This design comes from an exercise in tuning for small area, a short achievable clock period and few clock cycles per item on the open sky130 flow, not from production work.
RTL that was checked went through simulation tests only; none was proved equivalent to the original.
Some runs may be left out. An edit can pass the tests and still lose a function that they never use.
The RTL of runs 4 to 6 and 10 was laid out without a check of its function.
Power figures rest on the tool's default switching activity, not on a simulated workload.

==> run_1/pdn.png <==
(1.5 px per um) Pins as bars on the die edge. Tap cells in grey.
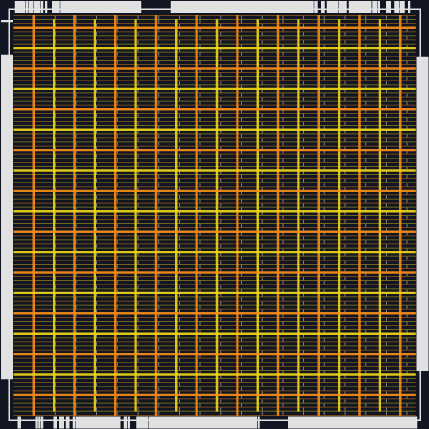
==> run_1/clock_map.png <==
(2 px per um)
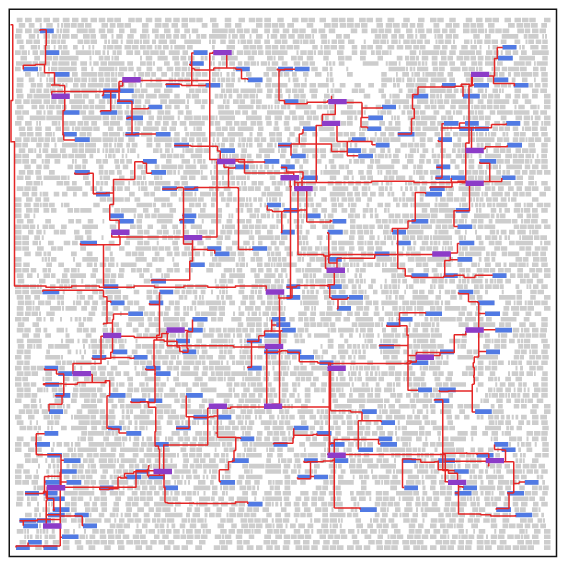
==> run_1/registers.png <==
(2 px per um) Other sequential cells in the stronger grey, the rest of the logic in the fainter grey.
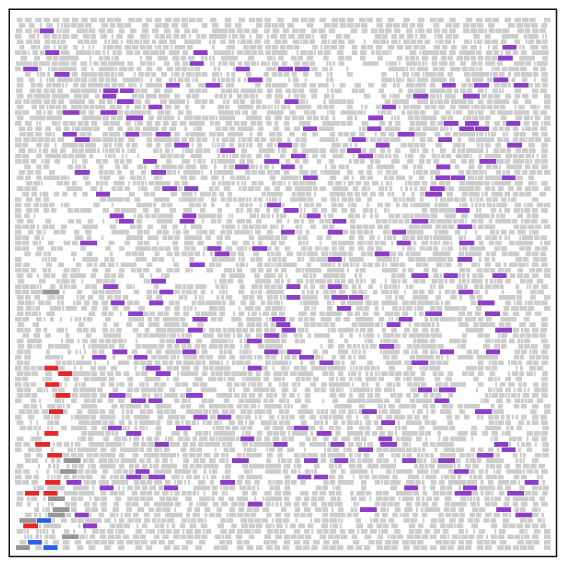
### flow/design.v
module Share_1_A1(
	input wire [3:0] data_in,
	output wire [3:0] data_out
);
assign data_out[3] = 1'b1 ^ data_in[3] ^ data_in[1];
assign data_out[2] = 1'b1 ^ data_in[2];
assign data_out[1] = data_in[1] ^ data_in[0];
assign data_out[0] = data_in[1];
endmodule 
module Affine_1(
	input wire [3:0] x1,	 
	input wire [3:0] x2,
	input wire [3:0] x3,
	output wire [3:0] y1,	 
	output wire [3:0] y2, 
	output wire [3:0] y3 
);
Share_1_A1 i_share_1_A1 (x1, y1);
Share_1_A1 i_share_2_A1 (x2, y2);
Share_1_A1 i_share_3_A1 (x3, y3);
endmodule 
module Share_1_A2(
	input wire [3:0] data_in,
	output wire [3:0] data_out
);
assign data_out[3]   = data_in[3] ^ data_in[1] ^ data_in[0];
assign data_out[2] = 1'b1 ^ data_in[3] ^ data_in[1];
assign data_out[1] = 1'b1 ^ data_in[2] ^ data_in[1] ^ data_in[0];
assign data_out[0] = data_in[3] ^ data_in[2] ^ data_in[1] ^ data_in[0];
endmodule 
module Affine_2(
	input wire [3:0] x1,	 
	input wire [3:0] x2,
	input wire [3:0] x3,
	output wire [3:0] y1,	 
	output wire [3:0] y2,
	output wire [3:0] y3
);
Share_1_A2 i_share_1_A2 (x1, y1);
Share_1_A2 i_share_2_A2 (x2, y2);
Share_1_A2 i_share_3_A2 (x3, y3);
endmodule 
module Share_1_A3(
	input wire [3:0] data_in,
	output wire [3:0] data_out
);
assign data_out[3]   = data_in[0];
assign data_out[2] = data_in[1];
assign data_out[1] = data_in[2];
assign data_out[0] = data_in[3];
endmodule 
module Affine_3(
	input wire [3:0] x1,	 
	input wire [3:0] x2,
	input wire [3:0] x3,
	output wire [3:0] y1,	 
	output wire [3:0] y2,
	output wire [3:0] y3
);
Share_1_A3 i_share_1_A3 (x1, y1);
Share_1_A3 i_share_2_A3 (x2, y2);
Share_1_A3 i_share_3_A3 (x3, y3);
endmodule 
module Share_1_A4(
	input wire [3:0] data_in,
	output wire [3:0] data_out
);
assign data_out[3]   = 1'b1 ^ data_in[3] ^ data_in[2] ^ data_in[1] ^ data_in[0];
assign data_out[2] = data_in[3];
assign data_out[1] = 1'b1 ^ data_in[3] ^ data_in[1] ^ data_in[0];
assign data_out[0] = data_in[0];
endmodule 
module Affine_4(
	input wire [3:0] x1,	 
	input wire [3:0] x2,
	input wire [3:0] x3,
	output wire [3:0] y1,	 
	output wire [3:0] y2,
	output wire [3:0] y3
);
Share_1_A4 i_share_1_A4 (x1, y1);
Share_1_A4 i_share_2_A4 (x2, y2);
Share_1_A4 i_share_3_A4 (x3, y3);
endmodule 
module Share_1_A5(
	input wire [3:0] data_in,
	output wire [3:0] data_out
);
assign data_out[3] = 1'b1 ^ data_in[2];
assign data_out[2] = data_in[3] ^ data_in[1];
assign data_out[1] = 1'b1 ^ data_in[2] ^ data_in[0];
assign data_out[0] = 1'b1 ^ data_in[1] ^ data_in[0];
endmodule 
module Affine_5(
	input wire [3:0] x1,	 
	input wire [3:0] x2,
	input wire [3:0] x3,
	output wire [3:0] y1,	 
	output wire [3:0] y2,
	output wire [3:0] y3
);
Share_1_A5 i_share_1_A5 (x1, y1);
Share_1_A5 i_share_2_A5 (x2, y2);
Share_1_A5 i_share_3_A5 (x3, y3);
endmodule 
module Share_1_A6(
	input wire [3:0] data_in,
	output wire [3:0] data_out
);
assign data_out[3]   = 1'b1 ^ (data_in[3] ^ data_in[0]);
assign data_out[2] = data_in[2];
assign data_out[1] = data_in[0];
assign data_out[0] = 1'b1 ^ data_in[1];
endmodule 
module Affine_6(
	input wire [3:0] x1,	 
	input wire [3:0] x2,
	input wire [3:0] x3,
	output wire [3:0] y1,	 
	output wire [3:0] y2,
	output wire [3:0] y3
);
Share_1_A6 i_share_1_A6 (x1, y1);
Share_1_A6 i_share_2_A6 (x2, y2);
Share_1_A6 i_share_3_A6 (x3, y3);
endmodule 
module Share_1_Q294(
	input wire [3:0] data_in_i,
	input wire [3:0] data_in_i_plus_1,
	output wire [3:0] data_out
);
assign data_out[3] = data_in_i[3];
assign data_out[2] = data_in_i[2];
assign data_out[1] = data_in_i[1] ^ (data_in_i[3]&data_in_i[2]) ^ (data_in_i[3]&data_in_i_plus_1[2]) ^ (data_in_i_plus_1[3]&data_in_i[2]);
assign data_out[0] = data_in_i[0] ^ (data_in_i[3]&data_in_i[1]) ^ (data_in_i[3]&data_in_i_plus_1[1]) ^ (data_in_i_plus_1[3]&data_in_i[1]);
endmodule 
module Quadratic_294(
	input wire [3:0] x1,	 
	input wire [3:0] x2,
	input wire [3:0] x3,
	output wire [3:0] y1,	 
	output wire [3:0] y2,
	output wire [3:0] y3
);
Share_1_Q294 i_share_1_Q294 (x1, x2, y1);
Share_1_Q294 i_share_2_Q294 (x2, x3, y2);
Share_1_Q294 i_share_3_Q294 (x3, x1, y3);
endmodule 
module linear_m(
  input [63:0] data_in,
  output wire [63:0] data_out
);
assign data_out[63:60] = data_in[63:60];
assign data_out[59:56] = data_in[43:40];
assign data_out[55:52] = data_in[23:20];
assign data_out[51:48] = data_in[3:0];
assign data_out[47:44] = data_in[47:44];
assign data_out[43:40] = data_in[27:24];
assign data_out[39:36] = data_in[7:4];
assign data_out[35:32] = data_in[51:48];
assign data_out[31:28] = data_in[31:28];
assign data_out[27:24] = data_in[11:8];
assign data_out[23:20] = data_in[55:52];
assign data_out[19:16] = data_in[35:32];
assign data_out[15:12] = data_in[15:12];
assign data_out[11:8] = data_in[59:56];
assign data_out[7:4] = data_in[39:36];
assign data_out[3:0] = data_in[19:16];
endmodule
module linear_mprime(
  input [63:0] data_in,
  output wire [63:0] data_out
);
assign data_out[63] = data_in[59] ^ data_in[55] ^ data_in[51];
assign data_out[62] = data_in[62] ^ data_in[54] ^ data_in[50];
assign data_out[61] = data_in[61] ^ data_in[57] ^ data_in[49];
assign data_out[60] = data_in[60] ^ data_in[56] ^ data_in[52];
assign data_out[59] = data_in[63] ^ data_in[59] ^ data_in[55];
assign data_out[58] = data_in[58] ^ data_in[54] ^ data_in[50];
assign data_out[57] = data_in[61] ^ data_in[53] ^ data_in[49];
assign data_out[56] = data_in[60] ^ data_in[56] ^ data_in[48];
assign data_out[55] = data_in[63] ^ data_in[59] ^ data_in[51];
assign data_out[54] = data_in[62] ^ data_in[58] ^ data_in[54];
assign data_out[53] = data_in[57] ^ data_in[53] ^ data_in[49];
assign data_out[52] = data_in[60] ^ data_in[52] ^ data_in[48];
assign data_out[51] = data_in[63] ^ data_in[55] ^ data_in[51];
assign data_out[50] = data_in[62] ^ data_in[58] ^ data_in[50];
assign data_out[49] = data_in[61] ^ data_in[57] ^ data_in[53];
assign data_out[48] = data_in[56] ^ data_in[52] ^ data_in[48];
assign data_out[47] = data_in[47] ^ data_in[43] ^ data_in[39];
assign data_out[46] = data_in[42] ^ data_in[38] ^ data_in[34];
assign data_out[45] = data_in[45] ^ data_in[37] ^ data_in[33];
assign data_out[44] = data_in[44] ^ data_in[40] ^ data_in[32];
assign data_out[43] = data_in[47] ^ data_in[43] ^ data_in[35];
assign data_out[42] = data_in[46] ^ data_in[42] ^ data_in[38];
assign data_out[41] = data_in[41] ^ data_in[37] ^ data_in[33];
assign data_out[40] = data_in[44] ^ data_in[36] ^ data_in[32];
assign data_out[39] = data_in[47] ^ data_in[39] ^ data_in[35];
assign data_out[38] = data_in[46] ^ data_in[42] ^ data_in[34];
assign data_out[37] = data_in[45] ^ data_in[41] ^ data_in[37];
assign data_out[36] = data_in[40] ^ data_in[36] ^ data_in[32];
assign data_out[35] = data_in[43] ^ data_in[39] ^ data_in[35];
assign data_out[34] = data_in[46] ^ data_in[38] ^ data_in[34];
assign data_out[33] = data_in[45] ^ data_in[41] ^ data_in[33];
assign data_out[32] = data_in[44] ^ data_in[40] ^ data_in[36];
assign data_out[31] = data_in[31] ^ data_in[27] ^ data_in[23];
assign data_out[30] = data_in[26] ^ data_in[22] ^ data_in[18];
assign data_out[29] = data_in[29] ^ data_in[21] ^ data_in[17];
assign data_out[28] = data_in[28] ^ data_in[24] ^ data_in[16];
assign data_out[27] = data_in[31] ^ data_in[27] ^ data_in[19];
assign data_out[26] = data_in[30] ^ data_in[26] ^ data_in[22];
assign data_out[25] = data_in[25] ^ data_in[21] ^ data_in[17];
assign data_out[24] = data_in[28] ^ data_in[20] ^ data_in[16];
assign data_out[23] = data_in[31] ^ data_in[23] ^ data_in[19];
assign data_out[22] = data_in[30] ^ data_in[26] ^ data_in[18];
assign data_out[21] = data_in[29] ^ data_in[25] ^ data_in[21];
assign data_out[20] = data_in[24] ^ data_in[20] ^ data_in[16];
assign data_out[19] = data_in[27] ^ data_in[23] ^ data_in[19];
assign data_out[18] = data_in[30] ^ data_in[22] ^ data_in[18];
assign data_out[17] = data_in[29] ^ data_in[25] ^ data_in[17];
assign data_out[16] = data_in[28] ^ data_in[24] ^ data_in[20];
assign data_out[15] = data_in[11] ^ data_in[7] ^ data_in[3];
assign data_out[14] = data_in[14] ^ data_in[6] ^ data_in[2];
assign data_out[13] = data_in[13] ^ data_in[9] ^ data_in[1];
assign data_out[12] = data_in[12] ^ data_in[8] ^ data_in[4];
assign data_out[11] = data_in[15] ^ data_in[11] ^ data_in[7];
assign data_out[10] = data_in[10] ^ data_in[6] ^ data_in[2];
assign data_out[9] = data_in[13] ^ data_in[5] ^ data_in[1];
assign data_out[8] = data_in[12] ^ data_in[8] ^ data_in[0];
assign data_out[7] = data_in[15] ^ data_in[11] ^ data_in[3];
assign data_out[6] = data_in[14] ^ data_in[10] ^ data_in[6];
assign data_out[5] = data_in[9] ^ data_in[5] ^ data_in[1];
assign data_out[4] = data_in[12] ^ data_in[4] ^ data_in[0];
assign data_out[3] = data_in[15] ^ data_in[7] ^ data_in[3];
assign data_out[2] = data_in[14] ^ data_in[10] ^ data_in[2];
assign data_out[1] = data_in[13] ^ data_in[9] ^ data_in[5];
assign data_out[0] = data_in[8] ^ data_in[4] ^ data_in[0];
endmodule
module linear_m_inv (
  input [63:0] data_in,
  output wire [63:0] data_out
);
assign data_out[63:60] = data_in[63:60];
assign data_out[59:56] = data_in[11:8];
assign data_out[55:52] = data_in[23:20];
assign data_out[51:48] = data_in[35:32];
assign data_out[47:44] = data_in[47:44];
assign data_out[43:40] = data_in[59:56];
assign data_out[39:36] = data_in[7:4];
assign data_out[35:32] = data_in[19:16];
assign data_out[31:28] = data_in[31:28];
assign data_out[27:24] = data_in[43:40];
assign data_out[23:20] = data_in[55:52];
assign data_out[19:16] = data_in[3:0];
assign data_out[15:12] = data_in[15:12];
assign data_out[11:8] = data_in[27:24];
assign data_out[7:4] = data_in[39:36];
assign data_out[3:0] = data_in[51:48];
endmodule
module prince_core_data (
    input  wire [191:0] state   ,
    input  wire [191:0] pt      ,
    input  wire [383:0] key     ,
    input  wire         s_i     ,
    input  wire         s_p0    ,
    input  wire         s_p1    ,
    input  wire         s_de    ,
    input  wire         s_f     ,
    input  wire         s_d     ,
    input  wire         s_ef    ,
    input  wire         s_o     ,
    input  wire [ 63:0] rc      ,
    output wire [191:0] nxt     ,
    output wire [191:0] ct
);
    localparam SBOX_NUMBER = 16;
    genvar j;
    wire [191:0] k0 = {key[383:320], key[255:192], key[127:64]};
    wire [191:0] k1 = {key[319:256], key[191:128], key[63:0]};
    wire [191:0] k0_end = {{key[320],key[383:322],(key[321] ^ key[383])},
        {key[192],key[255:194],(key[193] ^ key[255])},
        {key[64],key[127:66],(key[65] ^ key[127])}};
    wire [191:0] rck1 = {128'b0, rc} ^ k1;
    wire [191:0] h, p0, p1, u1, u5, w, w_sr, t, m, m_sr, v, d, e;
    generate
        for (j = 0; j < SBOX_NUMBER; j = j + 1) begin: nib
            Quadratic_294 Q (
                .x1(state[191-4*j -: 4]), .x2(state[127-4*j -: 4]), .x3(state[63-4*j -: 4]),
                .y1(h[191-4*j -: 4]), .y2(h[127-4*j -: 4]), .y3(h[63-4*j -: 4]));
        end
        for (j = 0; j < 3*SBOX_NUMBER; j = j + 1) begin: nsh
            nib_p0 P0 (.x(h[4*j +: 4]), .y(p0[4*j +: 4]));
            nib_p1 P1 (.x(h[4*j +: 4]), .y(p1[4*j +: 4]));
            nib_u1 U1 (.x(h[4*j +: 4]), .y(u1[4*j +: 4]));
            nib_u5 U5 (.x(h[4*j +: 4]), .y(u5[4*j +: 4]));
            nib_d4 D4 (.x(v[4*j +: 4]), .y(d[4*j +: 4]));
            nib_e6 E6 (.x(m[4*j +: 4]), .y(e[4*j +: 4]));
        end
        for (j = 0; j < 3; j = j + 1) begin: sh
            linear_m_inv  SRI (.data_in(w[191-64*j -: 64]), .data_out(w_sr[191-64*j -: 64]));
            linear_mprime MP  (.data_in(t[191-64*j -: 64]), .data_out(m[191-64*j -: 64]));
            linear_m      SR  (.data_in(m[191-64*j -: 64]), .data_out(m_sr[191-64*j -: 64]));
        end
    endgenerate
    assign w  = u5 ^ rck1;
    assign ct = w ^ k0_end;
    assign t  = ({192{s_de}} & u1) | ({192{s_f}} & w_sr);
    assign v  = m_sr ^ ({192{s_i}} & (pt ^ k0)) ^ rck1;
    assign nxt = ({192{s_p0}} & p0) | ({192{s_p1}} & p1) |
                 ({192{s_d}} & d) | ({192{s_ef}} & e) | ({192{s_o}} & ct);
endmodule
module nib_p0 (input wire [3:0] x, output wire [3:0] y);
    assign y[3] = x[3] ^ x[0];
    assign y[2] = x[1] ^ x[0];
    assign y[1] = x[2];
    assign y[0] = x[3];
endmodule
module nib_p1 (input wire [3:0] x, output wire [3:0] y);
    assign y[3] = x[1] ^ x[0];
    assign y[2] = ~(x[1]);
    assign y[1] = x[2] ^ x[0];
    assign y[0] = ~(x[3]);
endmodule
module nib_u1 (input wire [3:0] x, output wire [3:0] y);
    assign y[3] = ~(x[3] ^ x[2] ^ x[1]);
    assign y[2] = ~(x[2]);
    assign y[1] = x[0];
    assign y[0] = x[2] ^ x[1];
endmodule
module nib_u5 (input wire [3:0] x, output wire [3:0] y);
    assign y[3] = ~(x[2]);
    assign y[2] = x[3] ^ x[2] ^ x[1];
    assign y[1] = ~(x[1] ^ x[0]);
    assign y[0] = ~(x[0]);
endmodule
module nib_d4 (input wire [3:0] x, output wire [3:0] y);
    assign y[3] = ~(x[3] ^ x[2] ^ x[1] ^ x[0]);
    assign y[2] = x[3];
    assign y[1] = x[2];
    assign y[0] = x[0];
endmodule
module nib_e6 (input wire [3:0] x, output wire [3:0] y);
    assign y[3] = ~(x[3] ^ x[0]);
    assign y[2] = x[2];
    assign y[1] = ~(x[3]);
    assign y[0] = ~(x[1]);
endmodule
module prince_top (
    input  wire         clk       ,
    input  wire         reset     ,
    input  wire         start     ,
    input  wire [191:0] plaintext ,
    input  wire [383:0] key       ,
    output reg          done      ,
    output wire [191:0] ciphertext
);
    reg  [191:0] shared_state;
    reg          busy;
    reg  [  2:0] pos;      
    reg  [ 11:0] layer;    
    reg          s_p0, s_p1, s_de, s_f, s_d, s_ef, s_o;
    wire [191:0] nxt;
    wire [ 63:0] rc;
    localparam [64*12-1:0] RCS = {
        64'hC0AC29B7C97C50DD, 64'hD3B5A399CA0C2399, 64'h64A51195E0E3610D,
        64'hC882D32F25323C54, 64'h85840851F1AC43AA, 64'h7EF84F78FD955CB1,
        64'h0000000000000000, 64'hBE5466CF34E90C6C, 64'h452821E638D01377,
        64'h082EFA98EC4E6C89, 64'hA4093822299F31D0, 64'h13198A2E03707344};
    genvar b, l;
    generate
        for (b = 0; b < 64; b = b + 1) begin: rcb
            wire [11:0] sel;
            for (l = 0; l < 12; l = l + 1) begin: rcl
                assign sel[l] = RCS[64*l + b] & layer[l];
            end
            assign rc[b] = |sel;
        end
    endgenerate
    prince_core_data d_prince_core (
        .state(shared_state),
        .pt   (plaintext   ),
        .key  (key         ),
        .s_i  (~busy       ),
        .s_p0 (s_p0        ),
        .s_p1 (s_p1        ),
        .s_de (s_de        ),
        .s_f  (s_f         ),
        .s_d  (s_d         ),
        .s_ef (s_ef        ),
        .s_o  (s_o         ),
        .rc   (rc          ),
        .nxt  (nxt         ),
        .ct   (            )
    );
    assign ciphertext = shared_state;
    always @(posedge clk) begin
        shared_state <= nxt;
    end
    wire        last    = busy & pos[2] & layer[11];
    wire        busy_n  = busy ? ~last : start;
    wire [ 2:0] pos_n   = busy ? {pos[1:0], pos[2]} : 3'b001;
    wire [11:0] layer_n = ~busy  ? {11'b0, start} :
                          last   ? 12'b0 :
                          pos[2] ? {layer[10:0], 1'b0} : layer;
    always @(posedge clk) begin
        if (reset) begin
            busy  <= 1'b0;
            done  <= 1'b0;
            pos   <= 3'b001;
            layer <= 12'b0;
            s_p0  <= 1'b0;
            s_p1  <= 1'b0;
            s_de  <= 1'b0;
            s_f   <= 1'b0;
            s_d   <= 1'b1;
            s_ef  <= 1'b0;
            s_o   <= 1'b0;
        end else begin
            busy  <= busy_n;
            done  <= last;
            pos   <= pos_n;
            layer <= layer_n;
            s_p0  <= busy_n & pos_n[0];
            s_p1  <= busy_n & pos_n[1];
            s_de  <= busy_n & pos_n[2] & (|layer_n[5:0]);
            s_f   <= busy_n & pos_n[2] & (|layer_n[11:6]);
            s_d   <= ~busy_n | (pos_n[2] & (|layer_n[4:0]));
            s_ef  <= busy_n & pos_n[2] & (|layer_n[10:5]);
            s_o   <= busy_n & pos_n[2] & layer_n[11];
        end
    end
endmodule
### flow/config.mk
export PLATFORM = sky130hd
export DESIGN_NAME = prince_top
export DESIGN_NICKNAME = prince_top
export VERILOG_FILES = /design/flow/design.v
export SDC_FILE = /design/flow/constraint.sdc
export NUM_CORES = 4
export LEC_CHECK = 0
export CAP_MARGIN = 20
export CORE_MARGIN = 2
export CORE_UTILIZATION = 55
export SETUP_SLACK_MARGIN = 2.5
export SLEW_MARGIN = 20
### flow/run.sh
#!/bin/bash
# synth_recipe.tcl (not shown) runs the flow's synth.tcl, then flattens the netlist and writes it again
# the make line also repeats each setting of config.mk as NAME=value (left out here)
make -C /OpenROAD-flow-scripts/flow DESIGN_CONFIG=/design/flow/config.mk WORK_HOME=/design/flow/orfs CLKGATE_MAP_FILE= SYNTH_SCRIPT=/design/flow/synth_recipe.tcl finish
### flow/constraint.sdc
create_clock -name core_clock -period 6.5 [get_ports {clk}]
set_input_delay 1.3000 -clock core_clock [delete_from_list [all_inputs] [get_ports {clk}]]
set_output_delay 1.3000 -clock core_clock [all_outputs]
set_load 0.01 [all_outputs]
==> impl_metrics.py, run 1 <==
metrics = {
    "run": {
        "maxCapViolCount": 0,
    },
    "grt": {
        "antenna_found_initial": 14,
        "track_usage_pct": 47.8,
        "gr-total-overflow": 0,
        "grt_max_degree": 136,
        "grt_pass1_wl_mm": 261,
        "grt_pass1_vias": 37900,
    },
    "synthesis": {
        "async_reset_ff_share_pct": 0,
        "synth.top_cells.by_area": "xnor2_1 28%, dfxtp_1 11%, xor2_1 11%",
        "netlist_top_cells_count": "1250 x xnor2_1, 480 x xor2_1, 371 x nand2_1",
        "ys_seq_area_share_pct": 10.9,
        "ys_warn_count": 1,
        "syn_inst": 4628,
        "synth.most_common_cell": "xnor2_1",
        "synthFlopType": "dfxtp_1",
        "syn_avg_cell_area_um2": 8.59,
        "yosysTopAreaCell": "xnor2_1",
        "synth_area_um2": 39800,
        "synth_edf_count": 0,
        "synth_top_area_share_pct": 27.5,
        "syn_nets": 5255,
        "ys_types": 91,
        "ys_ff_latch": 216,
    },
    "clock_tree": {
        "hold_buffers": 0,
        "cts_root_buffer": "clkbuf_16",
        "clock_sinks": 216,
        "clockBufferDepth": 3,
        "htreeDepth": 1,
        "path_clk_slew_ns": 0.06,
        "insertion_delay_ns": 0.63,
        "numCtsBuffers": 31,
        "cts_tree": "yes",
    },
    "critical_path": {
        "critical_path_required_ns": 7.03,
        "ff2ff_setup_slack_ns": 2.51,
        "cp-startpoint": "shared_state[34]$_DFF_P_",
        "timing.rr.end": "shared_state[11]$_DFF_P_",
        "path_cells": "ha_1, xor2_1, xnor3_1, xnor3_1, xnor2_1, a22o_1, xnor3_1, xnor3_1, xnor3_1, o221ai_1",
        "r2r_cells": 10,
        "setup.worst_path.end": "shared_state[11]$_DFF_P_",
        "crit_type": "register to register",
        "crit_top_cell": "xnor3_1",
        "path_buf_inv": 0,
        "critical_path_arrival_ns": 4.51,
        "path_max_fanout": 9,
        "worst_path_max_delay_cell": "dfxtp_2",
        "max_stage_delay_ns": 0.57,
        "cp_num_cells": 10,
        "r2r_start": "shared_state[34]$_DFF_P_",
        "end_kind": "register",
        "critPathTopFamily": "XOR/XNOR gates",
        "critPathLaunchType": "register",
    },
    "final_layout": {
        "final_layout_size_suffix_gt1_share_pct": 9.79,
        "reg_top3": "shared_state: 192 flops, layer: 12 flops, pos: 3 flops",
        "largest_reg_flops": 192,
        "area_growth_pct": 26.0,
        "regMostFlops": "shared_state",
        "nNetsFinal": 5785,
    },
    "detailed_routing": {
        "top_layer": "met5",
        "post_drt_wl_per_cell_um": 30.5,
        "totalWireLength_mm": 187,
        "first_iter_violations": 6598,
        "detail-route-antenna-nets": 0,
        "dr_wl_met3_mm": 24.0,
        "vias": 40100,
        "met2_length_mm": 80.8,
        "vias_per_cell": 6.53,
        "dr.pass1.iters": 10,
        "drcViolationCount": 0,
        "met1Wirelength_mm": 64.8,
    },
    "sta": {
        "clock.fmax_mhz": 251,
        "slew_headroom_pct": 34.4,
        "fin_crit_sh_pct": 61.3,
        "skew_ns": 0.0171,
        "fin_crit_ns": 3.99,
        "rsz0062_at_grt": "true",
        "worst_pin_slew_ns": 0.985,
        "fin_setup_tns_ns": 0,
        "final-hold-violation-count": 0,
        "drv_slew": 0,
        "setup_viol": 0,
    },
    "placement": {
        "place_hpwl_mm": 146,
        "place.gp.congestion": 1.07,
        "port_buffers": 771,
    },
    "floorplanning": {
        "initial_utilization_pct": 55.6,
        "fp-row-count": 98,
        "ios": 772,
        "dieArea_um2": 74500,
    },
    "min_path": {
        "hold_path_class": "register to register",
    },
    "status": {
        "outcome": "timing/DRC/antenna clean",
    },
    "pwr": {
        "p_per_area_nw_per_um2": 578,
        "p_leak_uw": 0.0197,
    },
}
Testbench counts for the RTL of run 1, summed over its fixed seeds: cycles 7,296, items 192.
Back to the opening pictures, pdn.png:
Key: yellow = VDD; orange = VSS
950 tap cells. 19 straps on met5. 99 met1 rails follow the rows.
die width: 273 um
VDD IR-drop max: 0.445 mV
Die Y: 273 um
core area: 71500 um2

Back to the opening pictures, clock_map.png:
Key: purple = cells driving clock nets [count 31]; red = clock wires [length 4720 um]; blue = flip-flops [count 216]
Position of the flops: spread over the die. There are 32 routed clock nets.

Back to the opening pictures, registers.png:
Key: blue = `pos` [placed flops 3]; purple = `shared_state` [placed flops 192, where spread over the die]; red = `layer` [placed flops 12, where lower left]
Core Util, Final: 70.1%
Seq/total area: 9.09%
register area: 4550 um2

[run 1: placed cells by master (no fill, tap or decap), drive strengths merged, types with 50 or more instances in the layout]
master            n
a22oi           114
xnor2          1274
a222oi          121
nand2           371
inv              64
o211ai           71
buf              76
a21oi           114
xor2            493
o21ai           136
clkdlybuf4s50   771
xnor3           181
a2bb2oi          50
nand3            86
o221ai           51
dfxtp           216
nor2            301
[run 1: cells by family after synthesis]
group / Yosys count / share of synthesized area, %
fa+ha+maj: 48 / 1.51
buf+inv: 416 / 4.34
simple gates: 1031 / 12.4
xor+xnor: 1990 / 52.5
compound gates: 870 / 17.0
mux: 57 / 1.49
flops: 216 / 10.9
[run 1: what timing repair did]
item,in CTS,in global routing
pin swaps,5,12
endpoints found under the hold margin,0,0
resized for setup,123,171
setup buffers,9,16
setup endpoints to repair,52,46
gates cloned,0,0
[run 1: layout make-up]
type	instances	area [um2]
clock buffers	39	856
well taps	950	1190
inverters	66	258
repair buffers	847	8370
clock inverters	14	176
fillers	5951	21400
flip-flops and latches	216	4550
multi-input cells	3996	34700
diodes	11	27.5
[run 1: worst min path at each step]
stage                      start           endpoint  slack, ns  depth (start not counted)
6_report       pos[0]$_SDFF_PP1_  pos[1]$_SDFF_PP0_       0.45                          1
5_1_grt        pos[0]$_SDFF_PP1_  pos[1]$_SDFF_PP0_       0.47                          1
4_1_cts        pos[0]$_SDFF_PP1_  pos[1]$_SDFF_PP0_       0.45                          1
3_5_place_dp   pos[0]$_SDFF_PP1_  pos[1]$_SDFF_PP0_       0.43                          1
3_3_place_gp   pos[0]$_SDFF_PP1_  pos[1]$_SDFF_PP0_       0.43                          1
2_1_floorplan  pos[0]$_SDFF_PP1_  pos[1]$_SDFF_PP0_       0.42                          1
[run 1: power by group]
part,internal (uW),total [uW],switching [uW]
clock,1080,1870,796
combinational,10800,22900,12000
sequential,1980,4230,2240
[run 1: per-layer routing]
layer,GRT usage [%],vias to the layer above
met4,36.5,8
met5,0,-
met2,73.6,3231
met1,58.2,19000
li1,-,17100
met3,10.6,744
[run 1: through the flow]
stage	setup slack [ns]	total power (uW)	cells	instance area, um2	hold WS (ns)
after floorplan	2.60	19200	4628	39800	0.421
after global placement	1.79	25000	6050	47700	0.427
after detailed placement	1.74	25300	6050	47700	0.433
after CTS	2.46	27500	6112	49200	0.448
after global routing	2.46	30200	6132	50100	0.469
final	2.51	29000	6139	50100	0.445
==> run_1/wire_density.png <==
(1.5 px per um) The die is cut into 27 by 27 equal tiles; black is low, pale yellow is high, scaled to the fullest tile. Values are wire area over tile area, all layers added.
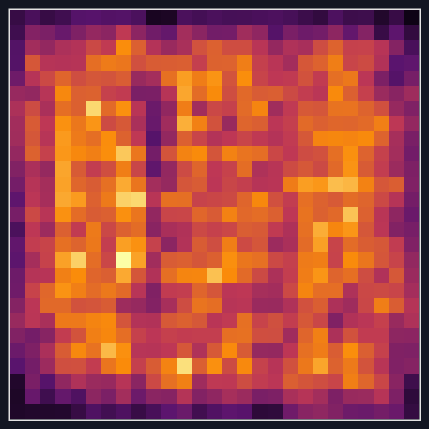

==> inputs of run 2 (changes only) <==
--- a/flow/config.mk
+++ b/flow/config.mk
@@ -10,3 +10,3 @@
 export CORE_UTILIZATION = 55
-export SETUP_SLACK_MARGIN = 2.5
+export SETUP_SLACK_MARGIN = 0.4
 export SLEW_MARGIN = 20
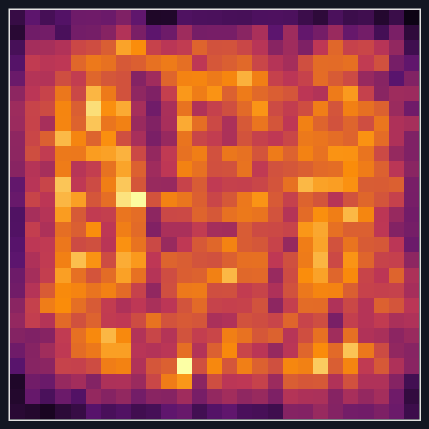
(run_2/wire_density.png)
(1.5 px per um) The die is cut into 27 by 27 equal tiles; black is low, pale yellow is high, scaled to the fullest tile. Values are wire area over tile area, all layers added.
The fullest tile reaches 0.86. 60% of the tiles are over half the peak. The mean over all tiles is 0.45.

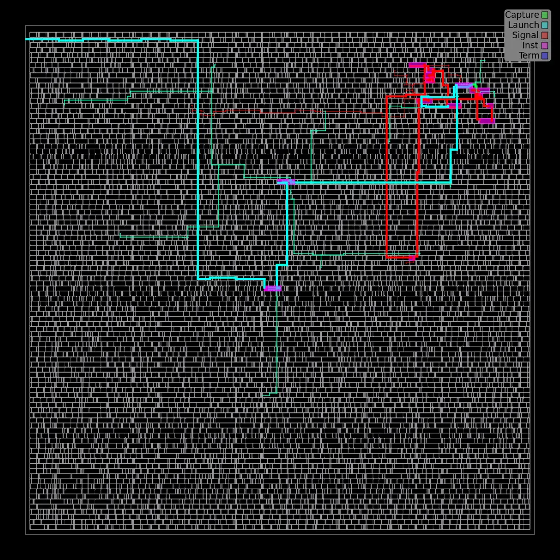
(run_2/final_worst_path.png)
post-route insts no fill: 6108
final period demand of the worst path: 5.01 ns
setup TNS: 0 ns
Core Util, Final: 68.1%
post-route worst setup slack: 1.49 ns

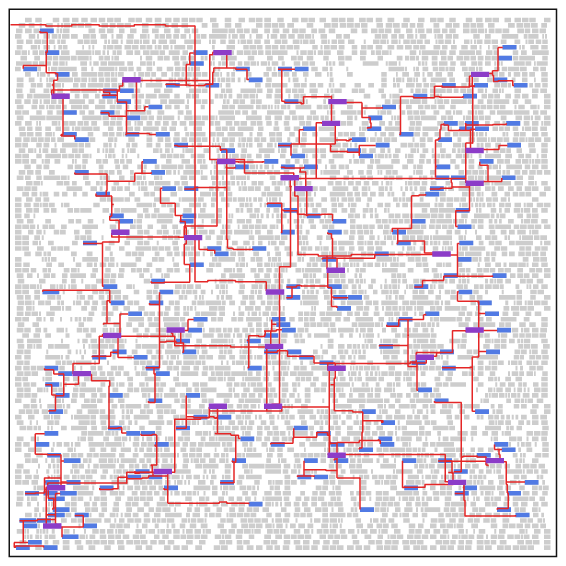
(run_2/clock_map.png)
(2 px per um)
clock latency on the worst-skew pair: 0.63 ns
worst clock skew: 0.0200 ns
Clock Power Share: 6.7%
P_clk: 1870 uW

==> run 2 against run 1 <==
Still clean. Synthesized area is the same. Clock skew grew 0.0029 ns. Largest power group unchanged. Via count shrank 0.69%. Critical path type unchanged.
==> impl_metrics.py, run 2 <==
metrics = {
    "status": {
        "outcome": "timing/DRC/antenna clean",
    },
    "final_layout": {
        "final_common_cell": "xnor2_1",
        "reg_top3": "shared_state: 192 flops, layer: 12 flops, pos: 3 flops",
        "nNetsFinal": 5760,
        "regMostFlops": "shared_state",
        "layout_common_cells": "1250 x xnor2_1, 771 x clkdlybuf4s50_1, 480 x xor2_1",
        "largest_reg_flops": 192,
        "multi_input_area_um2": 33700,
    },
    "floorplanning": {
        "initial_utilization_pct": 55.6,
        "ios": 772,
        "fp-row-count": 98,
        "die_w_um": 273,
        "core_region_area_um2": 71500,
    },
    "synthesis": {
        "synthFlopType": "dfxtp_1",
        "synth_top_area_share_pct": 27.5,
        "syn_avg_cell_area_um2": 8.59,
        "ys_warn_count": 1,
        "synth.top_cells.by_area": "xnor2_1 28%, dfxtp_1 11%, xor2_1 11%",
        "async_reset_ff_share_pct": 0,
        "synth.most_common_cell": "xnor2_1",
        "synth_area_um2": 39800,
        "ys_types": 91,
        "synth_edf_count": 0,
        "syn_inst": 4628,
        "netlist_top_cells_count": "1250 x xnor2_1, 480 x xor2_1, 371 x nand2_1",
        "ys_ff_latch": 216,
        "ys_seq_area_share_pct": 10.9,
    },
    "clock_tree": {
        "cts_tree": "yes",
        "clockBufferDepth": 3,
        "cts_root_buffer": "clkbuf_16",
        "clock_sinks": 216,
        "path_clk_slew_ns": 0.06,
        "numCtsBuffers": 31,
        "hold_buffers": 0,
        "post_cts_buffers": 0,
    },
    "min_path": {
        "hold_path_class": "register to register",
    },
    "pwr": {
        "ir_worst_vdd_mv": 0.384,
        "p_per_area_nw_per_um2": 575,
        "p_leak_uw": 0.0191,
    },
    "grt": {
        "grt_pass1_wl_mm": 260,
        "gr-total-overflow": 0,
        "grt_pass1_vias": 37700,
    },
    "sta": {
        "holdWs_ns": 0.444,
        "rsz0062_at_grt": "false",
        "setup_viol": 0,
        "drv_slew": 0,
        "final-hold-violation-count": 0,
        "worst_pin_slew_ns": 1.16,
    },
    "detailed_routing": {
        "dr.pass1.iters": 10,
        "vias_per_cell": 6.52,
        "drcViolationCount": 0,
        "totalWireLength_mm": 185,
        "post_drt_wl_per_cell_um": 30.4,
        "vias": 39800,
    },
    "critical_path": {
        "critical_path_required_ns": 6.95,
        "critical_path_arrival_ns": 5.47,
        "end_kind": "register",
        "path_max_fanout": 14,
        "critPathLaunchType": "register",
    },
    "placement": {
        "pre_cts_slack_ns": 1.74,
        "port_buffers": 771,
    },
    "run": {
        "maxCapViolCount": 0,
    },
}
[run 2: cells by family after synthesis]
family          Yosys count  synth area share (%)
simple gates           1031                  12.4
mux                      57                  1.49
compound gates          870                  17.0
fa+ha+maj                48                  1.51
buf+inv                 416                  4.34
flops                   216                  10.9
xor+xnor               1990                  52.5
[run 2: worst max-delay path, stage by stage, from the launching register on]
cell and delay, ns:
dfxtp_1 0.81, ha_1 0.29, xor2_1 0.24, xor3_2 0.57
xnor2_1 0.16, o21ai_0 0.90, xnor2_1 0.47, xnor3_1 0.53
xnor2_1 0.22, xnor3_1 0.37, xnor2_1 0.16, o221ai_1 0.12
[run 2: layout make-up]
type / instances / area share (%)
timing repair buffer: 822 / 16.7
multi-input combinational: 3996 / 69.3
clock buffer: 39 / 1.76
clock inverter: 14 / 0.362
inverter: 66 / 0.516
tap: 950 / 2.44
sequential: 216 / 8.94
antenna: 5 / 0.0257
[run 2: worst paths after layout]
kind | startpoint | end | slack [ns] | cells past startpoint
max reg2reg | shared_state[151]$_DFF_P_ | shared_state[183]$_DFF_P_ | 1.49 | 11
max | shared_state[151]$_DFF_P_ | shared_state[183]$_DFF_P_ | 1.49 | 11
min reg2reg | pos[0]$_SDFF_PP1_ | pos[1]$_SDFF_PP0_ | 0.44 | 1
min | pos[0]$_SDFF_PP1_ | pos[1]$_SDFF_PP0_ | 0.44 | 1
[run 2: metrics by stage]
step / total power, uW / cells / instance area [um2]
6_report: 28000 / 6108 / 48700
5_1_grt: 29200 / 6107 / 48700
4_1_cts: 27300 / 6103 / 48700
3_5_place_dp: 25300 / 6050 / 47700
3_3_place_gp: 25000 / 6050 / 47700
2_1_floorplan: 19200 / 4628 / 39800
[run 2: power breakdown]
group	switching, uW	total, uW	internal [uW]
sequential	2220	4090	1860
combinational	11600	22000	10400
clock	792	1870	1080
[run 2: layer usage]
layer  track usage, %  share of wire, %  routed length [um]
met1             58.1                35               65000
met2             73.6                43               80400
met3             10.6                13               23300
met4             35.3               8.9               16600
met5                0             0.041                  76
==> inputs of run 3 (changes only) <==
--- a/flow/config.mk
+++ b/flow/config.mk
@@ -10,3 +10,3 @@
 export CORE_UTILIZATION = 55
-export SETUP_SLACK_MARGIN = 0.4
+export SETUP_SLACK_MARGIN = 3.5
 export SLEW_MARGIN = 20
==> run 3 against run 2 <==
The run now fails in global routing (5_1_grt). Synthesized cell count did not move. Synthesized area unchanged.
==> impl_metrics.py, run 3 <==
metrics = {
    "clock_tree": {
        "clockBufferDepth": 3,
        "clock_sinks": 216,
        "htreeDepth": 1,
        "cts_root_buffer": "clkbuf_16",
        "numCtsBuffers": 31,
    },
    "synthesis": {
        "syn_avg_cell_area_um2": 8.59,
        "syn_nets": 5255,
        "synth_area_um2": 39800,
        "synth_top_area_share_pct": 27.5,
        "yosysTopAreaCell": "xnor2_1",
        "netlist_top_cells_count": "1250 x xnor2_1, 480 x xor2_1, 371 x nand2_1",
        "syn_inst": 4628,
        "ys_warn_count": 1,
        "ys_ff_latch": 216,
        "synth.top_cells.by_area": "xnor2_1 28%, dfxtp_1 11%, xor2_1 11%",
        "synth_edf_count": 0,
        "async_reset_ff_share_pct": 0,
        "synthFlopType": "dfxtp_1",
        "ys_seq_area_share_pct": 10.9,
        "synth.most_common_cell": "xnor2_1",
        "ys_types": 91,
    },
    "placement": {
        "port_buffers": 771,
        "placedCellCount": 6041,
        "place.gp.congestion": 1.05,
        "place_hpwl_mm": 146,
    },
    "grt": {
        "grt_max_degree": 129,
        "gr-total-overflow": 1168,
        "track_usage_pct": 91.3,
    },
    "status": {
        "outcome": "aborted with a tool error",
        "firstError": "[ERROR GRT-0232] Routing congestion too high. Check the congestion heatmap in the GUI.",
        "stop_stage": "global routing (5_1_grt)",
    },
    "floorplanning": {
        "die_h_um": 273,
        "initial_utilization_pct": 55.6,
        "fp-row-count": 98,
        "die_w_um": 273,
        "ios": 772,
    },
    "sta": {
        "worst-ep-kind": "register input",
        "worstEndpointGrtRepair": "shared_state[171]$_DFF_P_/D",
    },
}
## run 3: cell counts after synthesis
Identical to the previous run, type by type.
## run 3: power groups by stage
stage	registers, uW	logic, uW	clock network, uW
floorplan	2590	17700	0
global placement	3970	22000	0
detailed placement	4000	22300	0
CTS	3470	31400	1840
## run 3: what timing repair did
| action | CTS |
|---|---|
| pin swaps | 539 |
| hold buffers | 0 |
| setup endpoints to repair | 364 |
| cloned | 4 |
| resized for setup | 1434 |
| buffers inserted | 737 |
## run 3: logic make-up after synthesis
group / after synthesis / share of synthesized area (%)
buf+inv: 416 / 4.34
mux: 57 / 1.49
simple gates: 1031 / 12.4
xor+xnor: 1990 / 52.5
fa+ha+maj: 48 / 1.51
compound gates: 870 / 17.0
flops: 216 / 10.9
## run 3: how the worst max path moves through the flow
stage	from	end	slack [ns]	cells after the start
after floorplan	key[40]	shared_state[55]$_DFF_P_	2.92	9
after global placement	key[295]	shared_state[143]$_DFF_P_	2.04	9
after detailed placement	key[295]	shared_state[143]$_DFF_P_	2.04	9
after CTS	layer[10]$_SDFF_PP0_	shared_state[31]$_DFF_P_	3.05	11
## run 3: metal layers
layer	overflow	track usage (%)
met1	37	87.0
met2	652	103
met3	47	83.6
met4	430	97.5
met5	2	58.1
## run 3: per-stage QoR
step	utilization, %	area, um2	worst slack [ns]
2_1_floorplan	-	41400	2.92
3_3_place_gp	68.7	49100	2.04
3_5_place_dp	68.7	49100	2.04
4_1_cts	86.8	62100	3.05
==> inputs of run 4 (changes only) <==
--- a/flow/design.v
+++ b/flow/design.v
@@ -270,3 +270,2 @@
     input  wire         s_ef    ,
-    input  wire         s_o     ,
     input  wire [ 63:0] rc      ,
@@ -309,3 +308,3 @@
     assign nxt = ({192{s_p0}} & p0) | ({192{s_p1}} & p1) |
-                 ({192{s_d}} & d) | ({192{s_ef}} & e) | ({192{s_o}} & ct);
+                 ({192{s_d}} & d) | ({192{s_ef}} & e);
 endmodule
@@ -360,3 +359,3 @@
     reg  [ 11:0] layer;    
-    reg          s_p0, s_p1, s_de, s_f, s_d, s_ef, s_o;
+    reg          s_p0, s_p1, s_de, s_f, s_d, s_ef;
     wire [191:0] nxt;
@@ -389,8 +388,6 @@
         .s_ef (s_ef        ),
-        .s_o  (s_o         ),
         .rc   (rc          ),
         .nxt  (nxt         ),
-        .ct   (            )
+        .ct   (ciphertext  )
     );
-    assign ciphertext = shared_state;
     always @(posedge clk) begin
@@ -416,6 +413,5 @@
             s_ef  <= 1'b0;
-            s_o   <= 1'b0;
         end else begin
             busy  <= busy_n;
-            done  <= last;
+            done  <= busy & pos[1] & layer[11];
             pos   <= pos_n;
@@ -428,3 +424,2 @@
             s_ef  <= busy_n & pos_n[2] & (|layer_n[10:5]);
-            s_o   <= busy_n & pos_n[2] & layer_n[11];
         end
--- a/flow/config.mk
+++ b/flow/config.mk
@@ -9,4 +9,4 @@
 export CORE_MARGIN = 2
-export CORE_UTILIZATION = 55
-export SETUP_SLACK_MARGIN = 3.5
+export CORE_UTILIZATION = 25
+export SETUP_SLACK_MARGIN = 0.4
 export SLEW_MARGIN = 20
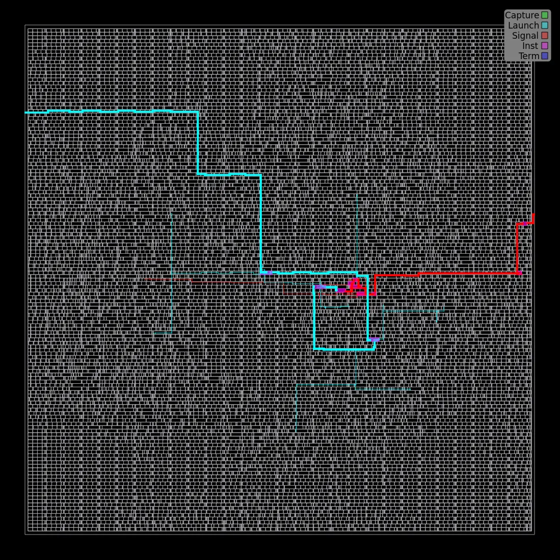
(run_4/final_worst_path.png)
post-route worst setup slack: 0.893 ns
post-route insts no fill: 7070
final period demand of the worst path: 5.61 ns
Core Util, Final: 32.3%

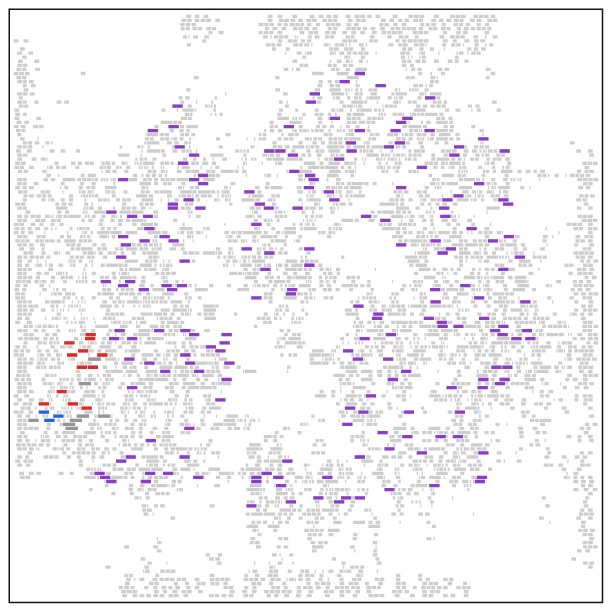
(run_4/registers.png)
(1.5 px per um) Other sequential cells in the stronger grey, the rest of the logic in the fainter grey.
Key: red = `layer` [placed flops 12, where middle left]; purple = `shared_state` [placed flops 192]; blue = `pos` [placed flops 3]
Another 8 sequential cells are not coloured.

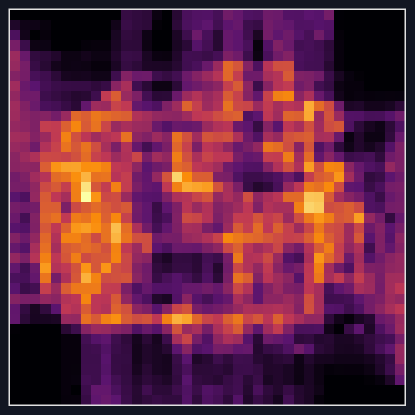
(run_4/wire_density.png)
(1 px per um) The die is cut into 39 by 39 equal tiles; black is low, pale yellow is high, scaled to the fullest tile. Values are wire area over tile area, all layers added.
Vias: 37.1k
WL/cell: 30.5 um
Total Wirelength: 216 mm
Total GRT Usage: 26.5%

==> run 4 against run 3 <==
The run now finishes clean. Synthesized cell count shrank 4.3%. Synthesized area shrank 4.1%.
==> impl_metrics.py, run 4 <==
metrics = {
    "sta": {
        "rsz0062_at_grt": "false",
        "clock.fmax_mhz": 178,
        "skew_ns": 0.0310,
        "fin_setup_tns_ns": 0,
        "fin_crit_sh_pct": 86.3,
        "slew_headroom_pct": 20.6,
        "setup_viol": 0,
        "drv_slew": 0,
        "final-hold-violation-count": 0,
        "holdWs_ns": 0.452,
        "worst_pin_slew_ns": 1.19,
    },
    "grt": {
        "grt_max_degree": 167,
        "grt_pass1_wl_mm": 292,
        "antenna_found_initial": 34,
        "grt_pass1_vias": 36000,
        "gr-total-overflow": 0,
    },
    "floorplanning": {
        "ios": 772,
        "initial_utilization_pct": 25.1,
        "dieArea_um2": 156000,
        "die_w_um": 395,
        "core_region_area_um2": 152000,
        "fp-row-count": 143,
        "die_h_um": 395,
    },
    "pwr": {
        "p_leak_uw": 0.0194,
        "ir_worst_vdd_mv": 0.421,
        "p_per_area_nw_per_um2": 763,
    },
    "status": {
        "outcome": "timing/DRC/antenna clean",
    },
    "detailed_routing": {
        "first_iter_violations": 4745,
        "dr.pass1.iters": 9,
        "vias_per_cell": 5.25,
        "drcViolationCount": 0,
        "detail-route-antenna-nets": 0,
    },
    "critical_path": {
        "crit_top_cell": "xor2_1",
        "crit_type": "register to output port",
        "worst_path_max_delay_cell": "xnor2_1",
        "end_kind": "output port",
        "path_cells": "ha_1, xor2_1, xor3_2, xnor3_1, xnor2_1, xor2_1, clkdlybuf4s50_1",
        "critical_path_required_ns": 5.20,
        "path_buf_inv": 1,
        "critPathTopFamily": "XOR/XNOR gates",
        "critPathLaunchType": "register",
        "max_stage_delay_ns": 0.73,
        "path_max_fanout": 8,
        "critical_path_arrival_ns": 4.31,
    },
    "final_layout": {
        "regMostFlops": "shared_state",
        "fill_cells": 16000,
        "area_growth_pct": 28.4,
        "nNetsFinal": 5635,
        "reg_top3": "shared_state: 192 flops, layer: 12 flops, pos: 3 flops",
        "largest_reg_flops": 192,
        "layout_common_cells": "1147 x xnor2_1, 771 x clkdlybuf4s50_1, 473 x xor2_1",
        "final_area_um2": 49000,
        "final_layout_size_suffix_gt1_share_pct": 4.51,
        "final_common_cell": "xnor2_1",
    },
    "placement": {
        "postPlaceCellArea_um2": 47900,
        "placedCellCount": 7002,
        "place_hpwl_mm": 180,
        "port_buffers": 771,
        "place.gp.congestion": 0.989,
    },
    "clock_tree": {
        "path_clk_slew_ns": 0.06,
        "hold_buffers": 0,
        "insertion_delay_ns": 0.58,
        "cts_root_buffer": "clkbuf_16",
        "numCtsBuffers": 34,
        "cts_tree": "yes",
        "post_cts_buffers": 0,
        "cts_resized": 0,
        "htreeDepth": 2,
        "clockBufferDepth": 3,
        "clock_sinks": 215,
    },
    "synthesis": {
        "yosysTopAreaCell": "xnor2_1",
        "async_reset_ff_share_pct": 0,
        "netlist_top_cells_count": "1151 x xnor2_1, 474 x xor2_1, 291 x nor2_1",
        "synth_edf_count": 0,
        "syn_avg_cell_area_um2": 8.61,
        "synthFlopType": "dfxtp_1",
        "synth.most_common_cell": "xnor2_1",
        "synth_area_um2": 38100,
        "syn_inst": 4430,
        "ys_seq_area_share_pct": 11.3,
        "syn_nets": 5057,
        "ys_warn_count": 1,
        "ys_ff_latch": 215,
        "synth_top_area_share_pct": 26.4,
        "ys_types": 97,
        "synth.top_cells.by_area": "xnor2_1 26%, xnor3_1 13%, dfxtp_1 11%",
    },
    "run": {
        "maxCapViolCount": 0,
    },
    "min_path": {
        "hold_path_class": "register to register",
    },
}
## run 4: cell types whose count changed after synthesis, moves of 30 or more
cell / delta
a21oi_1: +106
a222oi_1: -30
a22oi_1: -48
buf_2: -43
inv_1: +50
nand2_1: -110
nand3_1: -48
o211ai_1: -51
o21ai_0: +42
o221ai_1: -37
xnor2_1: -99
xnor3_1: +48
## run 4: final cells by class
type / count / area (um2) / share of cell area [%]
diodes: 8 / 20.0 / 0.0409
clock buffers: 48 / 965 / 1.97
clock inverters: 12 / 114 / 0.233
inverters: 114 / 433 / 0.884
multi-input cells: 3798 / 32200 / 65.8
flip-flops and latches: 215 / 4330 / 8.84
well taps: 2030 / 2540 / 5.19
repair buffers: 845 / 8340 / 17.0
## run 4: cell families after synthesis
| group | count (synthesis) | share of synthesized area [%] |
|---|---|---|
| DFF | 215 | 11.3 |
| xor gates and xnor gates | 1885 | 52.7 |
| and+or+nand+nor | 898 | 11.4 |
| AOI/OAI and AO/OA | 908 | 17.1 |
| muxes | 59 | 1.67 |
| buffers and inverters | 417 | 4.31 |
| adders and majority gates | 48 | 1.57 |
## run 4: layer usage
metal	wire length, um	up-vias	global-route usage [%]
met1	84800	17900	33.5
met5	172	-	0
met4	11300	26	11.9
met2	98900	2366	43.4
met3	20600	396	5.42
li1	-	16400	-
## run 4: through the flow
stage | utilization (%) | setup slack (ns) | total power [uW]
after global placement | 31.5 | 1.01 | 35000
after global routing | 32.3 | 0.784 | 39000
after floorplan | - | 2.63 | 21100
after detailed placement | 31.5 | 1.36 | 35100
final | 32.3 | 0.893 | 37400
after CTS | 32.3 | 0.961 | 37200
## run 4: worst paths after layout
| kind | startpoint | to | slack, ns | cells past startpoint |
|---|---|---|---|---|
| setup reg to reg | shared_state[34]$_DFF_P_ | shared_state[35]$_DFF_P_ | 1.65 | 10 |
| hold / removal | pos[0]$_SDFF_PP1_ | pos[1]$_SDFF_PP0_ | 0.45 | 1 |
| hold reg to reg | pos[0]$_SDFF_PP1_ | pos[1]$_SDFF_PP0_ | 0.45 | 1 |
| setup / recovery | shared_state[178]$_DFF_P_ | ciphertext[177] | 0.89 | 7 |
## run 4: report_power, final
part           total, uW  internal (uW)  switching, uW
combinational      31600          14400          17200
clock               1930           1110            817
sequential          3820           1920           1900
total              37400          17400          19900
==> run_4/clock_map.png <==
(1.5 px per um)
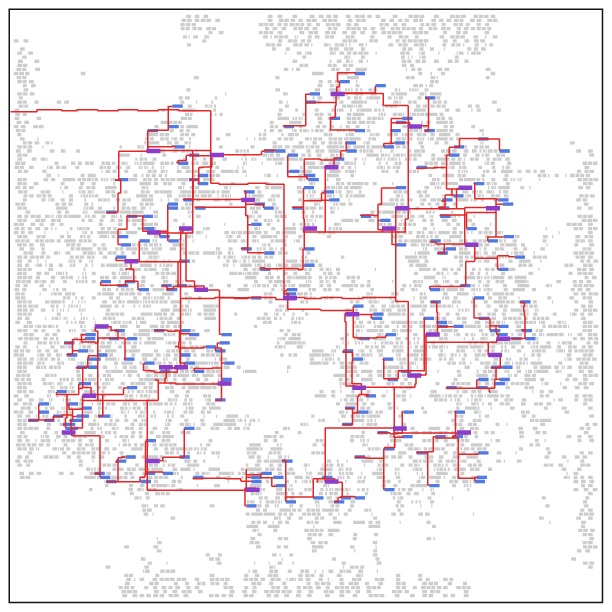

==> inputs of run 5 (changes only) <==
--- a/flow/config.mk
+++ b/flow/config.mk
@@ -9,3 +9,3 @@
 export CORE_MARGIN = 2
-export CORE_UTILIZATION = 25
+export CORE_UTILIZATION = 55
 export SETUP_SLACK_MARGIN = 0.4
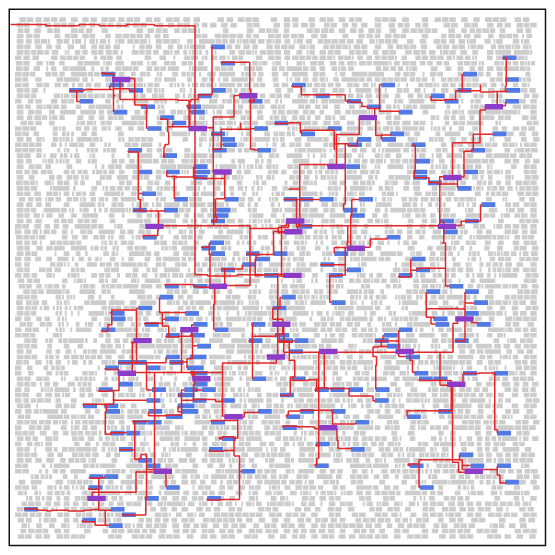
(run_5/clock_map.png)
(2 px per um)
Key: red = clock wires [length 4050 um]; purple = cells driving clock nets [count 30]; blue = flip-flops [count 215]
There are 31 routed clock nets.

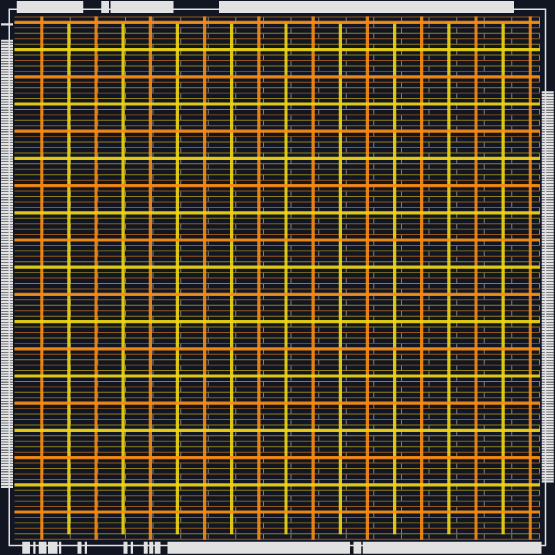
(run_5/pdn.png)
(2 px per um) Pins as bars on the die edge. Tap cells in grey.
VDD IR-drop max: 0.613 mV
die width: 267 um
core area: 68600 um2
Die Y: 267 um

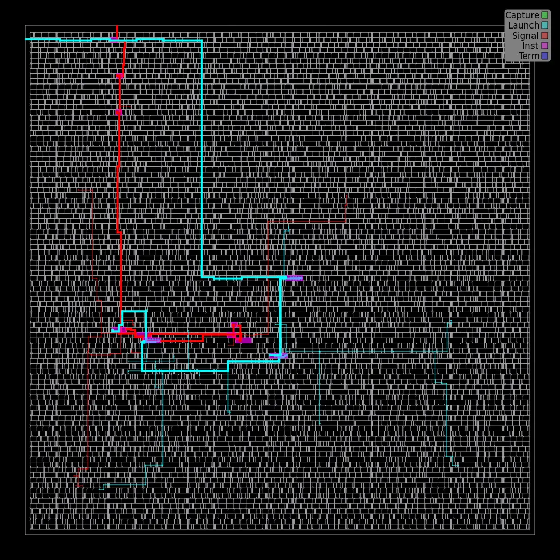
(run_5/final_worst_path.png)
post-route insts no fill: 5926
Core Util, Final: 68.8%

==> run 5 against run 4 <==
Synthesized cell count is the same. Worst setup slack gained 0.17 ns. Count of clock-buffer cells in the layout shrank 6. Power shrank 5.0%. Wire length shrank 23%. Register-to-register slack gained 0.03 ns. Combinational power shrank 5%. Clock power shrank 9%. Sequential cell count is the same. Cell count shrank 16%. Highest routed layer unchanged.
==> impl_metrics.py, run 5 <==
metrics = {
    "sta": {
        "holdWs_ns": 0.457,
        "slew_headroom_pct": 19.8,
        "drv_slew": 0,
        "clock.fmax_mhz": 184,
        "fin_crit_ns": 5.43,
        "finalWorstSetupSlack_ns": 1.07,
        "worst_pin_slew_ns": 1.19,
        "rsz0062_at_grt": "false",
        "fin_crit_sh_pct": 83.6,
    },
    "grt": {
        "grt_max_degree": 161,
        "grt_pass1_vias": 35400,
        "track_usage_pct": 45.0,
        "grt_pass1_wl_mm": 237,
        "gr-total-overflow": 0,
        "antenna_found_initial": 12,
    },
    "pwr": {
        "p_sw_uw": 18300,
        "p_int_uw": 17200,
        "p_clk_share_pct": 4.9,
        "totalPowerFinal_uw": 35500,
        "combPwrFrac_pct": 84.2,
        "p_leak_uw": 0.0191,
        "swShare_pct": 51.6,
        "p_per_area_nw_per_um2": 752,
        "p_seq_share_pct": 10.9,
    },
    "synthesis": {
        "ys_warn_count": 1,
        "synth_edf_count": 0,
        "synth.most_common_cell": "xnor2_1",
        "yosysTopAreaCell": "xnor2_1",
        "synth_area_um2": 38100,
        "syn_inst": 4430,
        "ys_seq_area_share_pct": 11.3,
        "syn_nets": 5057,
        "ys_ff_latch": 215,
        "synthFlopType": "dfxtp_1",
        "async_reset_ff_share_pct": 0,
        "synth.top_cells.by_area": "xnor2_1 26%, xnor3_1 13%, dfxtp_1 11%",
        "netlist_top_cells_count": "1151 x xnor2_1, 474 x xor2_1, 291 x nor2_1",
        "synth_top_area_share_pct": 26.4,
        "ys_types": 97,
    },
    "critical_path": {
        "r2r_cells": 11,
        "path_max_fanout": 11,
        "critical_path_required_ns": 5.20,
        "cp-startpoint": "shared_state[26]$_DFF_P_",
        "worst_path_max_delay_cell": "dfxtp_1",
        "max_stage_delay_ns": 1.00,
        "timing.rr.end": "shared_state[35]$_DFF_P_",
        "r2r_start": "shared_state[10]$_DFF_P_",
        "ff2ff_setup_slack_ns": 1.68,
        "end_kind": "output port",
        "setup.worst_path.end": "ciphertext[25]",
    },
    "final_layout": {
        "final_area_um2": 47200,
        "layout_common_cells": "1151 x xnor2_1, 771 x clkdlybuf4s50_1, 474 x xor2_1",
        "area_growth_pct": 23.7,
        "largest_reg_flops": 192,
        "final_layout_size_suffix_gt1_share_pct": 3.53,
        "nNetsFinal": 5592,
        "regMostFlops": "shared_state",
        "reg_top3": "shared_state: 192 flops, layer: 12 flops, pos: 3 flops",
    },
    "clock_tree": {
        "insertion_delay_ns": 0.60,
        "cts_tree": "yes",
        "clockBufferDepth": 3,
        "cts_resized": 0,
        "path_clk_slew_ns": 0.06,
        "numCtsBuffers": 30,
        "post_cts_buffers": 0,
    },
    "detailed_routing": {
        "post_drt_wl_per_cell_um": 28.2,
        "vias_per_cell": 6.28,
        "vias": 37200,
        "drcViolationCount": 0,
        "totalWireLength_mm": 167,
        "detail-route-antenna-nets": 0,
        "first_iter_violations": 5979,
        "dr.pass1.iters": 10,
    },
    "run": {
        "maxCapViolCount": 0,
    },
    "min_path": {
        "hold_path_class": "register to register",
    },
    "status": {
        "outcome": "timing/DRC/antenna clean",
    },
    "floorplanning": {
        "initial_utilization_pct": 55.6,
        "dieArea_um2": 71500,
        "ios": 772,
        "fp-row-count": 96,
    },
    "placement": {
        "postPlaceCellArea_um2": 46200,
        "place_hpwl_mm": 134,
        "pre_cts_slack_ns": 1.49,
        "port_buffers": 771,
        "placedCellCount": 5864,
        "place.gp.congestion": 1.03,
    },
}
## run 5: worst max-delay path, delay by kind of cell (launching register included)
family | cells | cell delay (ns)
buf+inv | 1 | 0.57
xor+xnor | 5 | 1.65
fa+ha+maj | 1 | 0.34
flops | 1 | 1.00
## run 5: worst min path at each step
stage	from	to	cells after the start
floorplan	pos[0]$_SDFF_PP1_	pos[1]$_SDFF_PP0_	1
global placement	pos[0]$_SDFF_PP1_	pos[1]$_SDFF_PP0_	1
detailed placement	pos[0]$_SDFF_PP1_	pos[1]$_SDFF_PP0_	1
CTS	pos[0]$_SDFF_PP1_	pos[1]$_SDFF_PP0_	1
global route	pos[0]$_SDFF_PP1_	pos[1]$_SDFF_PP0_	1
finish	pos[0]$_SDFF_PP1_	pos[1]$_SDFF_PP0_	1
## run 5: cell type report
class | instances | area [um2]
sequential | 215 | 4330
antenna | 7 | 17.5
timing repair buffer | 806 | 8040
clock inverter | 13 | 168
multi-input combinational | 3798 | 32200
inverter | 114 | 432
clock buffer | 42 | 827
fill | 5831 | 21400
tap | 931 | 1160
## run 5: cell families (layout without fill, tap and decap cells)
| kind of cell | after synthesis | in the layout | synth area share, % |
|---|---|---|---|
| muxes | 59 | 59 | 1.67 |
| buffers and inverters | 417 | 975 | 4.31 |
| other | 0 | 7 | 0 |
| xor gates and xnor gates | 1885 | 1885 | 52.7 |
| adders and majority gates | 48 | 48 | 1.57 |
| AOI/OAI and AO/OA | 908 | 908 | 17.1 |
| DFF | 215 | 215 | 11.3 |
| and+or+nand+nor | 898 | 898 | 11.4 |
## run 5: power groups by stage
stage	Clock [uW]	Combinational (uW)	Sequential, uW
after floorplan	0	18800	2300
after global placement	0	28900	3730
after detailed placement	0	29100	3760
after CTS	1740	29300	3740
after global routing	1800	31100	3880
final	1750	29900	3870
## run 5: metal layers
metal,track usage [%],part of all wire [%],up-vias
met2,71.1,45,2855
met5,0,0.016,-
met1,56.0,36,17400
met3,9.39,12,565
li1,-,-,16400
met4,28.0,7.2,6
==> run_5/final_congestion.png <==
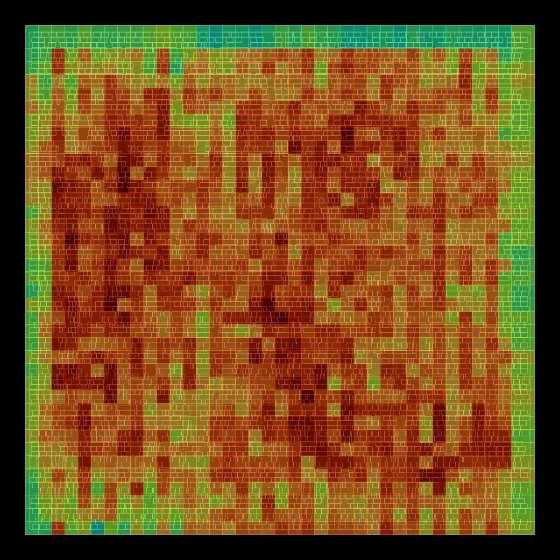

==> inputs of run 6 (changes only) <==
==> flow/flow/run.sh (new file) <==
#!/bin/bash
# Standard ORFS layout with two changes:
#  - synthesis maps the logic with flow/area.abc, an area-oriented ABC script,
#    in place of ORFS's speed script (everything else in the standard
#    synthesis, synth_recipe.tcl, is unchanged, so the registers are the same);
#  - the port buffers that buffer_ports inserts are the smallest plain buffer
#    (repair may still resize them).
set -euo pipefail
work=$(pwd)
{
  echo "proc abc {args} {"
  echo "  set i [lsearch -exact \$args -script]"
  echo "  if {\$i >= 0} { lset args [expr {\$i + 1}] $work/flow/area.abc }"
  echo "  yosys abc {*}\$args"
  echo "}"
  cat synth_recipe.tcl
} > own_synth.tcl
export BUFFER_PORTS_ARGS="-buffer_cell sky130_fd_sc_hd__buf_1"
bash standard.sh SYNTH_SCRIPT="$work/own_synth.tcl" finish > standard_flow.log 2>&1
==> flow/flow/area.abc (new file) <==
&get -n
&st
&dch
&nf
&put
==> flow/standard.sh (new file) <==
#!/bin/bash
# synth_recipe.tcl (not shown) runs the flow's synth.tcl, then flattens the netlist and writes it again
# the make line also repeats each setting of config.mk as NAME=value (left out here)
make -C /OpenROAD-flow-scripts/flow DESIGN_CONFIG=/design/flow/config.mk WORK_HOME=/design/flow/orfs CLKGATE_MAP_FILE= SYNTH_SCRIPT=/design/flow/synth_recipe.tcl "${@:-finish}"
--- a/flow/config.mk
+++ b/flow/config.mk
@@ -10,3 +10,3 @@
 export CORE_UTILIZATION = 55
-export SETUP_SLACK_MARGIN = 0.4
+export SETUP_SLACK_MARGIN = 2.5
 export SLEW_MARGIN = 20
removed: flow/run.sh
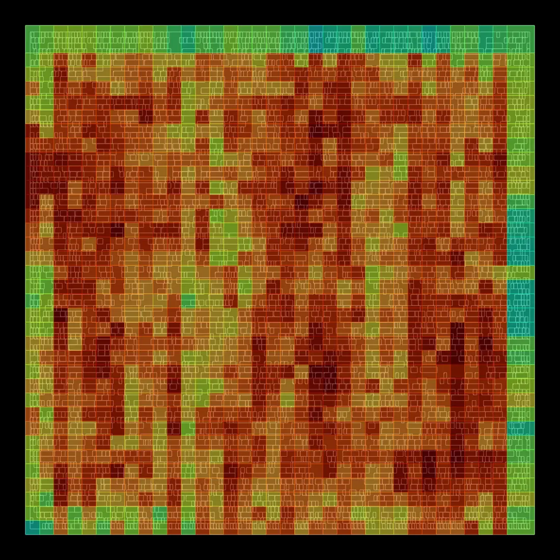
(run_6/final_congestion.png)
Total GRT Usage: 46.5%
Core Util, Final: 68.2%

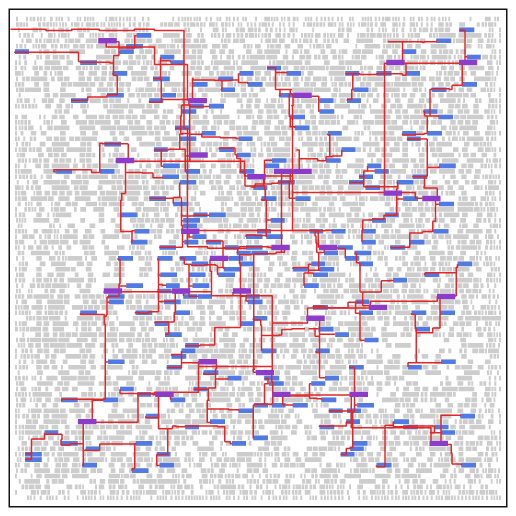
(run_6/clock_map.png)
(2 px per um)
Key: blue = flip-flops [count 215]; purple = cells driving clock nets [count 29]; red = clock wires [length 4130 um]
There are 30 routed clock nets.
Clock Power Share: 6.5%
P_clk: 1830 uW
clock latency on the worst-skew pair: 0.60 ns
worst clock skew: 0.0150 ns

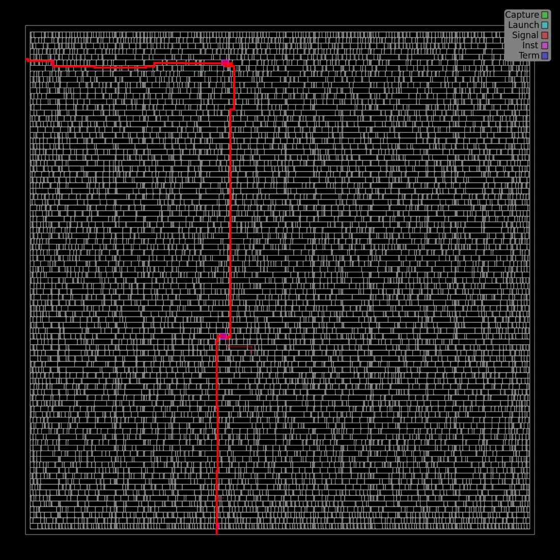
(run_6/final_worst_path.png)
post-route worst setup slack: 2.41 ns
final period demand of the worst path: 4.09 ns
post-route insts no fill: 5362

==> run 6 against run 5 <==
Maximum frequency grew 33%. Die area shrank 14%. Synthesized area shrank 14%. Via count shrank 10%. First-iteration DRC count shrank 26%. Critical path type is now primary input to output port. Critical endpoint is now ciphertext[139]. Largest power group unchanged.
==> impl_metrics.py, run 6 <==
metrics = {
    "sta": {
        "holdWs_ns": 0.447,
        "drv_slew": 0,
        "setup_viol": 0,
        "clock.fmax_mhz": 244,
        "rsz0062_at_grt": "true",
        "final-hold-violation-count": 0,
        "slew_headroom_pct": 21.9,
        "worst_pin_slew_ns": 1.17,
    },
    "synthesis": {
        "yosys.area_share.simple_pct": 7.25,
        "ys_ff_latch": 215,
        "yosysTopAreaCell": "xnor2_1",
        "synth_area_um2": 32700,
        "synthFlopType": "dfxtp_1",
        "ys_types": 48,
        "ys_warn_count": 1,
        "synth_mux_area_share_pct": 0.344,
        "netlist_top_cells_count": "844 x xnor2_1, 530 x xor2_1, 351 x o21ai_0",
        "synth_edf_count": 0,
        "yosys.area_share.adder_pct": 1.83,
        "async_reset_ff_share_pct": 0,
        "synth.most_common_cell": "xnor2_1",
        "synthXorXnorAreaFrac_pct": 55.9,
        "synth.top_cells.by_area": "xnor2_1 23%, xnor3_1 15%, xor2_1 14%",
        "syn_inst": 3622,
    },
    "final_layout": {
        "final_common_cell": "xnor2_1",
        "final_layout_size_suffix_gt1_share_pct": 11.7,
        "layout_common_cells": "799 x xnor2_1, 758 x buf_1, 487 x xor2_1",
        "regArea_um2": 4570,
        "final_area_um2": 40200,
        "reg_top3": "shared_state: 192 flops, layer: 12 flops, pos: 3 flops",
        "area_growth_pct": 22.7,
        "largest_reg_flops": 192,
        "fill_cells": 5119,
        "regMostFlops": "shared_state",
    },
    "floorplanning": {
        "dieArea_um2": 61500,
        "core_region_area_um2": 58900,
        "die_w_um": 248,
        "ios": 772,
        "initial_utilization_pct": 55.6,
    },
    "clock_tree": {
        "cts_tree": "yes",
        "htreeDepth": 1,
        "clockBufferDepth": 3,
        "hold_buffers": 0,
        "cts_root_buffer": "clkbuf_16",
    },
    "status": {
        "outcome": "timing/DRC/antenna clean",
    },
    "grt": {
        "gr-total-overflow": 0,
        "grt_pass1_wl_mm": 207,
        "antenna_found_initial": 12,
        "grt_pass1_vias": 30800,
    },
    "critical_path": {
        "critical_path_arrival_ns": 2.79,
        "max_stage_delay_ns": 0.66,
        "path_cells": "buf_1, xnor2_1, xor2_1, buf_1",
        "end_kind": "output port",
        "critical_path_required_ns": 5.20,
        "worst_path_max_delay_cell": "xnor2_1",
        "critPathTopFamily": "XOR/XNOR gates",
        "crit_top_cell": "buf_1",
        "crit_type": "primary input to output port",
    },
    "detailed_routing": {
        "detail-route-antenna-nets": 0,
        "dr.pass1.iters": 9,
        "first_iter_violations": 4401,
        "post_drt_wl_per_cell_um": 27.9,
        "totalWireLength_mm": 150,
    },
    "placement": {
        "placedCellCount": 5201,
        "postPlaceCellArea_um2": 36900,
        "port_buffers": 771,
        "place.gp.congestion": 1.04,
        "place_hpwl_mm": 116,
    },
    "pwr": {
        "p_leak_uw": 0.0162,
        "ir_worst_vdd_mv": 0.605,
    },
    "run": {
        "maxCapViolCount": 0,
    },
}
## run 6: cell types whose count changed in the layout (fill, tap and decap cells not counted), sizes merged, moves of 45 or more
cell / previous run / this run
nand2: 261 / 346
a221o: 66 / 8
buf: 35 / 898
nand2b: 54 / 5
clkdlybuf4s50: 771 / 0
a21oi: 222 / 320
o21ai: 175 / 351
nor2: 291 / 114
xnor2: 1155 / 844
inv: 113 / 1
xor2: 480 / 530
nor2b: 49 / 4
## run 6: final timing paths
kind	to	from	depth (start not counted)	slack (ns)
worst max-delay path	ciphertext[139]	key[267]	4	2.41
worst min-delay path	pos[1]$_SDFF_PP0_	pos[0]$_SDFF_PP1_	2	0.45
worst max register to register	shared_state[3]$_DFF_P_	layer[11]$_SDFF_PP0_	10	2.47
worst min register to register	pos[1]$_SDFF_PP0_	pos[0]$_SDFF_PP1_	2	0.45
## run 6: layout make-up
class                      count  share of cell area (%)
multi-input combinational   3367                    73.4
sequential                   215                    11.4
timing repair buffer         905                    9.81
tap                          773                    2.41
clock buffer                  33                    1.84
clock inverter                20                   0.726
inverter                      40                   0.402
antenna                        9                  0.0561
## run 6: kinds of logic (layout without fill, tap and decap cells)
logic type	after synthesis	count (layout)
other cells	0	9
mux	11	11
fa+ha+maj	48	48
buf+inv	40	998
flops	215	215
xor+xnor	1649	1649
compound gates	1096	1096
simple gates	563	563
## run 6: worst reg2reg max path, cell delays in order, from the launching register on
cell and delay [ns]:
dfxtp_4 0.39, or4_4 0.55, or3_4 0.42, xnor3_2 0.30
buf_4 0.17, a22oi_1 0.45, xnor2_1 0.22, xnor2_1 0.68
xnor2_1 0.25, xnor3_1 0.38, o21ai_0 0.14
## run 6: power by group
group | internal (uW) | switching, uW | leakage [uW] | total (uW)
logic | 10700 | 12500 | 0.0139 | 23100
registers | 1980 | 1410 | 0.00183 | 3380
clock network | 1090 | 737 | 0.000495 | 1830
total | 13700 | 14600 | 0.0162 | 28400
## run 6: per-layer routing
layer | GRT usage (%) | vias up | part of all wire [%] | wire length (um)
met1 | 58.8 | 15500 | 36 | 54000
met2 | 69.1 | 2448 | 43 | 63900
met5 | 0 | - | 0.043 | 64
met3 | 10.0 | 544 | 12 | 18300
li1 | - | 14900 | - | -
met4 | 35.6 | 10 | 8.9 | 13400
## run 6: what timing repair did
action,CTS,global route
resized for setup,302,125
buffers inserted,37,62
endpoints found under the setup margin,178,107
hold endpoints to repair,0,0
pin swaps,51,47
==> run_6/wire_density.png <==
(1.5 px per um) The die is cut into 25 by 25 equal tiles; black is low, pale yellow is high, scaled to the fullest tile. Values are wire area over tile area, all layers added.
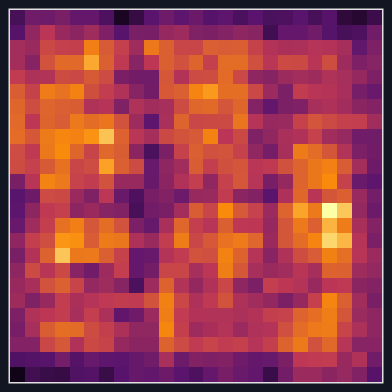

==> inputs of run 7 (changes only) <==
--- a/flow/design.v
+++ b/flow/design.v
@@ -362,2 +362,8 @@
     wire [ 63:0] rc;
+    wire        last    = busy & pos[2] & layer[11];
+    wire        busy_n  = busy ? ~last : start;
+    wire [ 2:0] pos_n   = busy ? {pos[1:0], pos[2]} : 3'b001;
+    wire [11:0] layer_n = ~busy  ? {11'b0, start} :
+                          last   ? 12'b0 :
+                          pos[2] ? {layer[10:0], 1'b0} : layer;
     localparam [64*12-1:0] RCS = {
@@ -367,2 +373,4 @@
         64'h082EFA98EC4E6C89, 64'hA4093822299F31D0, 64'h13198A2E03707344};
+    reg  [63:0] rc_r;
+    wire [63:0] rc_n;
     genvar b, l;
@@ -372,7 +380,8 @@
             for (l = 0; l < 12; l = l + 1) begin: rcl
-                assign sel[l] = RCS[64*l + b] & layer[l];
+                assign sel[l] = RCS[64*l + b] & layer_n[l];
             end
-            assign rc[b] = |sel;
+            assign rc_n[b] = |sel;
         end
     endgenerate
+    assign rc = rc_r;
     prince_core_data d_prince_core (
@@ -395,8 +404,2 @@
     end
-    wire        last    = busy & pos[2] & layer[11];
-    wire        busy_n  = busy ? ~last : start;
-    wire [ 2:0] pos_n   = busy ? {pos[1:0], pos[2]} : 3'b001;
-    wire [11:0] layer_n = ~busy  ? {11'b0, start} :
-                          last   ? 12'b0 :
-                          pos[2] ? {layer[10:0], 1'b0} : layer;
     always @(posedge clk) begin
@@ -413,2 +416,3 @@
             s_ef  <= 1'b0;
+            rc_r  <= 64'b0;
         end else begin
@@ -424,2 +428,3 @@
             s_ef  <= busy_n & pos_n[2] & (|layer_n[10:5]);
+            rc_r  <= rc_n;
         end
--- a/flow/config.mk
+++ b/flow/config.mk
@@ -10,3 +10,3 @@
 export CORE_UTILIZATION = 55
-export SETUP_SLACK_MARGIN = 2.5
+export SETUP_SLACK_MARGIN = 3.0
 export SLEW_MARGIN = 20
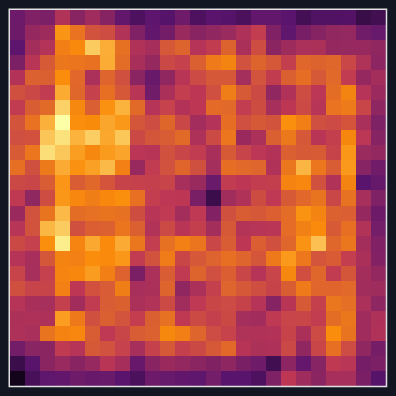
(run_7/wire_density.png)
(1.5 px per um) The die is cut into 25 by 25 equal tiles; black is low, pale yellow is high, scaled to the fullest tile. Values are wire area over tile area, all layers added.
The densest ninth of the die: middle left. The fullest tile reaches 1.0. The mean over all tiles is 0.54.

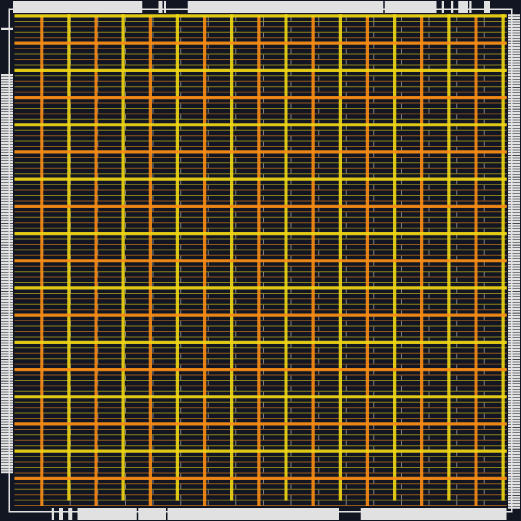
(run_7/pdn.png)
(2 px per um) Pins as bars on the die edge. Tap cells in grey.
Key: orange = VSS; yellow = VDD
18 straps on met4. 782 tap cells. 772 signal pins sit on the boundary. The core has 90 rows.

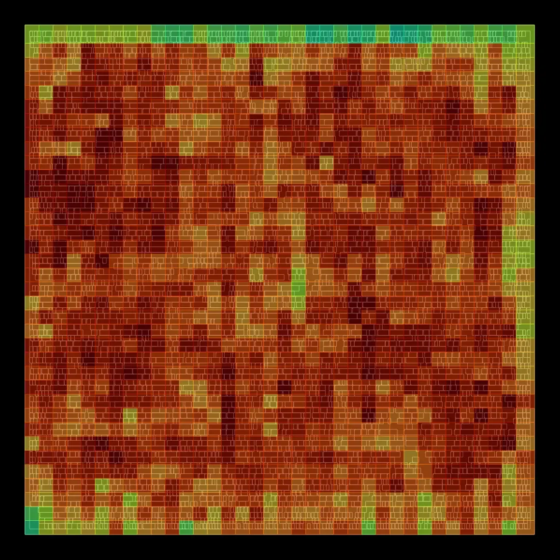
(run_7/final_congestion.png)
Core Util, Final: 84.2%
met1 GRT Util: 63.1%

==> run 7 against run 6 <==
The layout now fails its checks (max-capacitance violations, max-slew violations). Worst setup slack improved by 0.23 ns. Worst hold slack improved by 0.040 ns. Wire length rose by 21%. Clock power rose by 9.8%. Critical path type is now register to output port. Critical endpoint is now ciphertext[186]. Largest cell class unchanged. Largest power group unchanged.
==> impl_metrics.py, run 7 <==
metrics = {
    "synthesis": {
        "ys_ff_latch": 254,
        "syn_nets": 4266,
        "synth_top_family_by_area": "XOR/XNOR gates",
        "synthXorXnorAreaFrac_pct": 56.0,
        "synthFlopType": "dfxtp_1",
        "synth_top_area_share_pct": 23.2,
        "synth.most_common_cell": "xnor2_1",
        "ys_warn_count": 1,
        "syn_avg_cell_area_um2": 9.18,
        "synth_edf_count": 0,
        "ys_types": 38,
        "synth_area_um2": 33400,
        "ys_seq_area_share_pct": 15.2,
        "yosys.area_share.simple_pct": 5.90,
        "async_reset_ff_share_pct": 0,
        "synth.top_cells.by_area": "xnor2_1 23%, dfxtp_1 15%, xnor3_1 15%",
        "netlist_top_cells_count": "885 x xnor2_1, 533 x xor2_1, 357 x nand2_1",
        "synth_mux_area_share_pct": 0.352,
    },
    "final_layout": {
        "nNetsFinal": 5734,
        "regMostFlops": "shared_state",
        "largest_reg_flops": 192,
        "layout_common_cells": "653 x xnor2_1, 563 x buf_4, 558 x buf_1",
        "reg_top3": "shared_state: 192 flops, rc_r: 39 flops, layer: 12 flops",
        "final_layout_size_suffix_gt1_share_pct": 36.2,
        "instances_no_fill": 5926,
    },
    "floorplanning": {
        "ios": 772,
        "initial_utilization_pct": 55.5,
        "die_w_um": 251,
        "dieArea_um2": 62800,
        "fp-row-count": 90,
        "core_region_area_um2": 60200,
    },
    "pwr": {
        "p_sw_uw": 18600,
        "powerSeq_uw": 3780,
        "combPwrFrac_pct": 85.3,
        "p_leak_uw": 0.0214,
        "power_leader": "combinational cells",
        "p_int_uw": 20800,
        "p_comb_uw": 33600,
        "p_per_area_nw_per_um2": 777,
        "swShare_pct": 47.3,
        "ir_worst_vdd_mv": 0.630,
        "p_clk_share_pct": 5.1,
    },
    "critical_path": {
        "cp_num_cells": 6,
        "critical_path_arrival_ns": 2.57,
        "max_stage_delay_ns": 0.48,
        "worst_path_max_delay_cell": "xor3_2",
        "ff2ff_setup_slack_ns": 2.70,
        "r2r_start": "shared_state[35]$_DFF_P_",
        "path_buf_inv": 1,
        "timing.rr.end": "shared_state[19]$_DFF_P_",
        "cp-startpoint": "shared_state[186]$_DFF_P_",
        "critPathTopFamily": "XOR/XNOR gates",
        "critical_path_required_ns": 5.20,
        "crit_type": "register to output port",
    },
    "grt": {
        "track_usage_pct": 51.5,
        "antenna_found_initial": 9,
        "gr-total-overflow": 0,
        "grt_pass1_vias": 35500,
        "grt_max_degree": 77,
    },
    "clock_tree": {
        "numCtsBuffers": 36,
        "path_clk_slew_ns": 0.06,
        "cts_tree": "yes",
        "clock_sinks": 254,
        "clockBufferDepth": 3,
        "insertion_delay_ns": 0.59,
    },
    "sta": {
        "slew_headroom_pct": -7.69,
        "worst_pin_slew_ns": 1.60,
        "skew_ns": 0.0275,
        "rsz0062_at_grt": "true",
        "setup_viol": 0,
        "finalWorstSetupSlack_ns": 2.63,
        "fin_setup_tns_ns": 0,
        "drv_slew": 2,
        "holdWs_ns": 0.487,
        "clock.fmax_mhz": 259,
    },
    "status": {
        "violations": "max-capacitance violations, max-slew violations",
        "outcome": "complete, but fails checks",
    },
    "detailed_routing": {
        "totalWireLength_mm": 180,
        "drcViolationCount": 0,
        "dr.pass1.iters": 9,
        "first_iter_violations": 6374,
        "detail-route-antenna-nets": 0,
        "post_drt_wl_per_cell_um": 30.4,
        "vias_per_cell": 6.57,
        "vias": 38900,
    },
    "placement": {
        "placedCellCount": 5214,
        "port_buffers": 771,
        "pre_cts_slack_ns": 2.13,
        "place_hpwl_mm": 119,
    },
    "min_path": {
        "min_path_cells": 2,
        "hold_path_class": "register to register",
    },
    "run": {
        "maxCapViolCount": 1,
    },
}
Testbench counts for the RTL of run 7, summed over its fixed seeds: cycles 7,104, items 192.
run 7: cell count changes in the layout (fill, tap and decap cells not counted), moves of 76 or more:
cell,previous run,this run
xor2_1,487,411
xnor2_2,44,188
xnor2_1,799,653
dfxtp_4,46,143
buf_6,0,99
buf_1,758,558
buf_2,7,147
buf_4,131,563
run 7: area by class of cell:
cell class / instances / area (um2)
sequential: 254 / 5630
clock inverter: 4 / 27.5
antenna: 12 / 30.0
timing repair buffer: 1430 / 9040
clock buffer: 59 / 1080
tap: 782 / 978
inverter: 35 / 180
fill: 3481 / 9500
multi-input combinational: 3350 / 33800
run 7: metrics by stage:
| stage | power (uW) | area (um2) |
|---|---|---|
| after global routing | 40400 | 50700 |
| after CTS | 35100 | 47500 |
| after global placement | 24300 | 37600 |
| final | 39400 | 50700 |
| after floorplan | 18200 | 33600 |
| after detailed placement | 24400 | 37600 |
run 7: worst min path at each step:
| stage | slack, ns | end | start |
|---|---|---|---|
| 2_1_floorplan | 0.42 | s_p1$_SDFF_PP0_ | pos[0]$_SDFF_PP1_ |
| 4_1_cts | 0.48 | s_p1$_SDFF_PP0_ | pos[0]$_SDFF_PP1_ |
| 5_1_grt | 0.51 | pos[2]$_SDFF_PP0_ | pos[1]$_SDFF_PP0_ |
| 3_5_place_dp | 0.45 | s_p1$_SDFF_PP0_ | pos[0]$_SDFF_PP1_ |
| 6_report | 0.49 | s_d$_SDFF_PP1_ | pos[1]$_SDFF_PP0_ |
| 3_3_place_gp | 0.44 | s_p1$_SDFF_PP0_ | pos[0]$_SDFF_PP1_ |
run 7: cells by family after synthesis:
family | count (synthesis)
AO/OA/AOI/OAI | 1090
XOR/XNOR | 1694
adder cells (fa/ha/maj) | 48
buffers and inverters | 35
flip-flops | 254
multiplexers | 11
AND/OR/NAND/NOR | 507
run 7: timing repair:
item,CTS,global route
gates cloned,1,0
pin swaps,345,201
gates resized for setup,1239,424
hold buffers,0,0
buffers inserted,487,149
endpoints found under the setup margin,290,226
run 7: layer usage:
metal / vias up / track usage, % / share of wire [%] / wire [um]
li1: 15900 / - / - / -
met4: 0 / 41.3 / 11 / 20300
met2: 3795 / 77.9 / 42 / 75200
met3: 1105 / 12.0 / 14 / 25500
met5: - / 0 / 0 / 0
met1: 18100 / 63.1 / 33 / 59300
run 7: tightest hold or removal path: cells and delay by family (launching register included):
family | cells | cell delay [ns]
DFF | 1 | 0.32
and+or+nand+nor | 2 | 0.12
==> run_7/registers.png <==
(2 px per um) Other sequential cells in the stronger grey, the rest of the logic in the fainter grey.
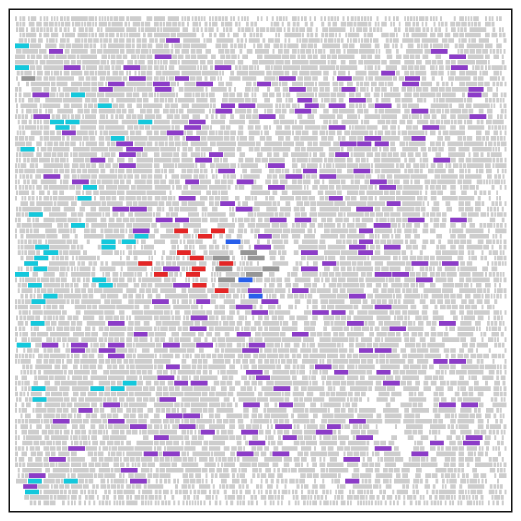

==> inputs of run 8 (changes only) <==
--- a/flow/config.mk
+++ b/flow/config.mk
@@ -10,3 +10,3 @@
 export CORE_UTILIZATION = 55
-export SETUP_SLACK_MARGIN = 3.0
+export SETUP_SLACK_MARGIN = 2.2
 export SLEW_MARGIN = 20
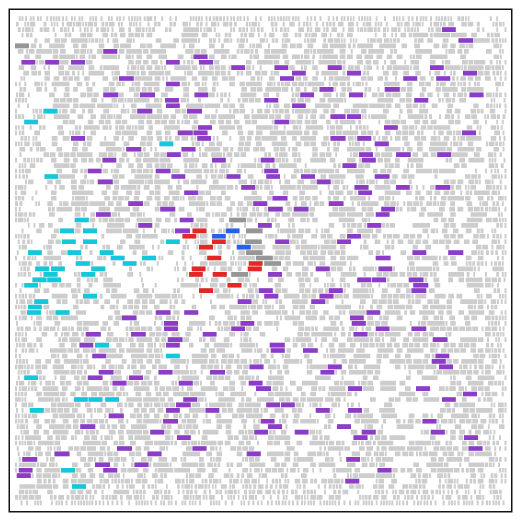
(run_8/registers.png)
(2 px per um) Other sequential cells in the stronger grey, the rest of the logic in the fainter grey.
Key: red = `layer` [placed flops 12, where centre]; blue = `pos` [placed flops 3]; purple = `shared_state` [placed flops 192, where spread over the die]; cyan = `rc_r` [placed flops 39, where middle left]
Another 8 sequential cells are not coloured.
Core Util, Final: 64.8%
power in sequential cells: 3620 uW
register area: 5170 um2
Seq/total area: 13.3%

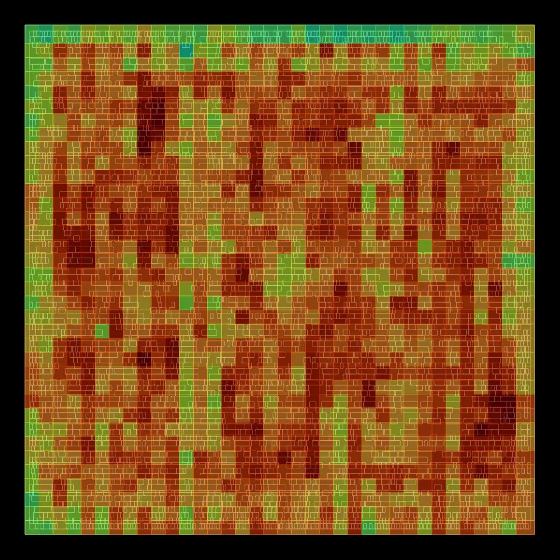
(run_8/final_congestion.png)
met1 GRT Util: 58.0%
busiest grt layer: met2
Total GRT Usage: 45.4%
global-route track usage on met2: 69.4%
met3 Resource Use GR: 8.68%

==> run 8 against run 7 <==
Now clean on timing, DRC and antenna. Sequential cell count did not move. Utilization down 19 points. Final area is 23% lower. Register-to-register slack got worse by 0.51 ns. Worst hold slack worse by 0.038 ns. Critical endpoint is now shared_state[19]$_DFF_P_. Largest cell class unchanged. Largest power group unchanged. Highest routed layer is now met5.
==> impl_metrics.py, run 8 <==
metrics = {
    "detailed_routing": {
        "vias_per_cell": 6.22,
        "first_iter_violations": 4422,
        "detail-route-antenna-nets": 0,
    },
    "sta": {
        "fin_crit_ns": 4.31,
        "fin_crit_sh_pct": 66.3,
        "finalWorstSetupSlack_ns": 2.19,
        "rsz0062_at_grt": "true",
    },
    "floorplanning": {
        "ios": 772,
        "die_h_um": 251,
        "initial_utilization_pct": 55.5,
    },
    "grt": {
        "gr-total-overflow": 0,
    },
    "critical_path": {
        "crit_top_cell": "xnor2_1",
        "critPathLaunchType": "register",
        "path_buf_inv": 0,
        "critPathTopFamily": "XOR/XNOR gates",
        "critical_path_arrival_ns": 4.72,
    },
    "pwr": {
        "p_leak_uw": 0.0157,
        "p_per_area_nw_per_um2": 698,
        "swShare_pct": 52.1,
        "p_sw_uw": 14200,
        "combPwrFrac_pct": 79.0,
        "ir_worst_vdd_mv": 0.526,
    },
    "clock_tree": {
        "htreeDepth": 2,
        "hold_buffers": 0,
        "path_clk_slew_ns": 0.06,
        "numCtsBuffers": 36,
    },
    "synthesis": {
        "syn_avg_cell_area_um2": 9.18,
        "synth_area_um2": 33400,
        "syn_inst": 3639,
        "syn_nets": 4266,
        "yosysTopAreaCell": "xnor2_1",
        "synthFlopType": "dfxtp_1",
        "netlist_top_cells_count": "885 x xnor2_1, 533 x xor2_1, 357 x nand2_1",
    },
    "final_layout": {
        "layout_common_cells": "870 x xnor2_1, 770 x buf_1, 521 x xor2_1",
        "instances_no_fill": 5290,
        "area_growth_pct": 16.9,
        "final_common_cell": "xnor2_1",
        "regMostFlops": "shared_state",
        "final_layout_size_suffix_gt1_share_pct": 3.96,
    },
    "status": {
        "outcome": "timing/DRC/antenna clean",
    },
    "placement": {
        "place_hpwl_mm": 118,
        "placedCellCount": 5214,
    },
    "min_path": {
        "hold_path_class": "register to register",
    },
}
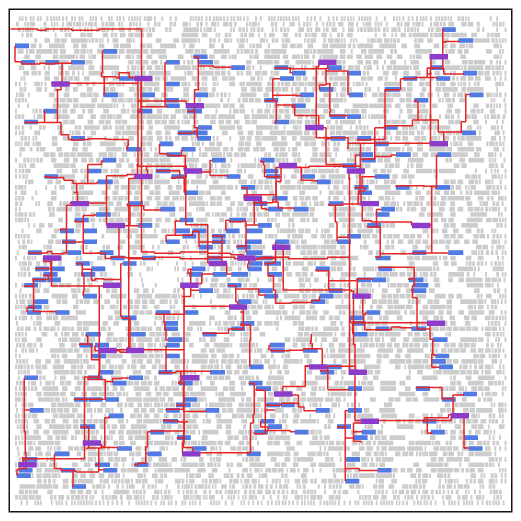
(run_8/clock_map.png)
(2 px per um)
Clock Power Share: 7.7%
clock latency on the worst-skew pair: 0.58 ns
P_clk: 2100 uW

-- run 8: cell count changes in the layout (fill, tap and decap cells not counted), sizes merged --
cell,previous run,this run
bufinv,0,2
clkbuf,81,56
clkinvlp,0,1
buf,1407,794
inv,12,3
clkinv,27,39
diode,12,9
bufbuf,1,0
-- run 8: logic make-up after synthesis --
group,count (synthesis),synth area share (%)
AOI/OAI and AO/OA,1090,20.4
xor gates and xnor gates,1694,56.0
adders and majority gates,48,1.80
buffers and inverters,35,0.393
DFF,254,15.2
muxes,11,0.352
and+or+nand+nor,507,5.90
-- run 8: what timing repair did --
item                                    4_1_cts  5_1_grt
pin swaps                                     0        2
cloned                                        0        0
resized for setup                            22       65
setup buffers                                 0        2
endpoints found under the setup margin       18       50
-- run 8: layer usage --
layer	GRT usage [%]	vias up	part of all wire, %
li1	-	14700	-
met4	31.2	6	8.1
met5	0	-	0.030
met2	69.4	2400	43
met1	58.0	15300	37
met3	8.68	471	11
-- run 8: final timing paths --
check | startpoint | to | slack [ns] | cells past startpoint
max | shared_state[35]$_DFF_P_ | shared_state[19]$_DFF_P_ | 2.19 | 11
min reg2reg | pos[0]$_SDFF_PP1_ | s_p1$_SDFF_PP0_ | 0.45 | 2
min | pos[0]$_SDFF_PP1_ | s_p1$_SDFF_PP0_ | 0.45 | 2
max reg2reg | shared_state[35]$_DFF_P_ | shared_state[19]$_DFF_P_ | 2.19 | 11
-- run 8: tightest hold or removal path, stage by stage (launching register included) --
cell and delay [ns]:
dfxtp_1 0.29, nand2_1 0.08, nor3_1 0.04
-- run 8: cell type report --
cell class	count	area (um2)	share of cell area (%)
Multi-Input combinational cell	3350	28400	72.8
Sequential cell	254	5170	13.3
Timing Repair Buffer	795	3100	7.94
Clock buffer	55	1090	2.80
Tap cell	782	978	2.51
Inverter	35	145	0.372
Clock inverter	10	110	0.282
Antenna cell	9	22.5	0.0577
-- run 8: through the flow --
stage	util [%]	hold slack [ns]	total power, uW
2_1_floorplan	-	0.425	18100
3_3_place_gp	62.3	0.431	24200
3_5_place_dp	62.3	0.441	24300
4_1_cts	64.4	0.446	26500
5_1_grt	64.8	0.486	28400
6_report	64.8	0.449	27200
==> run_8/wire_density.png <==
(1.5 px per um) The die is cut into 25 by 25 equal tiles; black is low, pale yellow is high, scaled to the fullest tile. Values are wire area over tile area, all layers added.
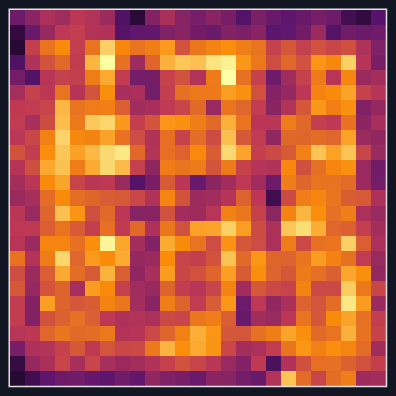

==> inputs of run 9 (changes only) <==
--- a/flow/config.mk
+++ b/flow/config.mk
@@ -10,3 +10,3 @@
 export CORE_UTILIZATION = 55
-export SETUP_SLACK_MARGIN = 2.2
+export SETUP_SLACK_MARGIN = 2.5
 export SLEW_MARGIN = 20
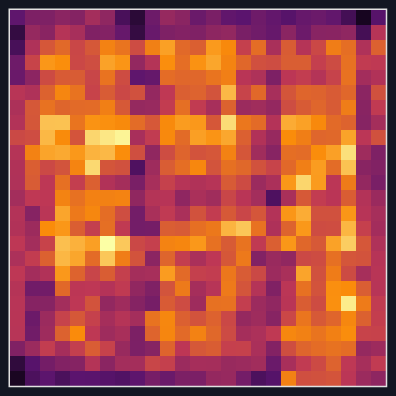
(run_9/wire_density.png)
(1.5 px per um) The die is cut into 25 by 25 equal tiles; black is low, pale yellow is high, scaled to the fullest tile. Values are wire area over tile area, all layers added.
Vias: 33.0k
Total GRT Usage: 46.0%
Total Wirelength: 150 mm
WL/cell: 28.2 um

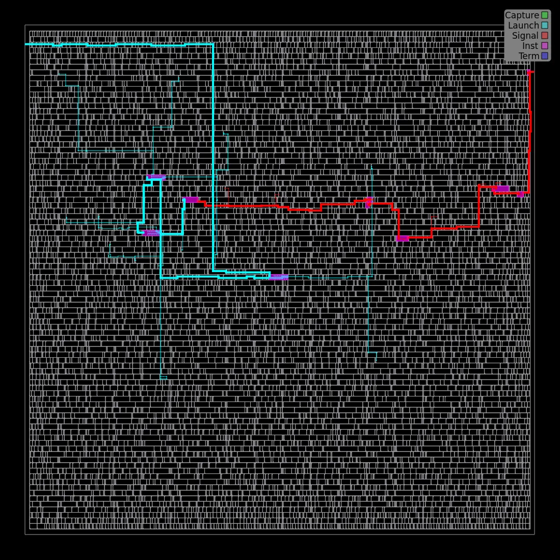
(run_9/final_worst_path.png)
Core Util, Final: 66.6%
post-route worst setup slack: 2.50 ns

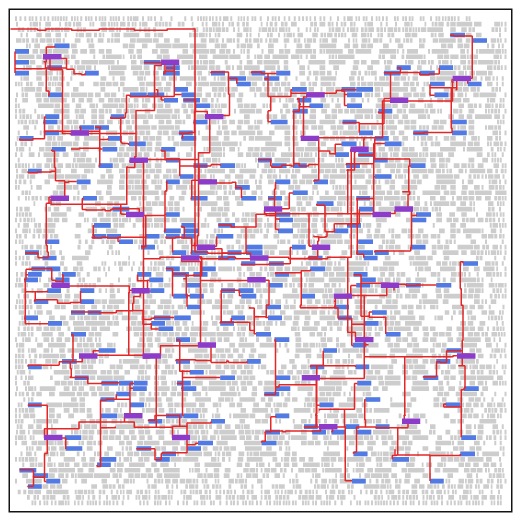
(run_9/clock_map.png)
(2 px per um)
P_clk: 2200 uW
worst clock skew: 0.0313 ns

==> run 9 against run 8 <==
Still clean on timing, DRC and antenna. Clock power up 5%. Global-route usage up 0.61 points. First-iteration DRC count up 5.3%. Final area up 2.7%. Maximum frequency up 7.7%. Largest cell class unchanged.
==> impl_metrics.py, run 9 <==
metrics = {
    "status": {
        "outcome": "timing/DRC/antenna clean",
    },
    "detailed_routing": {
        "first_iter_violations": 4655,
        "detail-route-antenna-nets": 0,
    },
    "final_layout": {
        "nNetsFinal": 5138,
        "final_area_um2": 40100,
        "regMostFlops": "shared_state",
        "fill_cells": 5284,
        "regArea_um2": 5310,
    },
    "synthesis": {
        "syn_nets": 4266,
        "synth.most_common_cell": "xnor2_1",
        "yosys.area_share.simple_pct": 5.90,
        "synth.top_cells.by_area": "xnor2_1 23%, dfxtp_1 15%, xnor3_1 15%",
        "ys_ff_latch": 254,
        "synth_mux_area_share_pct": 0.352,
        "ys_types": 38,
        "syn_inst": 3639,
        "ys_warn_count": 1,
        "syn_avg_cell_area_um2": 9.18,
    },
    "critical_path": {
        "r2r_cells": 9,
        "r2r_start": "s_de$_SDFF_PP0_",
        "end_kind": "output port",
        "critical_path_required_ns": 5.20,
        "critical_path_arrival_ns": 2.70,
        "ff2ff_setup_slack_ns": 2.56,
    },
    "min_path": {
        "hold_path_class": "register to register",
    },
    "floorplanning": {
        "die_w_um": 251,
    },
    "clock_tree": {
        "cts_root_buffer": "clkbuf_16",
        "clock_sinks": 254,
        "insertion_delay_ns": 0.58,
    },
    "placement": {
        "port_buffers": 771,
        "postPlaceCellArea_um2": 37500,
        "place.gp.congestion": 1.06,
        "place_hpwl_mm": 118,
    },
    "pwr": {
        "ir_worst_vdd_mv": 0.453,
        "p_comb_uw": 22600,
        "p_clk_share_pct": 7.7,
        "p_per_area_nw_per_um2": 710,
    },
    "grt": {
        "grt_pass1_vias": 31100,
        "gr-total-overflow": 0,
    },
    "sta": {
        "worst_pin_slew_ns": 1.07,
        "fin_crit_sh_pct": 61.6,
        "rsz0062_at_grt": "true",
    },
}
run 9: cell counts after synthesis:
Identical to the previous run, type by type.
run 9: worst min-delay path by stage:
| stage | start | endpoint | slack [ns] | cells past startpoint |
|---|---|---|---|---|
| final | pos[0]$_SDFF_PP1_ | s_p1$_SDFF_PP0_ | 0.45 | 2 |
| after global routing | pos[0]$_SDFF_PP1_ | pos[1]$_SDFF_PP0_ | 0.49 | 2 |
| after CTS | pos[0]$_SDFF_PP1_ | s_p1$_SDFF_PP0_ | 0.45 | 2 |
| after detailed placement | pos[0]$_SDFF_PP1_ | s_p1$_SDFF_PP0_ | 0.44 | 2 |
| after global placement | pos[0]$_SDFF_PP1_ | pos[1]$_SDFF_PP0_ | 0.43 | 2 |
| after floorplan | pos[0]$_SDFF_PP1_ | s_p1$_SDFF_PP0_ | 0.42 | 2 |
run 9: layout make-up:
type / instances / share of cell area [%]
inverters: 35 / 0.343
clock buffers: 52 / 2.70
multi-input cells: 3350 / 72.2
repair buffers: 834 / 8.57
well taps: 782 / 2.44
clock inverters: 13 / 0.459
diodes: 8 / 0.0499
flip-flops and latches: 254 / 13.2
run 9: critical path: stages, from the launching register on:
cell and delay [ns]:
dfxtp_1 0.55, a21boi_0 0.15, o21ai_1 0.24, xor2_2 0.41, xnor3_1 0.33, xor2_1 0.27
buf_1 0.18
run 9: layer usage:
layer | GRT usage, % | vias up | wire length [um]
li1 | - | 14800 | -
met1 | 59.2 | 15400 | 55600
met2 | 70.6 | 2407 | 65400
met3 | 8.48 | 448 | 17200
met4 | 30.6 | 4 | 11900
met5 | 0 | - | 22
run 9: cell families after synthesis:
kind of cell	count (synthesis)
and+or+nand+nor	507
DFF	254
buffers and inverters	35
muxes	11
xor gates and xnor gates	1694
adders and majority gates	48
AOI/OAI and AO/OA	1090
run 9: metrics by stage:
stage               hold slack, ns  power [uW]  cells  worst slack (ns)  utilization [%]
detailed placement           0.436       24300   5215              1.94             62.3
floorplan                    0.425       18100   3639              2.40                -
finish                       0.454       28500   5328              2.50             66.6
CTS                          0.447       27300   5286              2.50             65.7
global placement             0.435       24300   5215              1.97             62.3
global route                 0.493       29700   5324              2.48             66.6
run 9: repair_timing:
| item | CTS | global route |
|---|---|---|
| buffers inserted | 6 | 34 |
| endpoints found under the setup margin | 132 | 66 |
| resized for setup | 232 | 65 |
| cloned | 0 | 0 |
| pin swaps | 27 | 41 |
==> run_9/pdn.png <==
(2 px per um) Pins as bars on the die edge. Tap cells in grey.
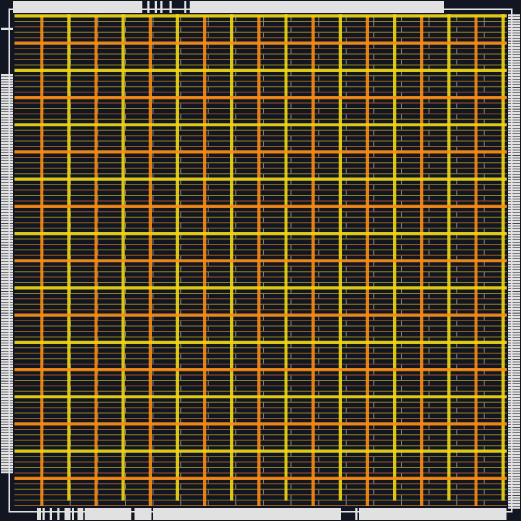

==> inputs of run 10 (changes only) <==
--- a/flow/design.v
+++ b/flow/design.v
@@ -304,3 +304,3 @@
     assign w  = u5 ^ rck1;
-    assign ct = w ^ k0_end;
+    assign ct = u5 ^ (rck1 ^ k0_end);
     assign t  = ({192{s_de}} & u1) | ({192{s_f}} & w_sr);
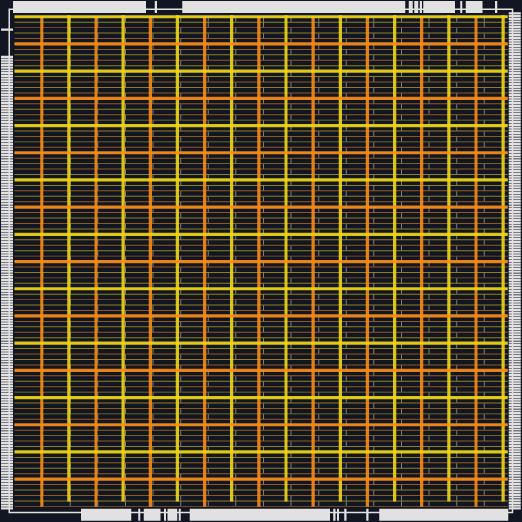
(run_10/pdn.png)
(2 px per um) Pins as bars on the die edge. Tap cells in grey.
VDD IR-drop max: 0.493 mV
die width: 251 um
Die Y: 251 um

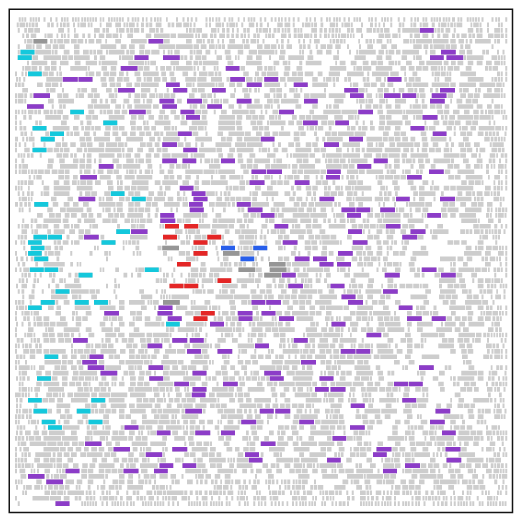
(run_10/registers.png)
(2 px per um) Other sequential cells in the stronger grey, the rest of the logic in the fainter grey.
Seq/total area: 13.2%
Core Util, Final: 66.3%
power in sequential cells: 3670 uW
register area: 5290 um2

==> run 10 against run 9 <==
Still clean. Non-clock buffer count up 9. Clock skew down 0.013 ns. Worst setup slack worse by 0.022 ns. Largest cell class unchanged. Highest routed layer unchanged.
==> impl_metrics.py, run 10 <==
metrics = {
    "status": {
        "outcome": "timing/DRC/antenna clean",
    },
    "clock_tree": {
        "numCtsBuffers": 34,
        "htreeDepth": 2,
        "cts_root_buffer": "clkbuf_16",
        "clock_sinks": 254,
    },
    "pwr": {
        "p_leak_uw": 0.0161,
        "p_per_area_nw_per_um2": 713,
    },
    "critical_path": {
        "path_max_fanout": 2,
        "critical_path_arrival_ns": 2.73,
        "path_cells": "buf_1, xnor2_1, xor2_1, buf_1",
        "critical_path_required_ns": 5.20,
        "crit_top_cell": "buf_1",
        "worst_path_max_delay_cell": "xor2_1",
    },
    "grt": {
        "grt_max_degree": 144,
        "grt_pass1_wl_mm": 212,
        "met2_usage_pct": 71.1,
        "track_usage_pct": 46.0,
        "grt-busiest-layer": "met2",
    },
    "floorplanning": {
        "fp-row-count": 90,
        "initial_utilization_pct": 55.5,
        "dieArea_um2": 63000,
        "core_region_area_um2": 60400,
    },
    "synthesis": {
        "synth_area_um2": 33500,
        "yosys.area_share.adder_pct": 1.79,
        "synth_top_area_share_pct": 23.6,
        "synth.most_common_cell": "xnor2_1",
        "syn_nets": 4280,
        "synth_edf_count": 0,
        "ys_warn_count": 1,
        "synthFlopType": "dfxtp_1",
        "synth.top_cells.by_area": "xnor2_1 24%, dfxtp_1 15%, xnor3_1 15%",
    },
    "sta": {
        "drv_slew": 0,
        "fin_setup_tns_ns": 0,
        "clock.fmax_mhz": 248,
        "slew_headroom_pct": 20.0,
        "worst_pin_slew_ns": 1.20,
        "final-hold-violation-count": 0,
        "fin_crit_sh_pct": 61.9,
        "rsz0062_at_grt": "true",
    },
    "placement": {
        "place.gp.congestion": 1.01,
        "place_hpwl_mm": 118,
        "port_buffers": 771,
    },
    "final_layout": {
        "reg_top3": "shared_state: 192 flops, rc_r: 39 flops, layer: 12 flops",
        "regMostFlops": "shared_state",
    },
    "detailed_routing": {
        "dr.pass1.iters": 7,
        "vias": 33200,
        "detail-route-antenna-nets": 0,
        "first_iter_violations": 4803,
    },
}
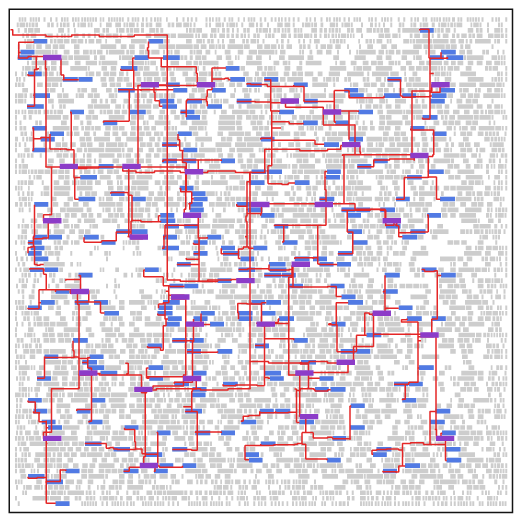
(run_10/clock_map.png)
(2 px per um)
Key: red = clock wires [length 4690 um]; blue = flip-flops [count 254]; purple = cells driving clock nets [count 34]
There are 35 routed clock nets.
clock latency on the worst-skew pair: 0.57 ns
P_clk: 2050 uW
Clock Power Share: 7.2%
worst clock skew: 0.0180 ns

## run 10: cell count changes after synthesis, sizes merged, moves of 7 or more
| cell | delta |
|---|---|
| a221oi | +7 |
| nor2 | +12 |
| o211ai | -8 |
| xnor2 | +19 |
| o2111ai | +9 |
| a21boi | +9 |
| xor2 | -23 |
| a21oi | -19 |
| clkinv | +8 |
| xnor3 | +9 |
## run 10: critical path, delay by kind of cell
| family | cells | cell delay (ns) |
|---|---|---|
| xor gates and xnor gates | 2 | 0.81 |
| buffers and inverters | 2 | 0.61 |
## run 10: routing by layer
layer  part of all wire (%)  vias up
li1                       -    14800
met1                     37    15600
met2                     44     2332
met3                     11      447
met4                    7.7       10
met5                  0.041        -
## run 10: path summary, 6_finish.rpt
| kind | from | end | slack (ns) |
|---|---|---|---|
| min | pos[0]$_SDFF_PP1_ | pos[1]$_SDFF_PP0_ | 0.46 |
| max reg2reg | s_de$_SDFF_PP0_ | shared_state[83]$_DFF_P_ | 2.51 |
| min reg2reg | pos[0]$_SDFF_PP1_ | pos[1]$_SDFF_PP0_ | 0.46 |
| max | key[267] | ciphertext[139] | 2.47 |
## run 10: cell type report
type                    instances  area (um2)
inverters                      43         169
fillers                      5349       20300
flip-flops and latches        254        5290
clock buffers                  51        1070
well taps                     782         978
diodes                         11        27.5
multi-input cells            3356       28900
clock inverters                11         105
repair buffers                843        3480
## run 10: metrics by stage
step           worst slack (ns)  area, um2
2_1_floorplan              2.65      33500
3_3_place_gp               2.02      37600
3_5_place_dp               2.02      37600
4_1_cts                    2.35      39600
5_1_grt                    2.47      40000
6_report                   2.47      40000
## run 10: repair_timing
| item | in CTS | in global routing |
|---|---|---|
| endpoints found under the setup margin | 140 | 70 |
| pin swaps | 33 | 35 |
| setup buffers | 18 | 33 |
| gates resized for setup | 219 | 46 |
## run 10: power by group
part | internal (uW) | switching, uW
sequential | 2210 | 1460
combinational | 10600 | 12200
clock | 1220 | 831
total | 14000 | 14500
## run 10: logic make-up after synthesis
kind of cell / after synthesis
xor gates and xnor gates: 1695
AOI/OAI and AO/OA: 1085
and+or+nand+nor: 519
DFF: 254
adders and majority gates: 48
buffers and inverters: 43
muxes: 9
==> run_10/final_congestion.png <==
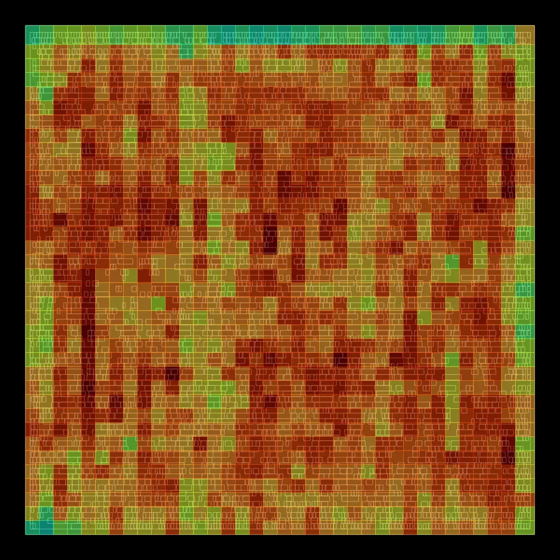

==> inputs of run 11 (changes only) <==
--- a/flow/design.v
+++ b/flow/design.v
@@ -304,3 +304,3 @@
     assign w  = u5 ^ rck1;
-    assign ct = u5 ^ (rck1 ^ k0_end);
+    assign ct = w ^ k0_end;
     assign t  = ({192{s_de}} & u1) | ({192{s_f}} & w_sr);
--- a/flow/config.mk
+++ b/flow/config.mk
@@ -9,3 +9,3 @@
 export CORE_MARGIN = 2
-export CORE_UTILIZATION = 55
+export CORE_UTILIZATION = 62
 export SETUP_SLACK_MARGIN = 2.5
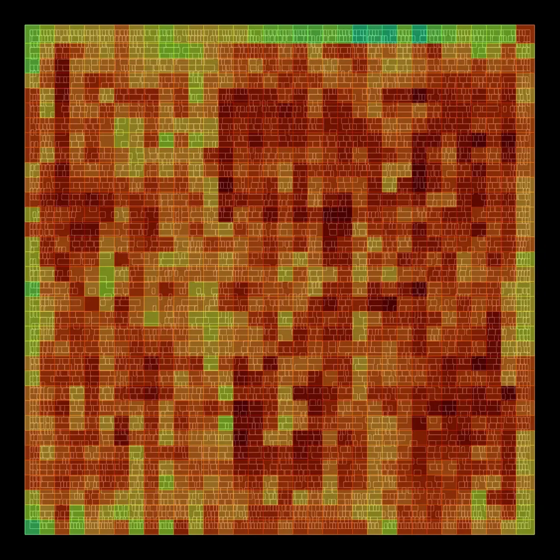
(run_11/final_congestion.png)
global-route track usage on met2: 76.6%
met1 GRT Util: 63.4%
WL/cell: 28.2 um

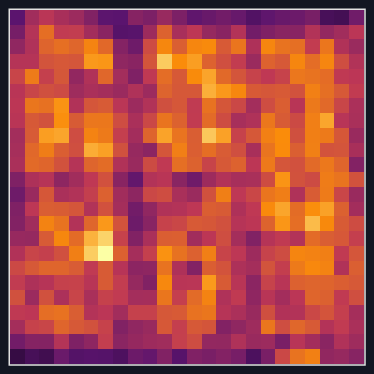
(run_11/wire_density.png)
(1.5 px per um) The die is cut into 24 by 24 equal tiles; black is low, pale yellow is high, scaled to the fullest tile. Values are wire area over tile area, all layers added.
The mean over all tiles is 0.49. The fullest tile reaches 0.91. 58% of the tiles are over half the peak.
Total Wirelength: 148 mm
Vias: 34.0k
Total GRT Usage: 50.9%

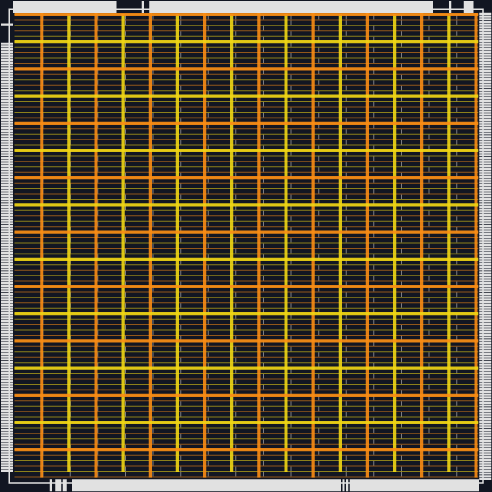
(run_11/pdn.png)
(2 px per um) Pins as bars on the die edge. Tap cells in grey.
die width: 236 um
VDD IR-drop max: 0.522 mV
core area: 53600 um2

==> run 11 against run 10 <==
Highest routed layer unchanged. Critical endpoint is now ciphertext[4]. First-iteration DRC count up 5.5%. Wire length down 1.6%. Register-to-register slack about the same. Still clean. Worst hold slack worse by 0.011 ns. Sequential power about the same. Count of clock-buffer cells in the layout down 3. Via count up 2.3%. Maximum frequency down 1.8%.
==> impl_metrics.py, run 11 <==
metrics = {
    "synthesis": {
        "synth.most_common_cell": "xnor2_1",
        "synth.top_cells.by_area": "xnor2_1 23%, dfxtp_1 15%, xnor3_1 15%",
        "syn_avg_cell_area_um2": 9.18,
        "ys_ff_latch": 254,
        "ys_warn_count": 1,
        "synth_area_um2": 33400,
    },
    "final_layout": {
        "area_growth_pct": 19.3,
        "final_area_um2": 39900,
        "utilization_pct": 74.4,
        "regMostFlops": "shared_state",
    },
    "sta": {
        "drv_slew": 0,
        "clock.fmax_mhz": 244,
        "rsz0062_at_grt": "true",
        "worst_pin_slew_ns": 1.18,
        "setup_viol": 0,
        "fin_crit_ns": 4.10,
        "finalWorstSetupSlack_ns": 2.40,
    },
    "floorplanning": {
        "initial_utilization_pct": 62.4,
        "ios": 772,
    },
    "clock_tree": {
        "clock_sinks": 254,
        "path_clk_slew_ns": 0.06,
    },
    "critical_path": {
        "path_buf_inv": 1,
        "r2r_cells": 11,
        "critPathTopFamily": "XOR/XNOR gates",
        "end_kind": "output port",
        "path_max_fanout": 6,
        "timing.rr.end": "shared_state[115]$_DFF_P_",
    },
    "detailed_routing": {
        "dr_wl_met3_mm": 19.2,
        "first_iter_violations": 5065,
        "dr.pass1.iters": 10,
    },
    "placement": {
        "place_hpwl_mm": 115,
        "port_buffers": 771,
        "pre_cts_slack_ns": 2.05,
    },
    "status": {
        "outcome": "timing/DRC/antenna clean",
    },
    "grt": {
        "grt_pass1_wl_mm": 209,
        "grt-busiest-layer": "met2",
    },
    "min_path": {
        "min_path_cells": 2,
        "hold_path_class": "register to register",
    },
    "pwr": {
        "p_seq_share_pct": 13.0,
        "swShare_pct": 51.4,
    },
}
Testbench counts for the RTL of run 11, summed over its fixed seeds: cycles 7,104, items 192.
run 11: changes by cell type after synthesis, moves of 7 or more:
cell	before	now
o211ai_1	53	61
clkinv_1	43	35
o2111ai_1	32	23
a21oi_1	321	340
xnor3_1	225	216
a221oi_1	32	25
nor2_1	130	118
xnor2_1	904	885
a21boi_0	24	15
xor2_1	510	533
run 11: worst register-to-register path, cell delays in order (launching register included):
cell	delay (ns)
dfxtp_2	0.40
ha_1	0.24
xnor2_1	0.22
xnor3_2	0.41
xor3_1	0.32
a2bb2oi_1	0.49
xnor2_1	0.24
xor2_1	0.52
xnor2_1	0.26
xnor3_1	0.42
xnor2_1	0.20
o21ai_0	0.10
run 11: power by group through the flow:
| stage | clock network, uW | logic (uW) | registers [uW] |
|---|---|---|---|
| floorplan | 0 | 15200 | 2910 |
| global placement | 0 | 20500 | 3440 |
| detailed placement | 0 | 20700 | 3460 |
| CTS | 2150 | 21300 | 3540 |
| global route | 2210 | 23500 | 3700 |
| finish | 2160 | 22500 | 3690 |
run 11: cell type report:
class                           instances  area, um2
Multi-Input combinational cell       3350      28900
Inverter                               35        138
Tap cell                              696        871
Clock buffer                           48       1030
Clock inverter                         13        211
Timing Repair Buffer                  839       3440
Fill cell                            4219      13700
Antenna cell                           14       35.0
Sequential cell                       254       5280
run 11: timing repair:
| action | in CTS | in global routing |
|---|---|---|
| resized for setup | 214 | 51 |
| pin swaps | 26 | 36 |
| setup endpoints to repair | 122 | 69 |
| buffers inserted | 4 | 43 |
| hold buffers | 0 | 0 |
run 11: cell families (layout without fill, tap and decap cells):
family | Yosys count | count (layout)
XOR/XNOR | 1694 | 1694
other | 0 | 14
AO/OA/AOI/OAI | 1090 | 1090
adder cells (fa/ha/maj) | 48 | 48
multiplexers | 11 | 11
flip-flops | 254 | 254
AND/OR/NAND/NOR | 507 | 507
buffers and inverters | 35 | 935
run 11: worst max path at each step:
stage | endpoint | start | cells after the start | slack [ns]
after global placement | shared_state[51]$_DFF_P_ | key[51] | 10 | 2.03
after CTS | ciphertext[25] | shared_state[26]$_DFF_P_ | 6 | 2.39
final | ciphertext[4] | shared_state[5]$_DFF_P_ | 6 | 2.40
after detailed placement | shared_state[51]$_DFF_P_ | key[51] | 10 | 2.05
after floorplan | shared_state[87]$_DFF_P_ | s_f$_SDFF_PP0_ | 8 | 2.40
after global routing | ciphertext[153] | shared_state[89]$_DFF_P_ | 6 | 2.43

==> screenshots <==
Sequential cells coloured by netlist name.
(2 px per um) Other sequential cells in the stronger grey, the rest of the logic in the fainter grey.
(a)
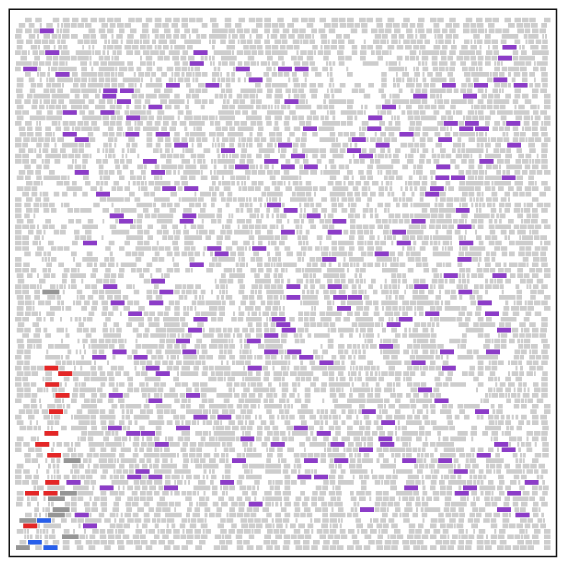
(b)
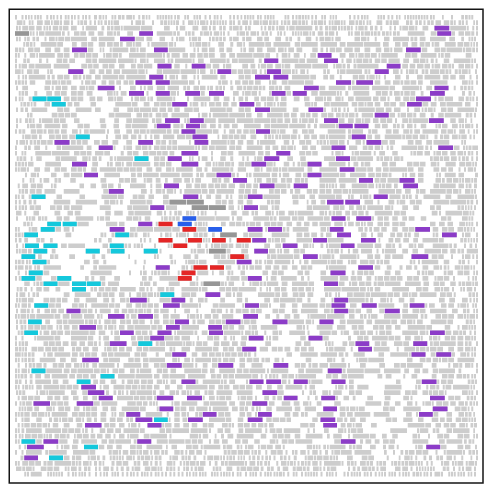
(c)
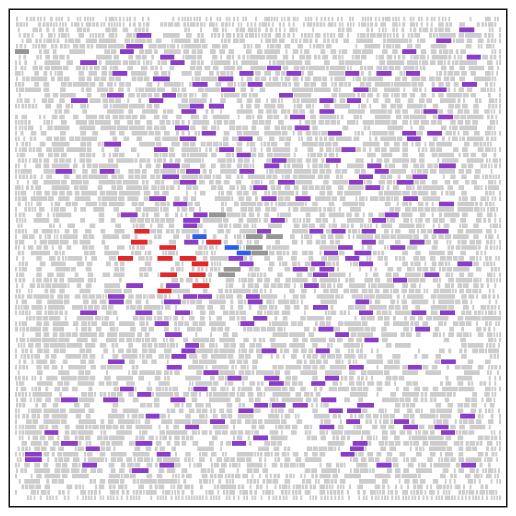
(d)
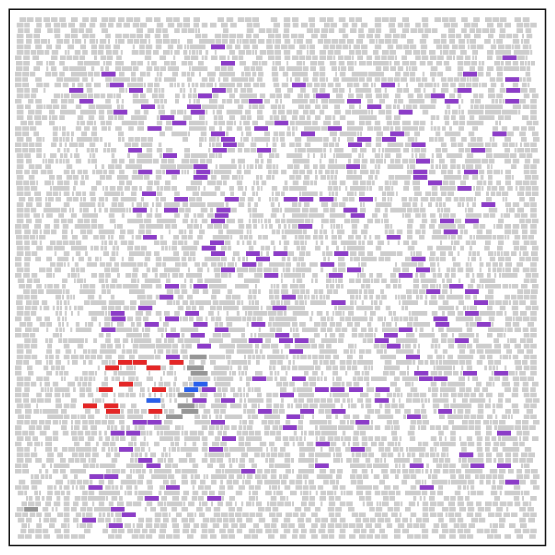
- run 6 = (c)
- run 11 = (b)
- run 5 = (d)
- run 2 = (a)
- most sequential cells: (b)

Key to (c):
Key: blue = `pos` [placed flops 3]; purple = `shared_state` [placed flops 192]; red = `layer` [placed flops 12]


==> layout pictures side by side <==
Supply network.
picture 1
(2 px per um) Pins as bars on the die edge. Tap cells in grey.
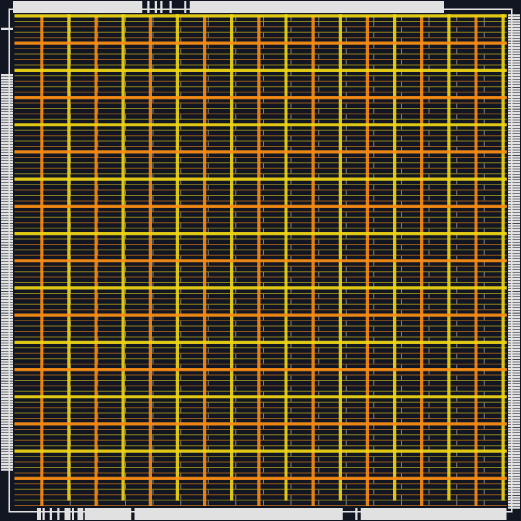
picture 2
(2 px per um) Pins as bars on the die edge. Tap cells in grey.
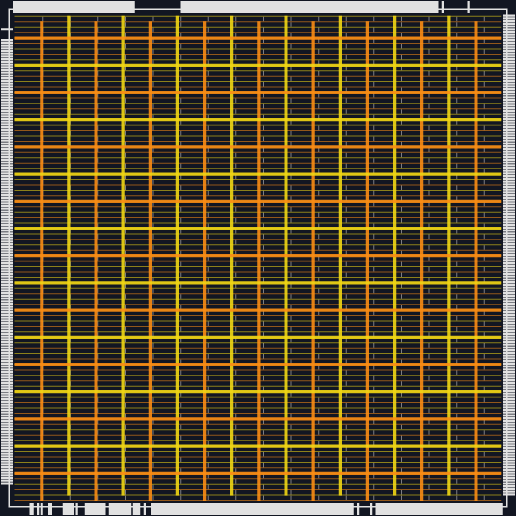
picture 3
(1 px per um) Pins as bars on the die edge. Tap cells in grey.
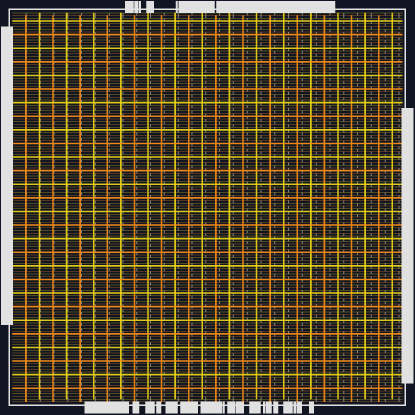
| from | picture |
|---|---|
| run 6 | picture 2 |
| run 8 | picture 1 |
| run 4 | picture 3 |
- largest die: picture 3

Key to picture 2:
Key: orange = VSS; yellow = VDD
772 signal pins sit on the boundary. 773 tap cells. 90 met1 rails follow the rows. The core has 89 rows. 17 straps on met5.

==> what the ideal ports hide <==
Ports are ideal in the flow. The routed layouts listed here were re-timed in OpenROAD.
Step 1 assumes that a clkbuf_16 drives the clock port and a buf_2 every other input.
Step 2, shift: input delay + t, output delay - t, t = (earliest + latest rising clock arrival at the registers) / 2. This alone moves slack from input paths to output paths.
Slacks: ideal ports / drivers / drivers and shift; pairs: ideal ports / drivers.
run	shift t [ns]	setup slack, ns	slew at the worst register clock pin (ns)	worst slew at a driven data input, ns
run 1	0.693	2.513 / 2.513 / 1.914	0.07 / 0.07	0.14
run 2	0.690	1.488 / 1.488 / 1.488	0.07 / 0.07	0.15
run 4	0.641	0.893 / 0.818 / 1.247	0.07 / 0.07	0.22
run 5	0.655	1.066 / 0.998 / 1.444	0.06 / 0.06	0.10
run 6	0.657	2.407 / 2.388 / 2.029	0.07 / 0.07	0.26
run 7	0.649	2.635 / 2.565 / 2.193	0.07 / 0.07	0.14
run 8	0.633	2.187 / 2.143 / 1.991	0.06 / 0.06	0.17
run 9	0.628	2.495 / 2.431 / 1.997	0.06 / 0.06	0.17
run 10	0.628	2.474 / 2.434 / 2.018	0.07 / 0.07	0.23
run 11	0.633	2.399 / 2.334 / 2.055	0.07 / 0.07	0.23
For run 1, which loses most, drivers alone change the setup slack by 0.000 ns; drivers and shift together by -0.599 ns.
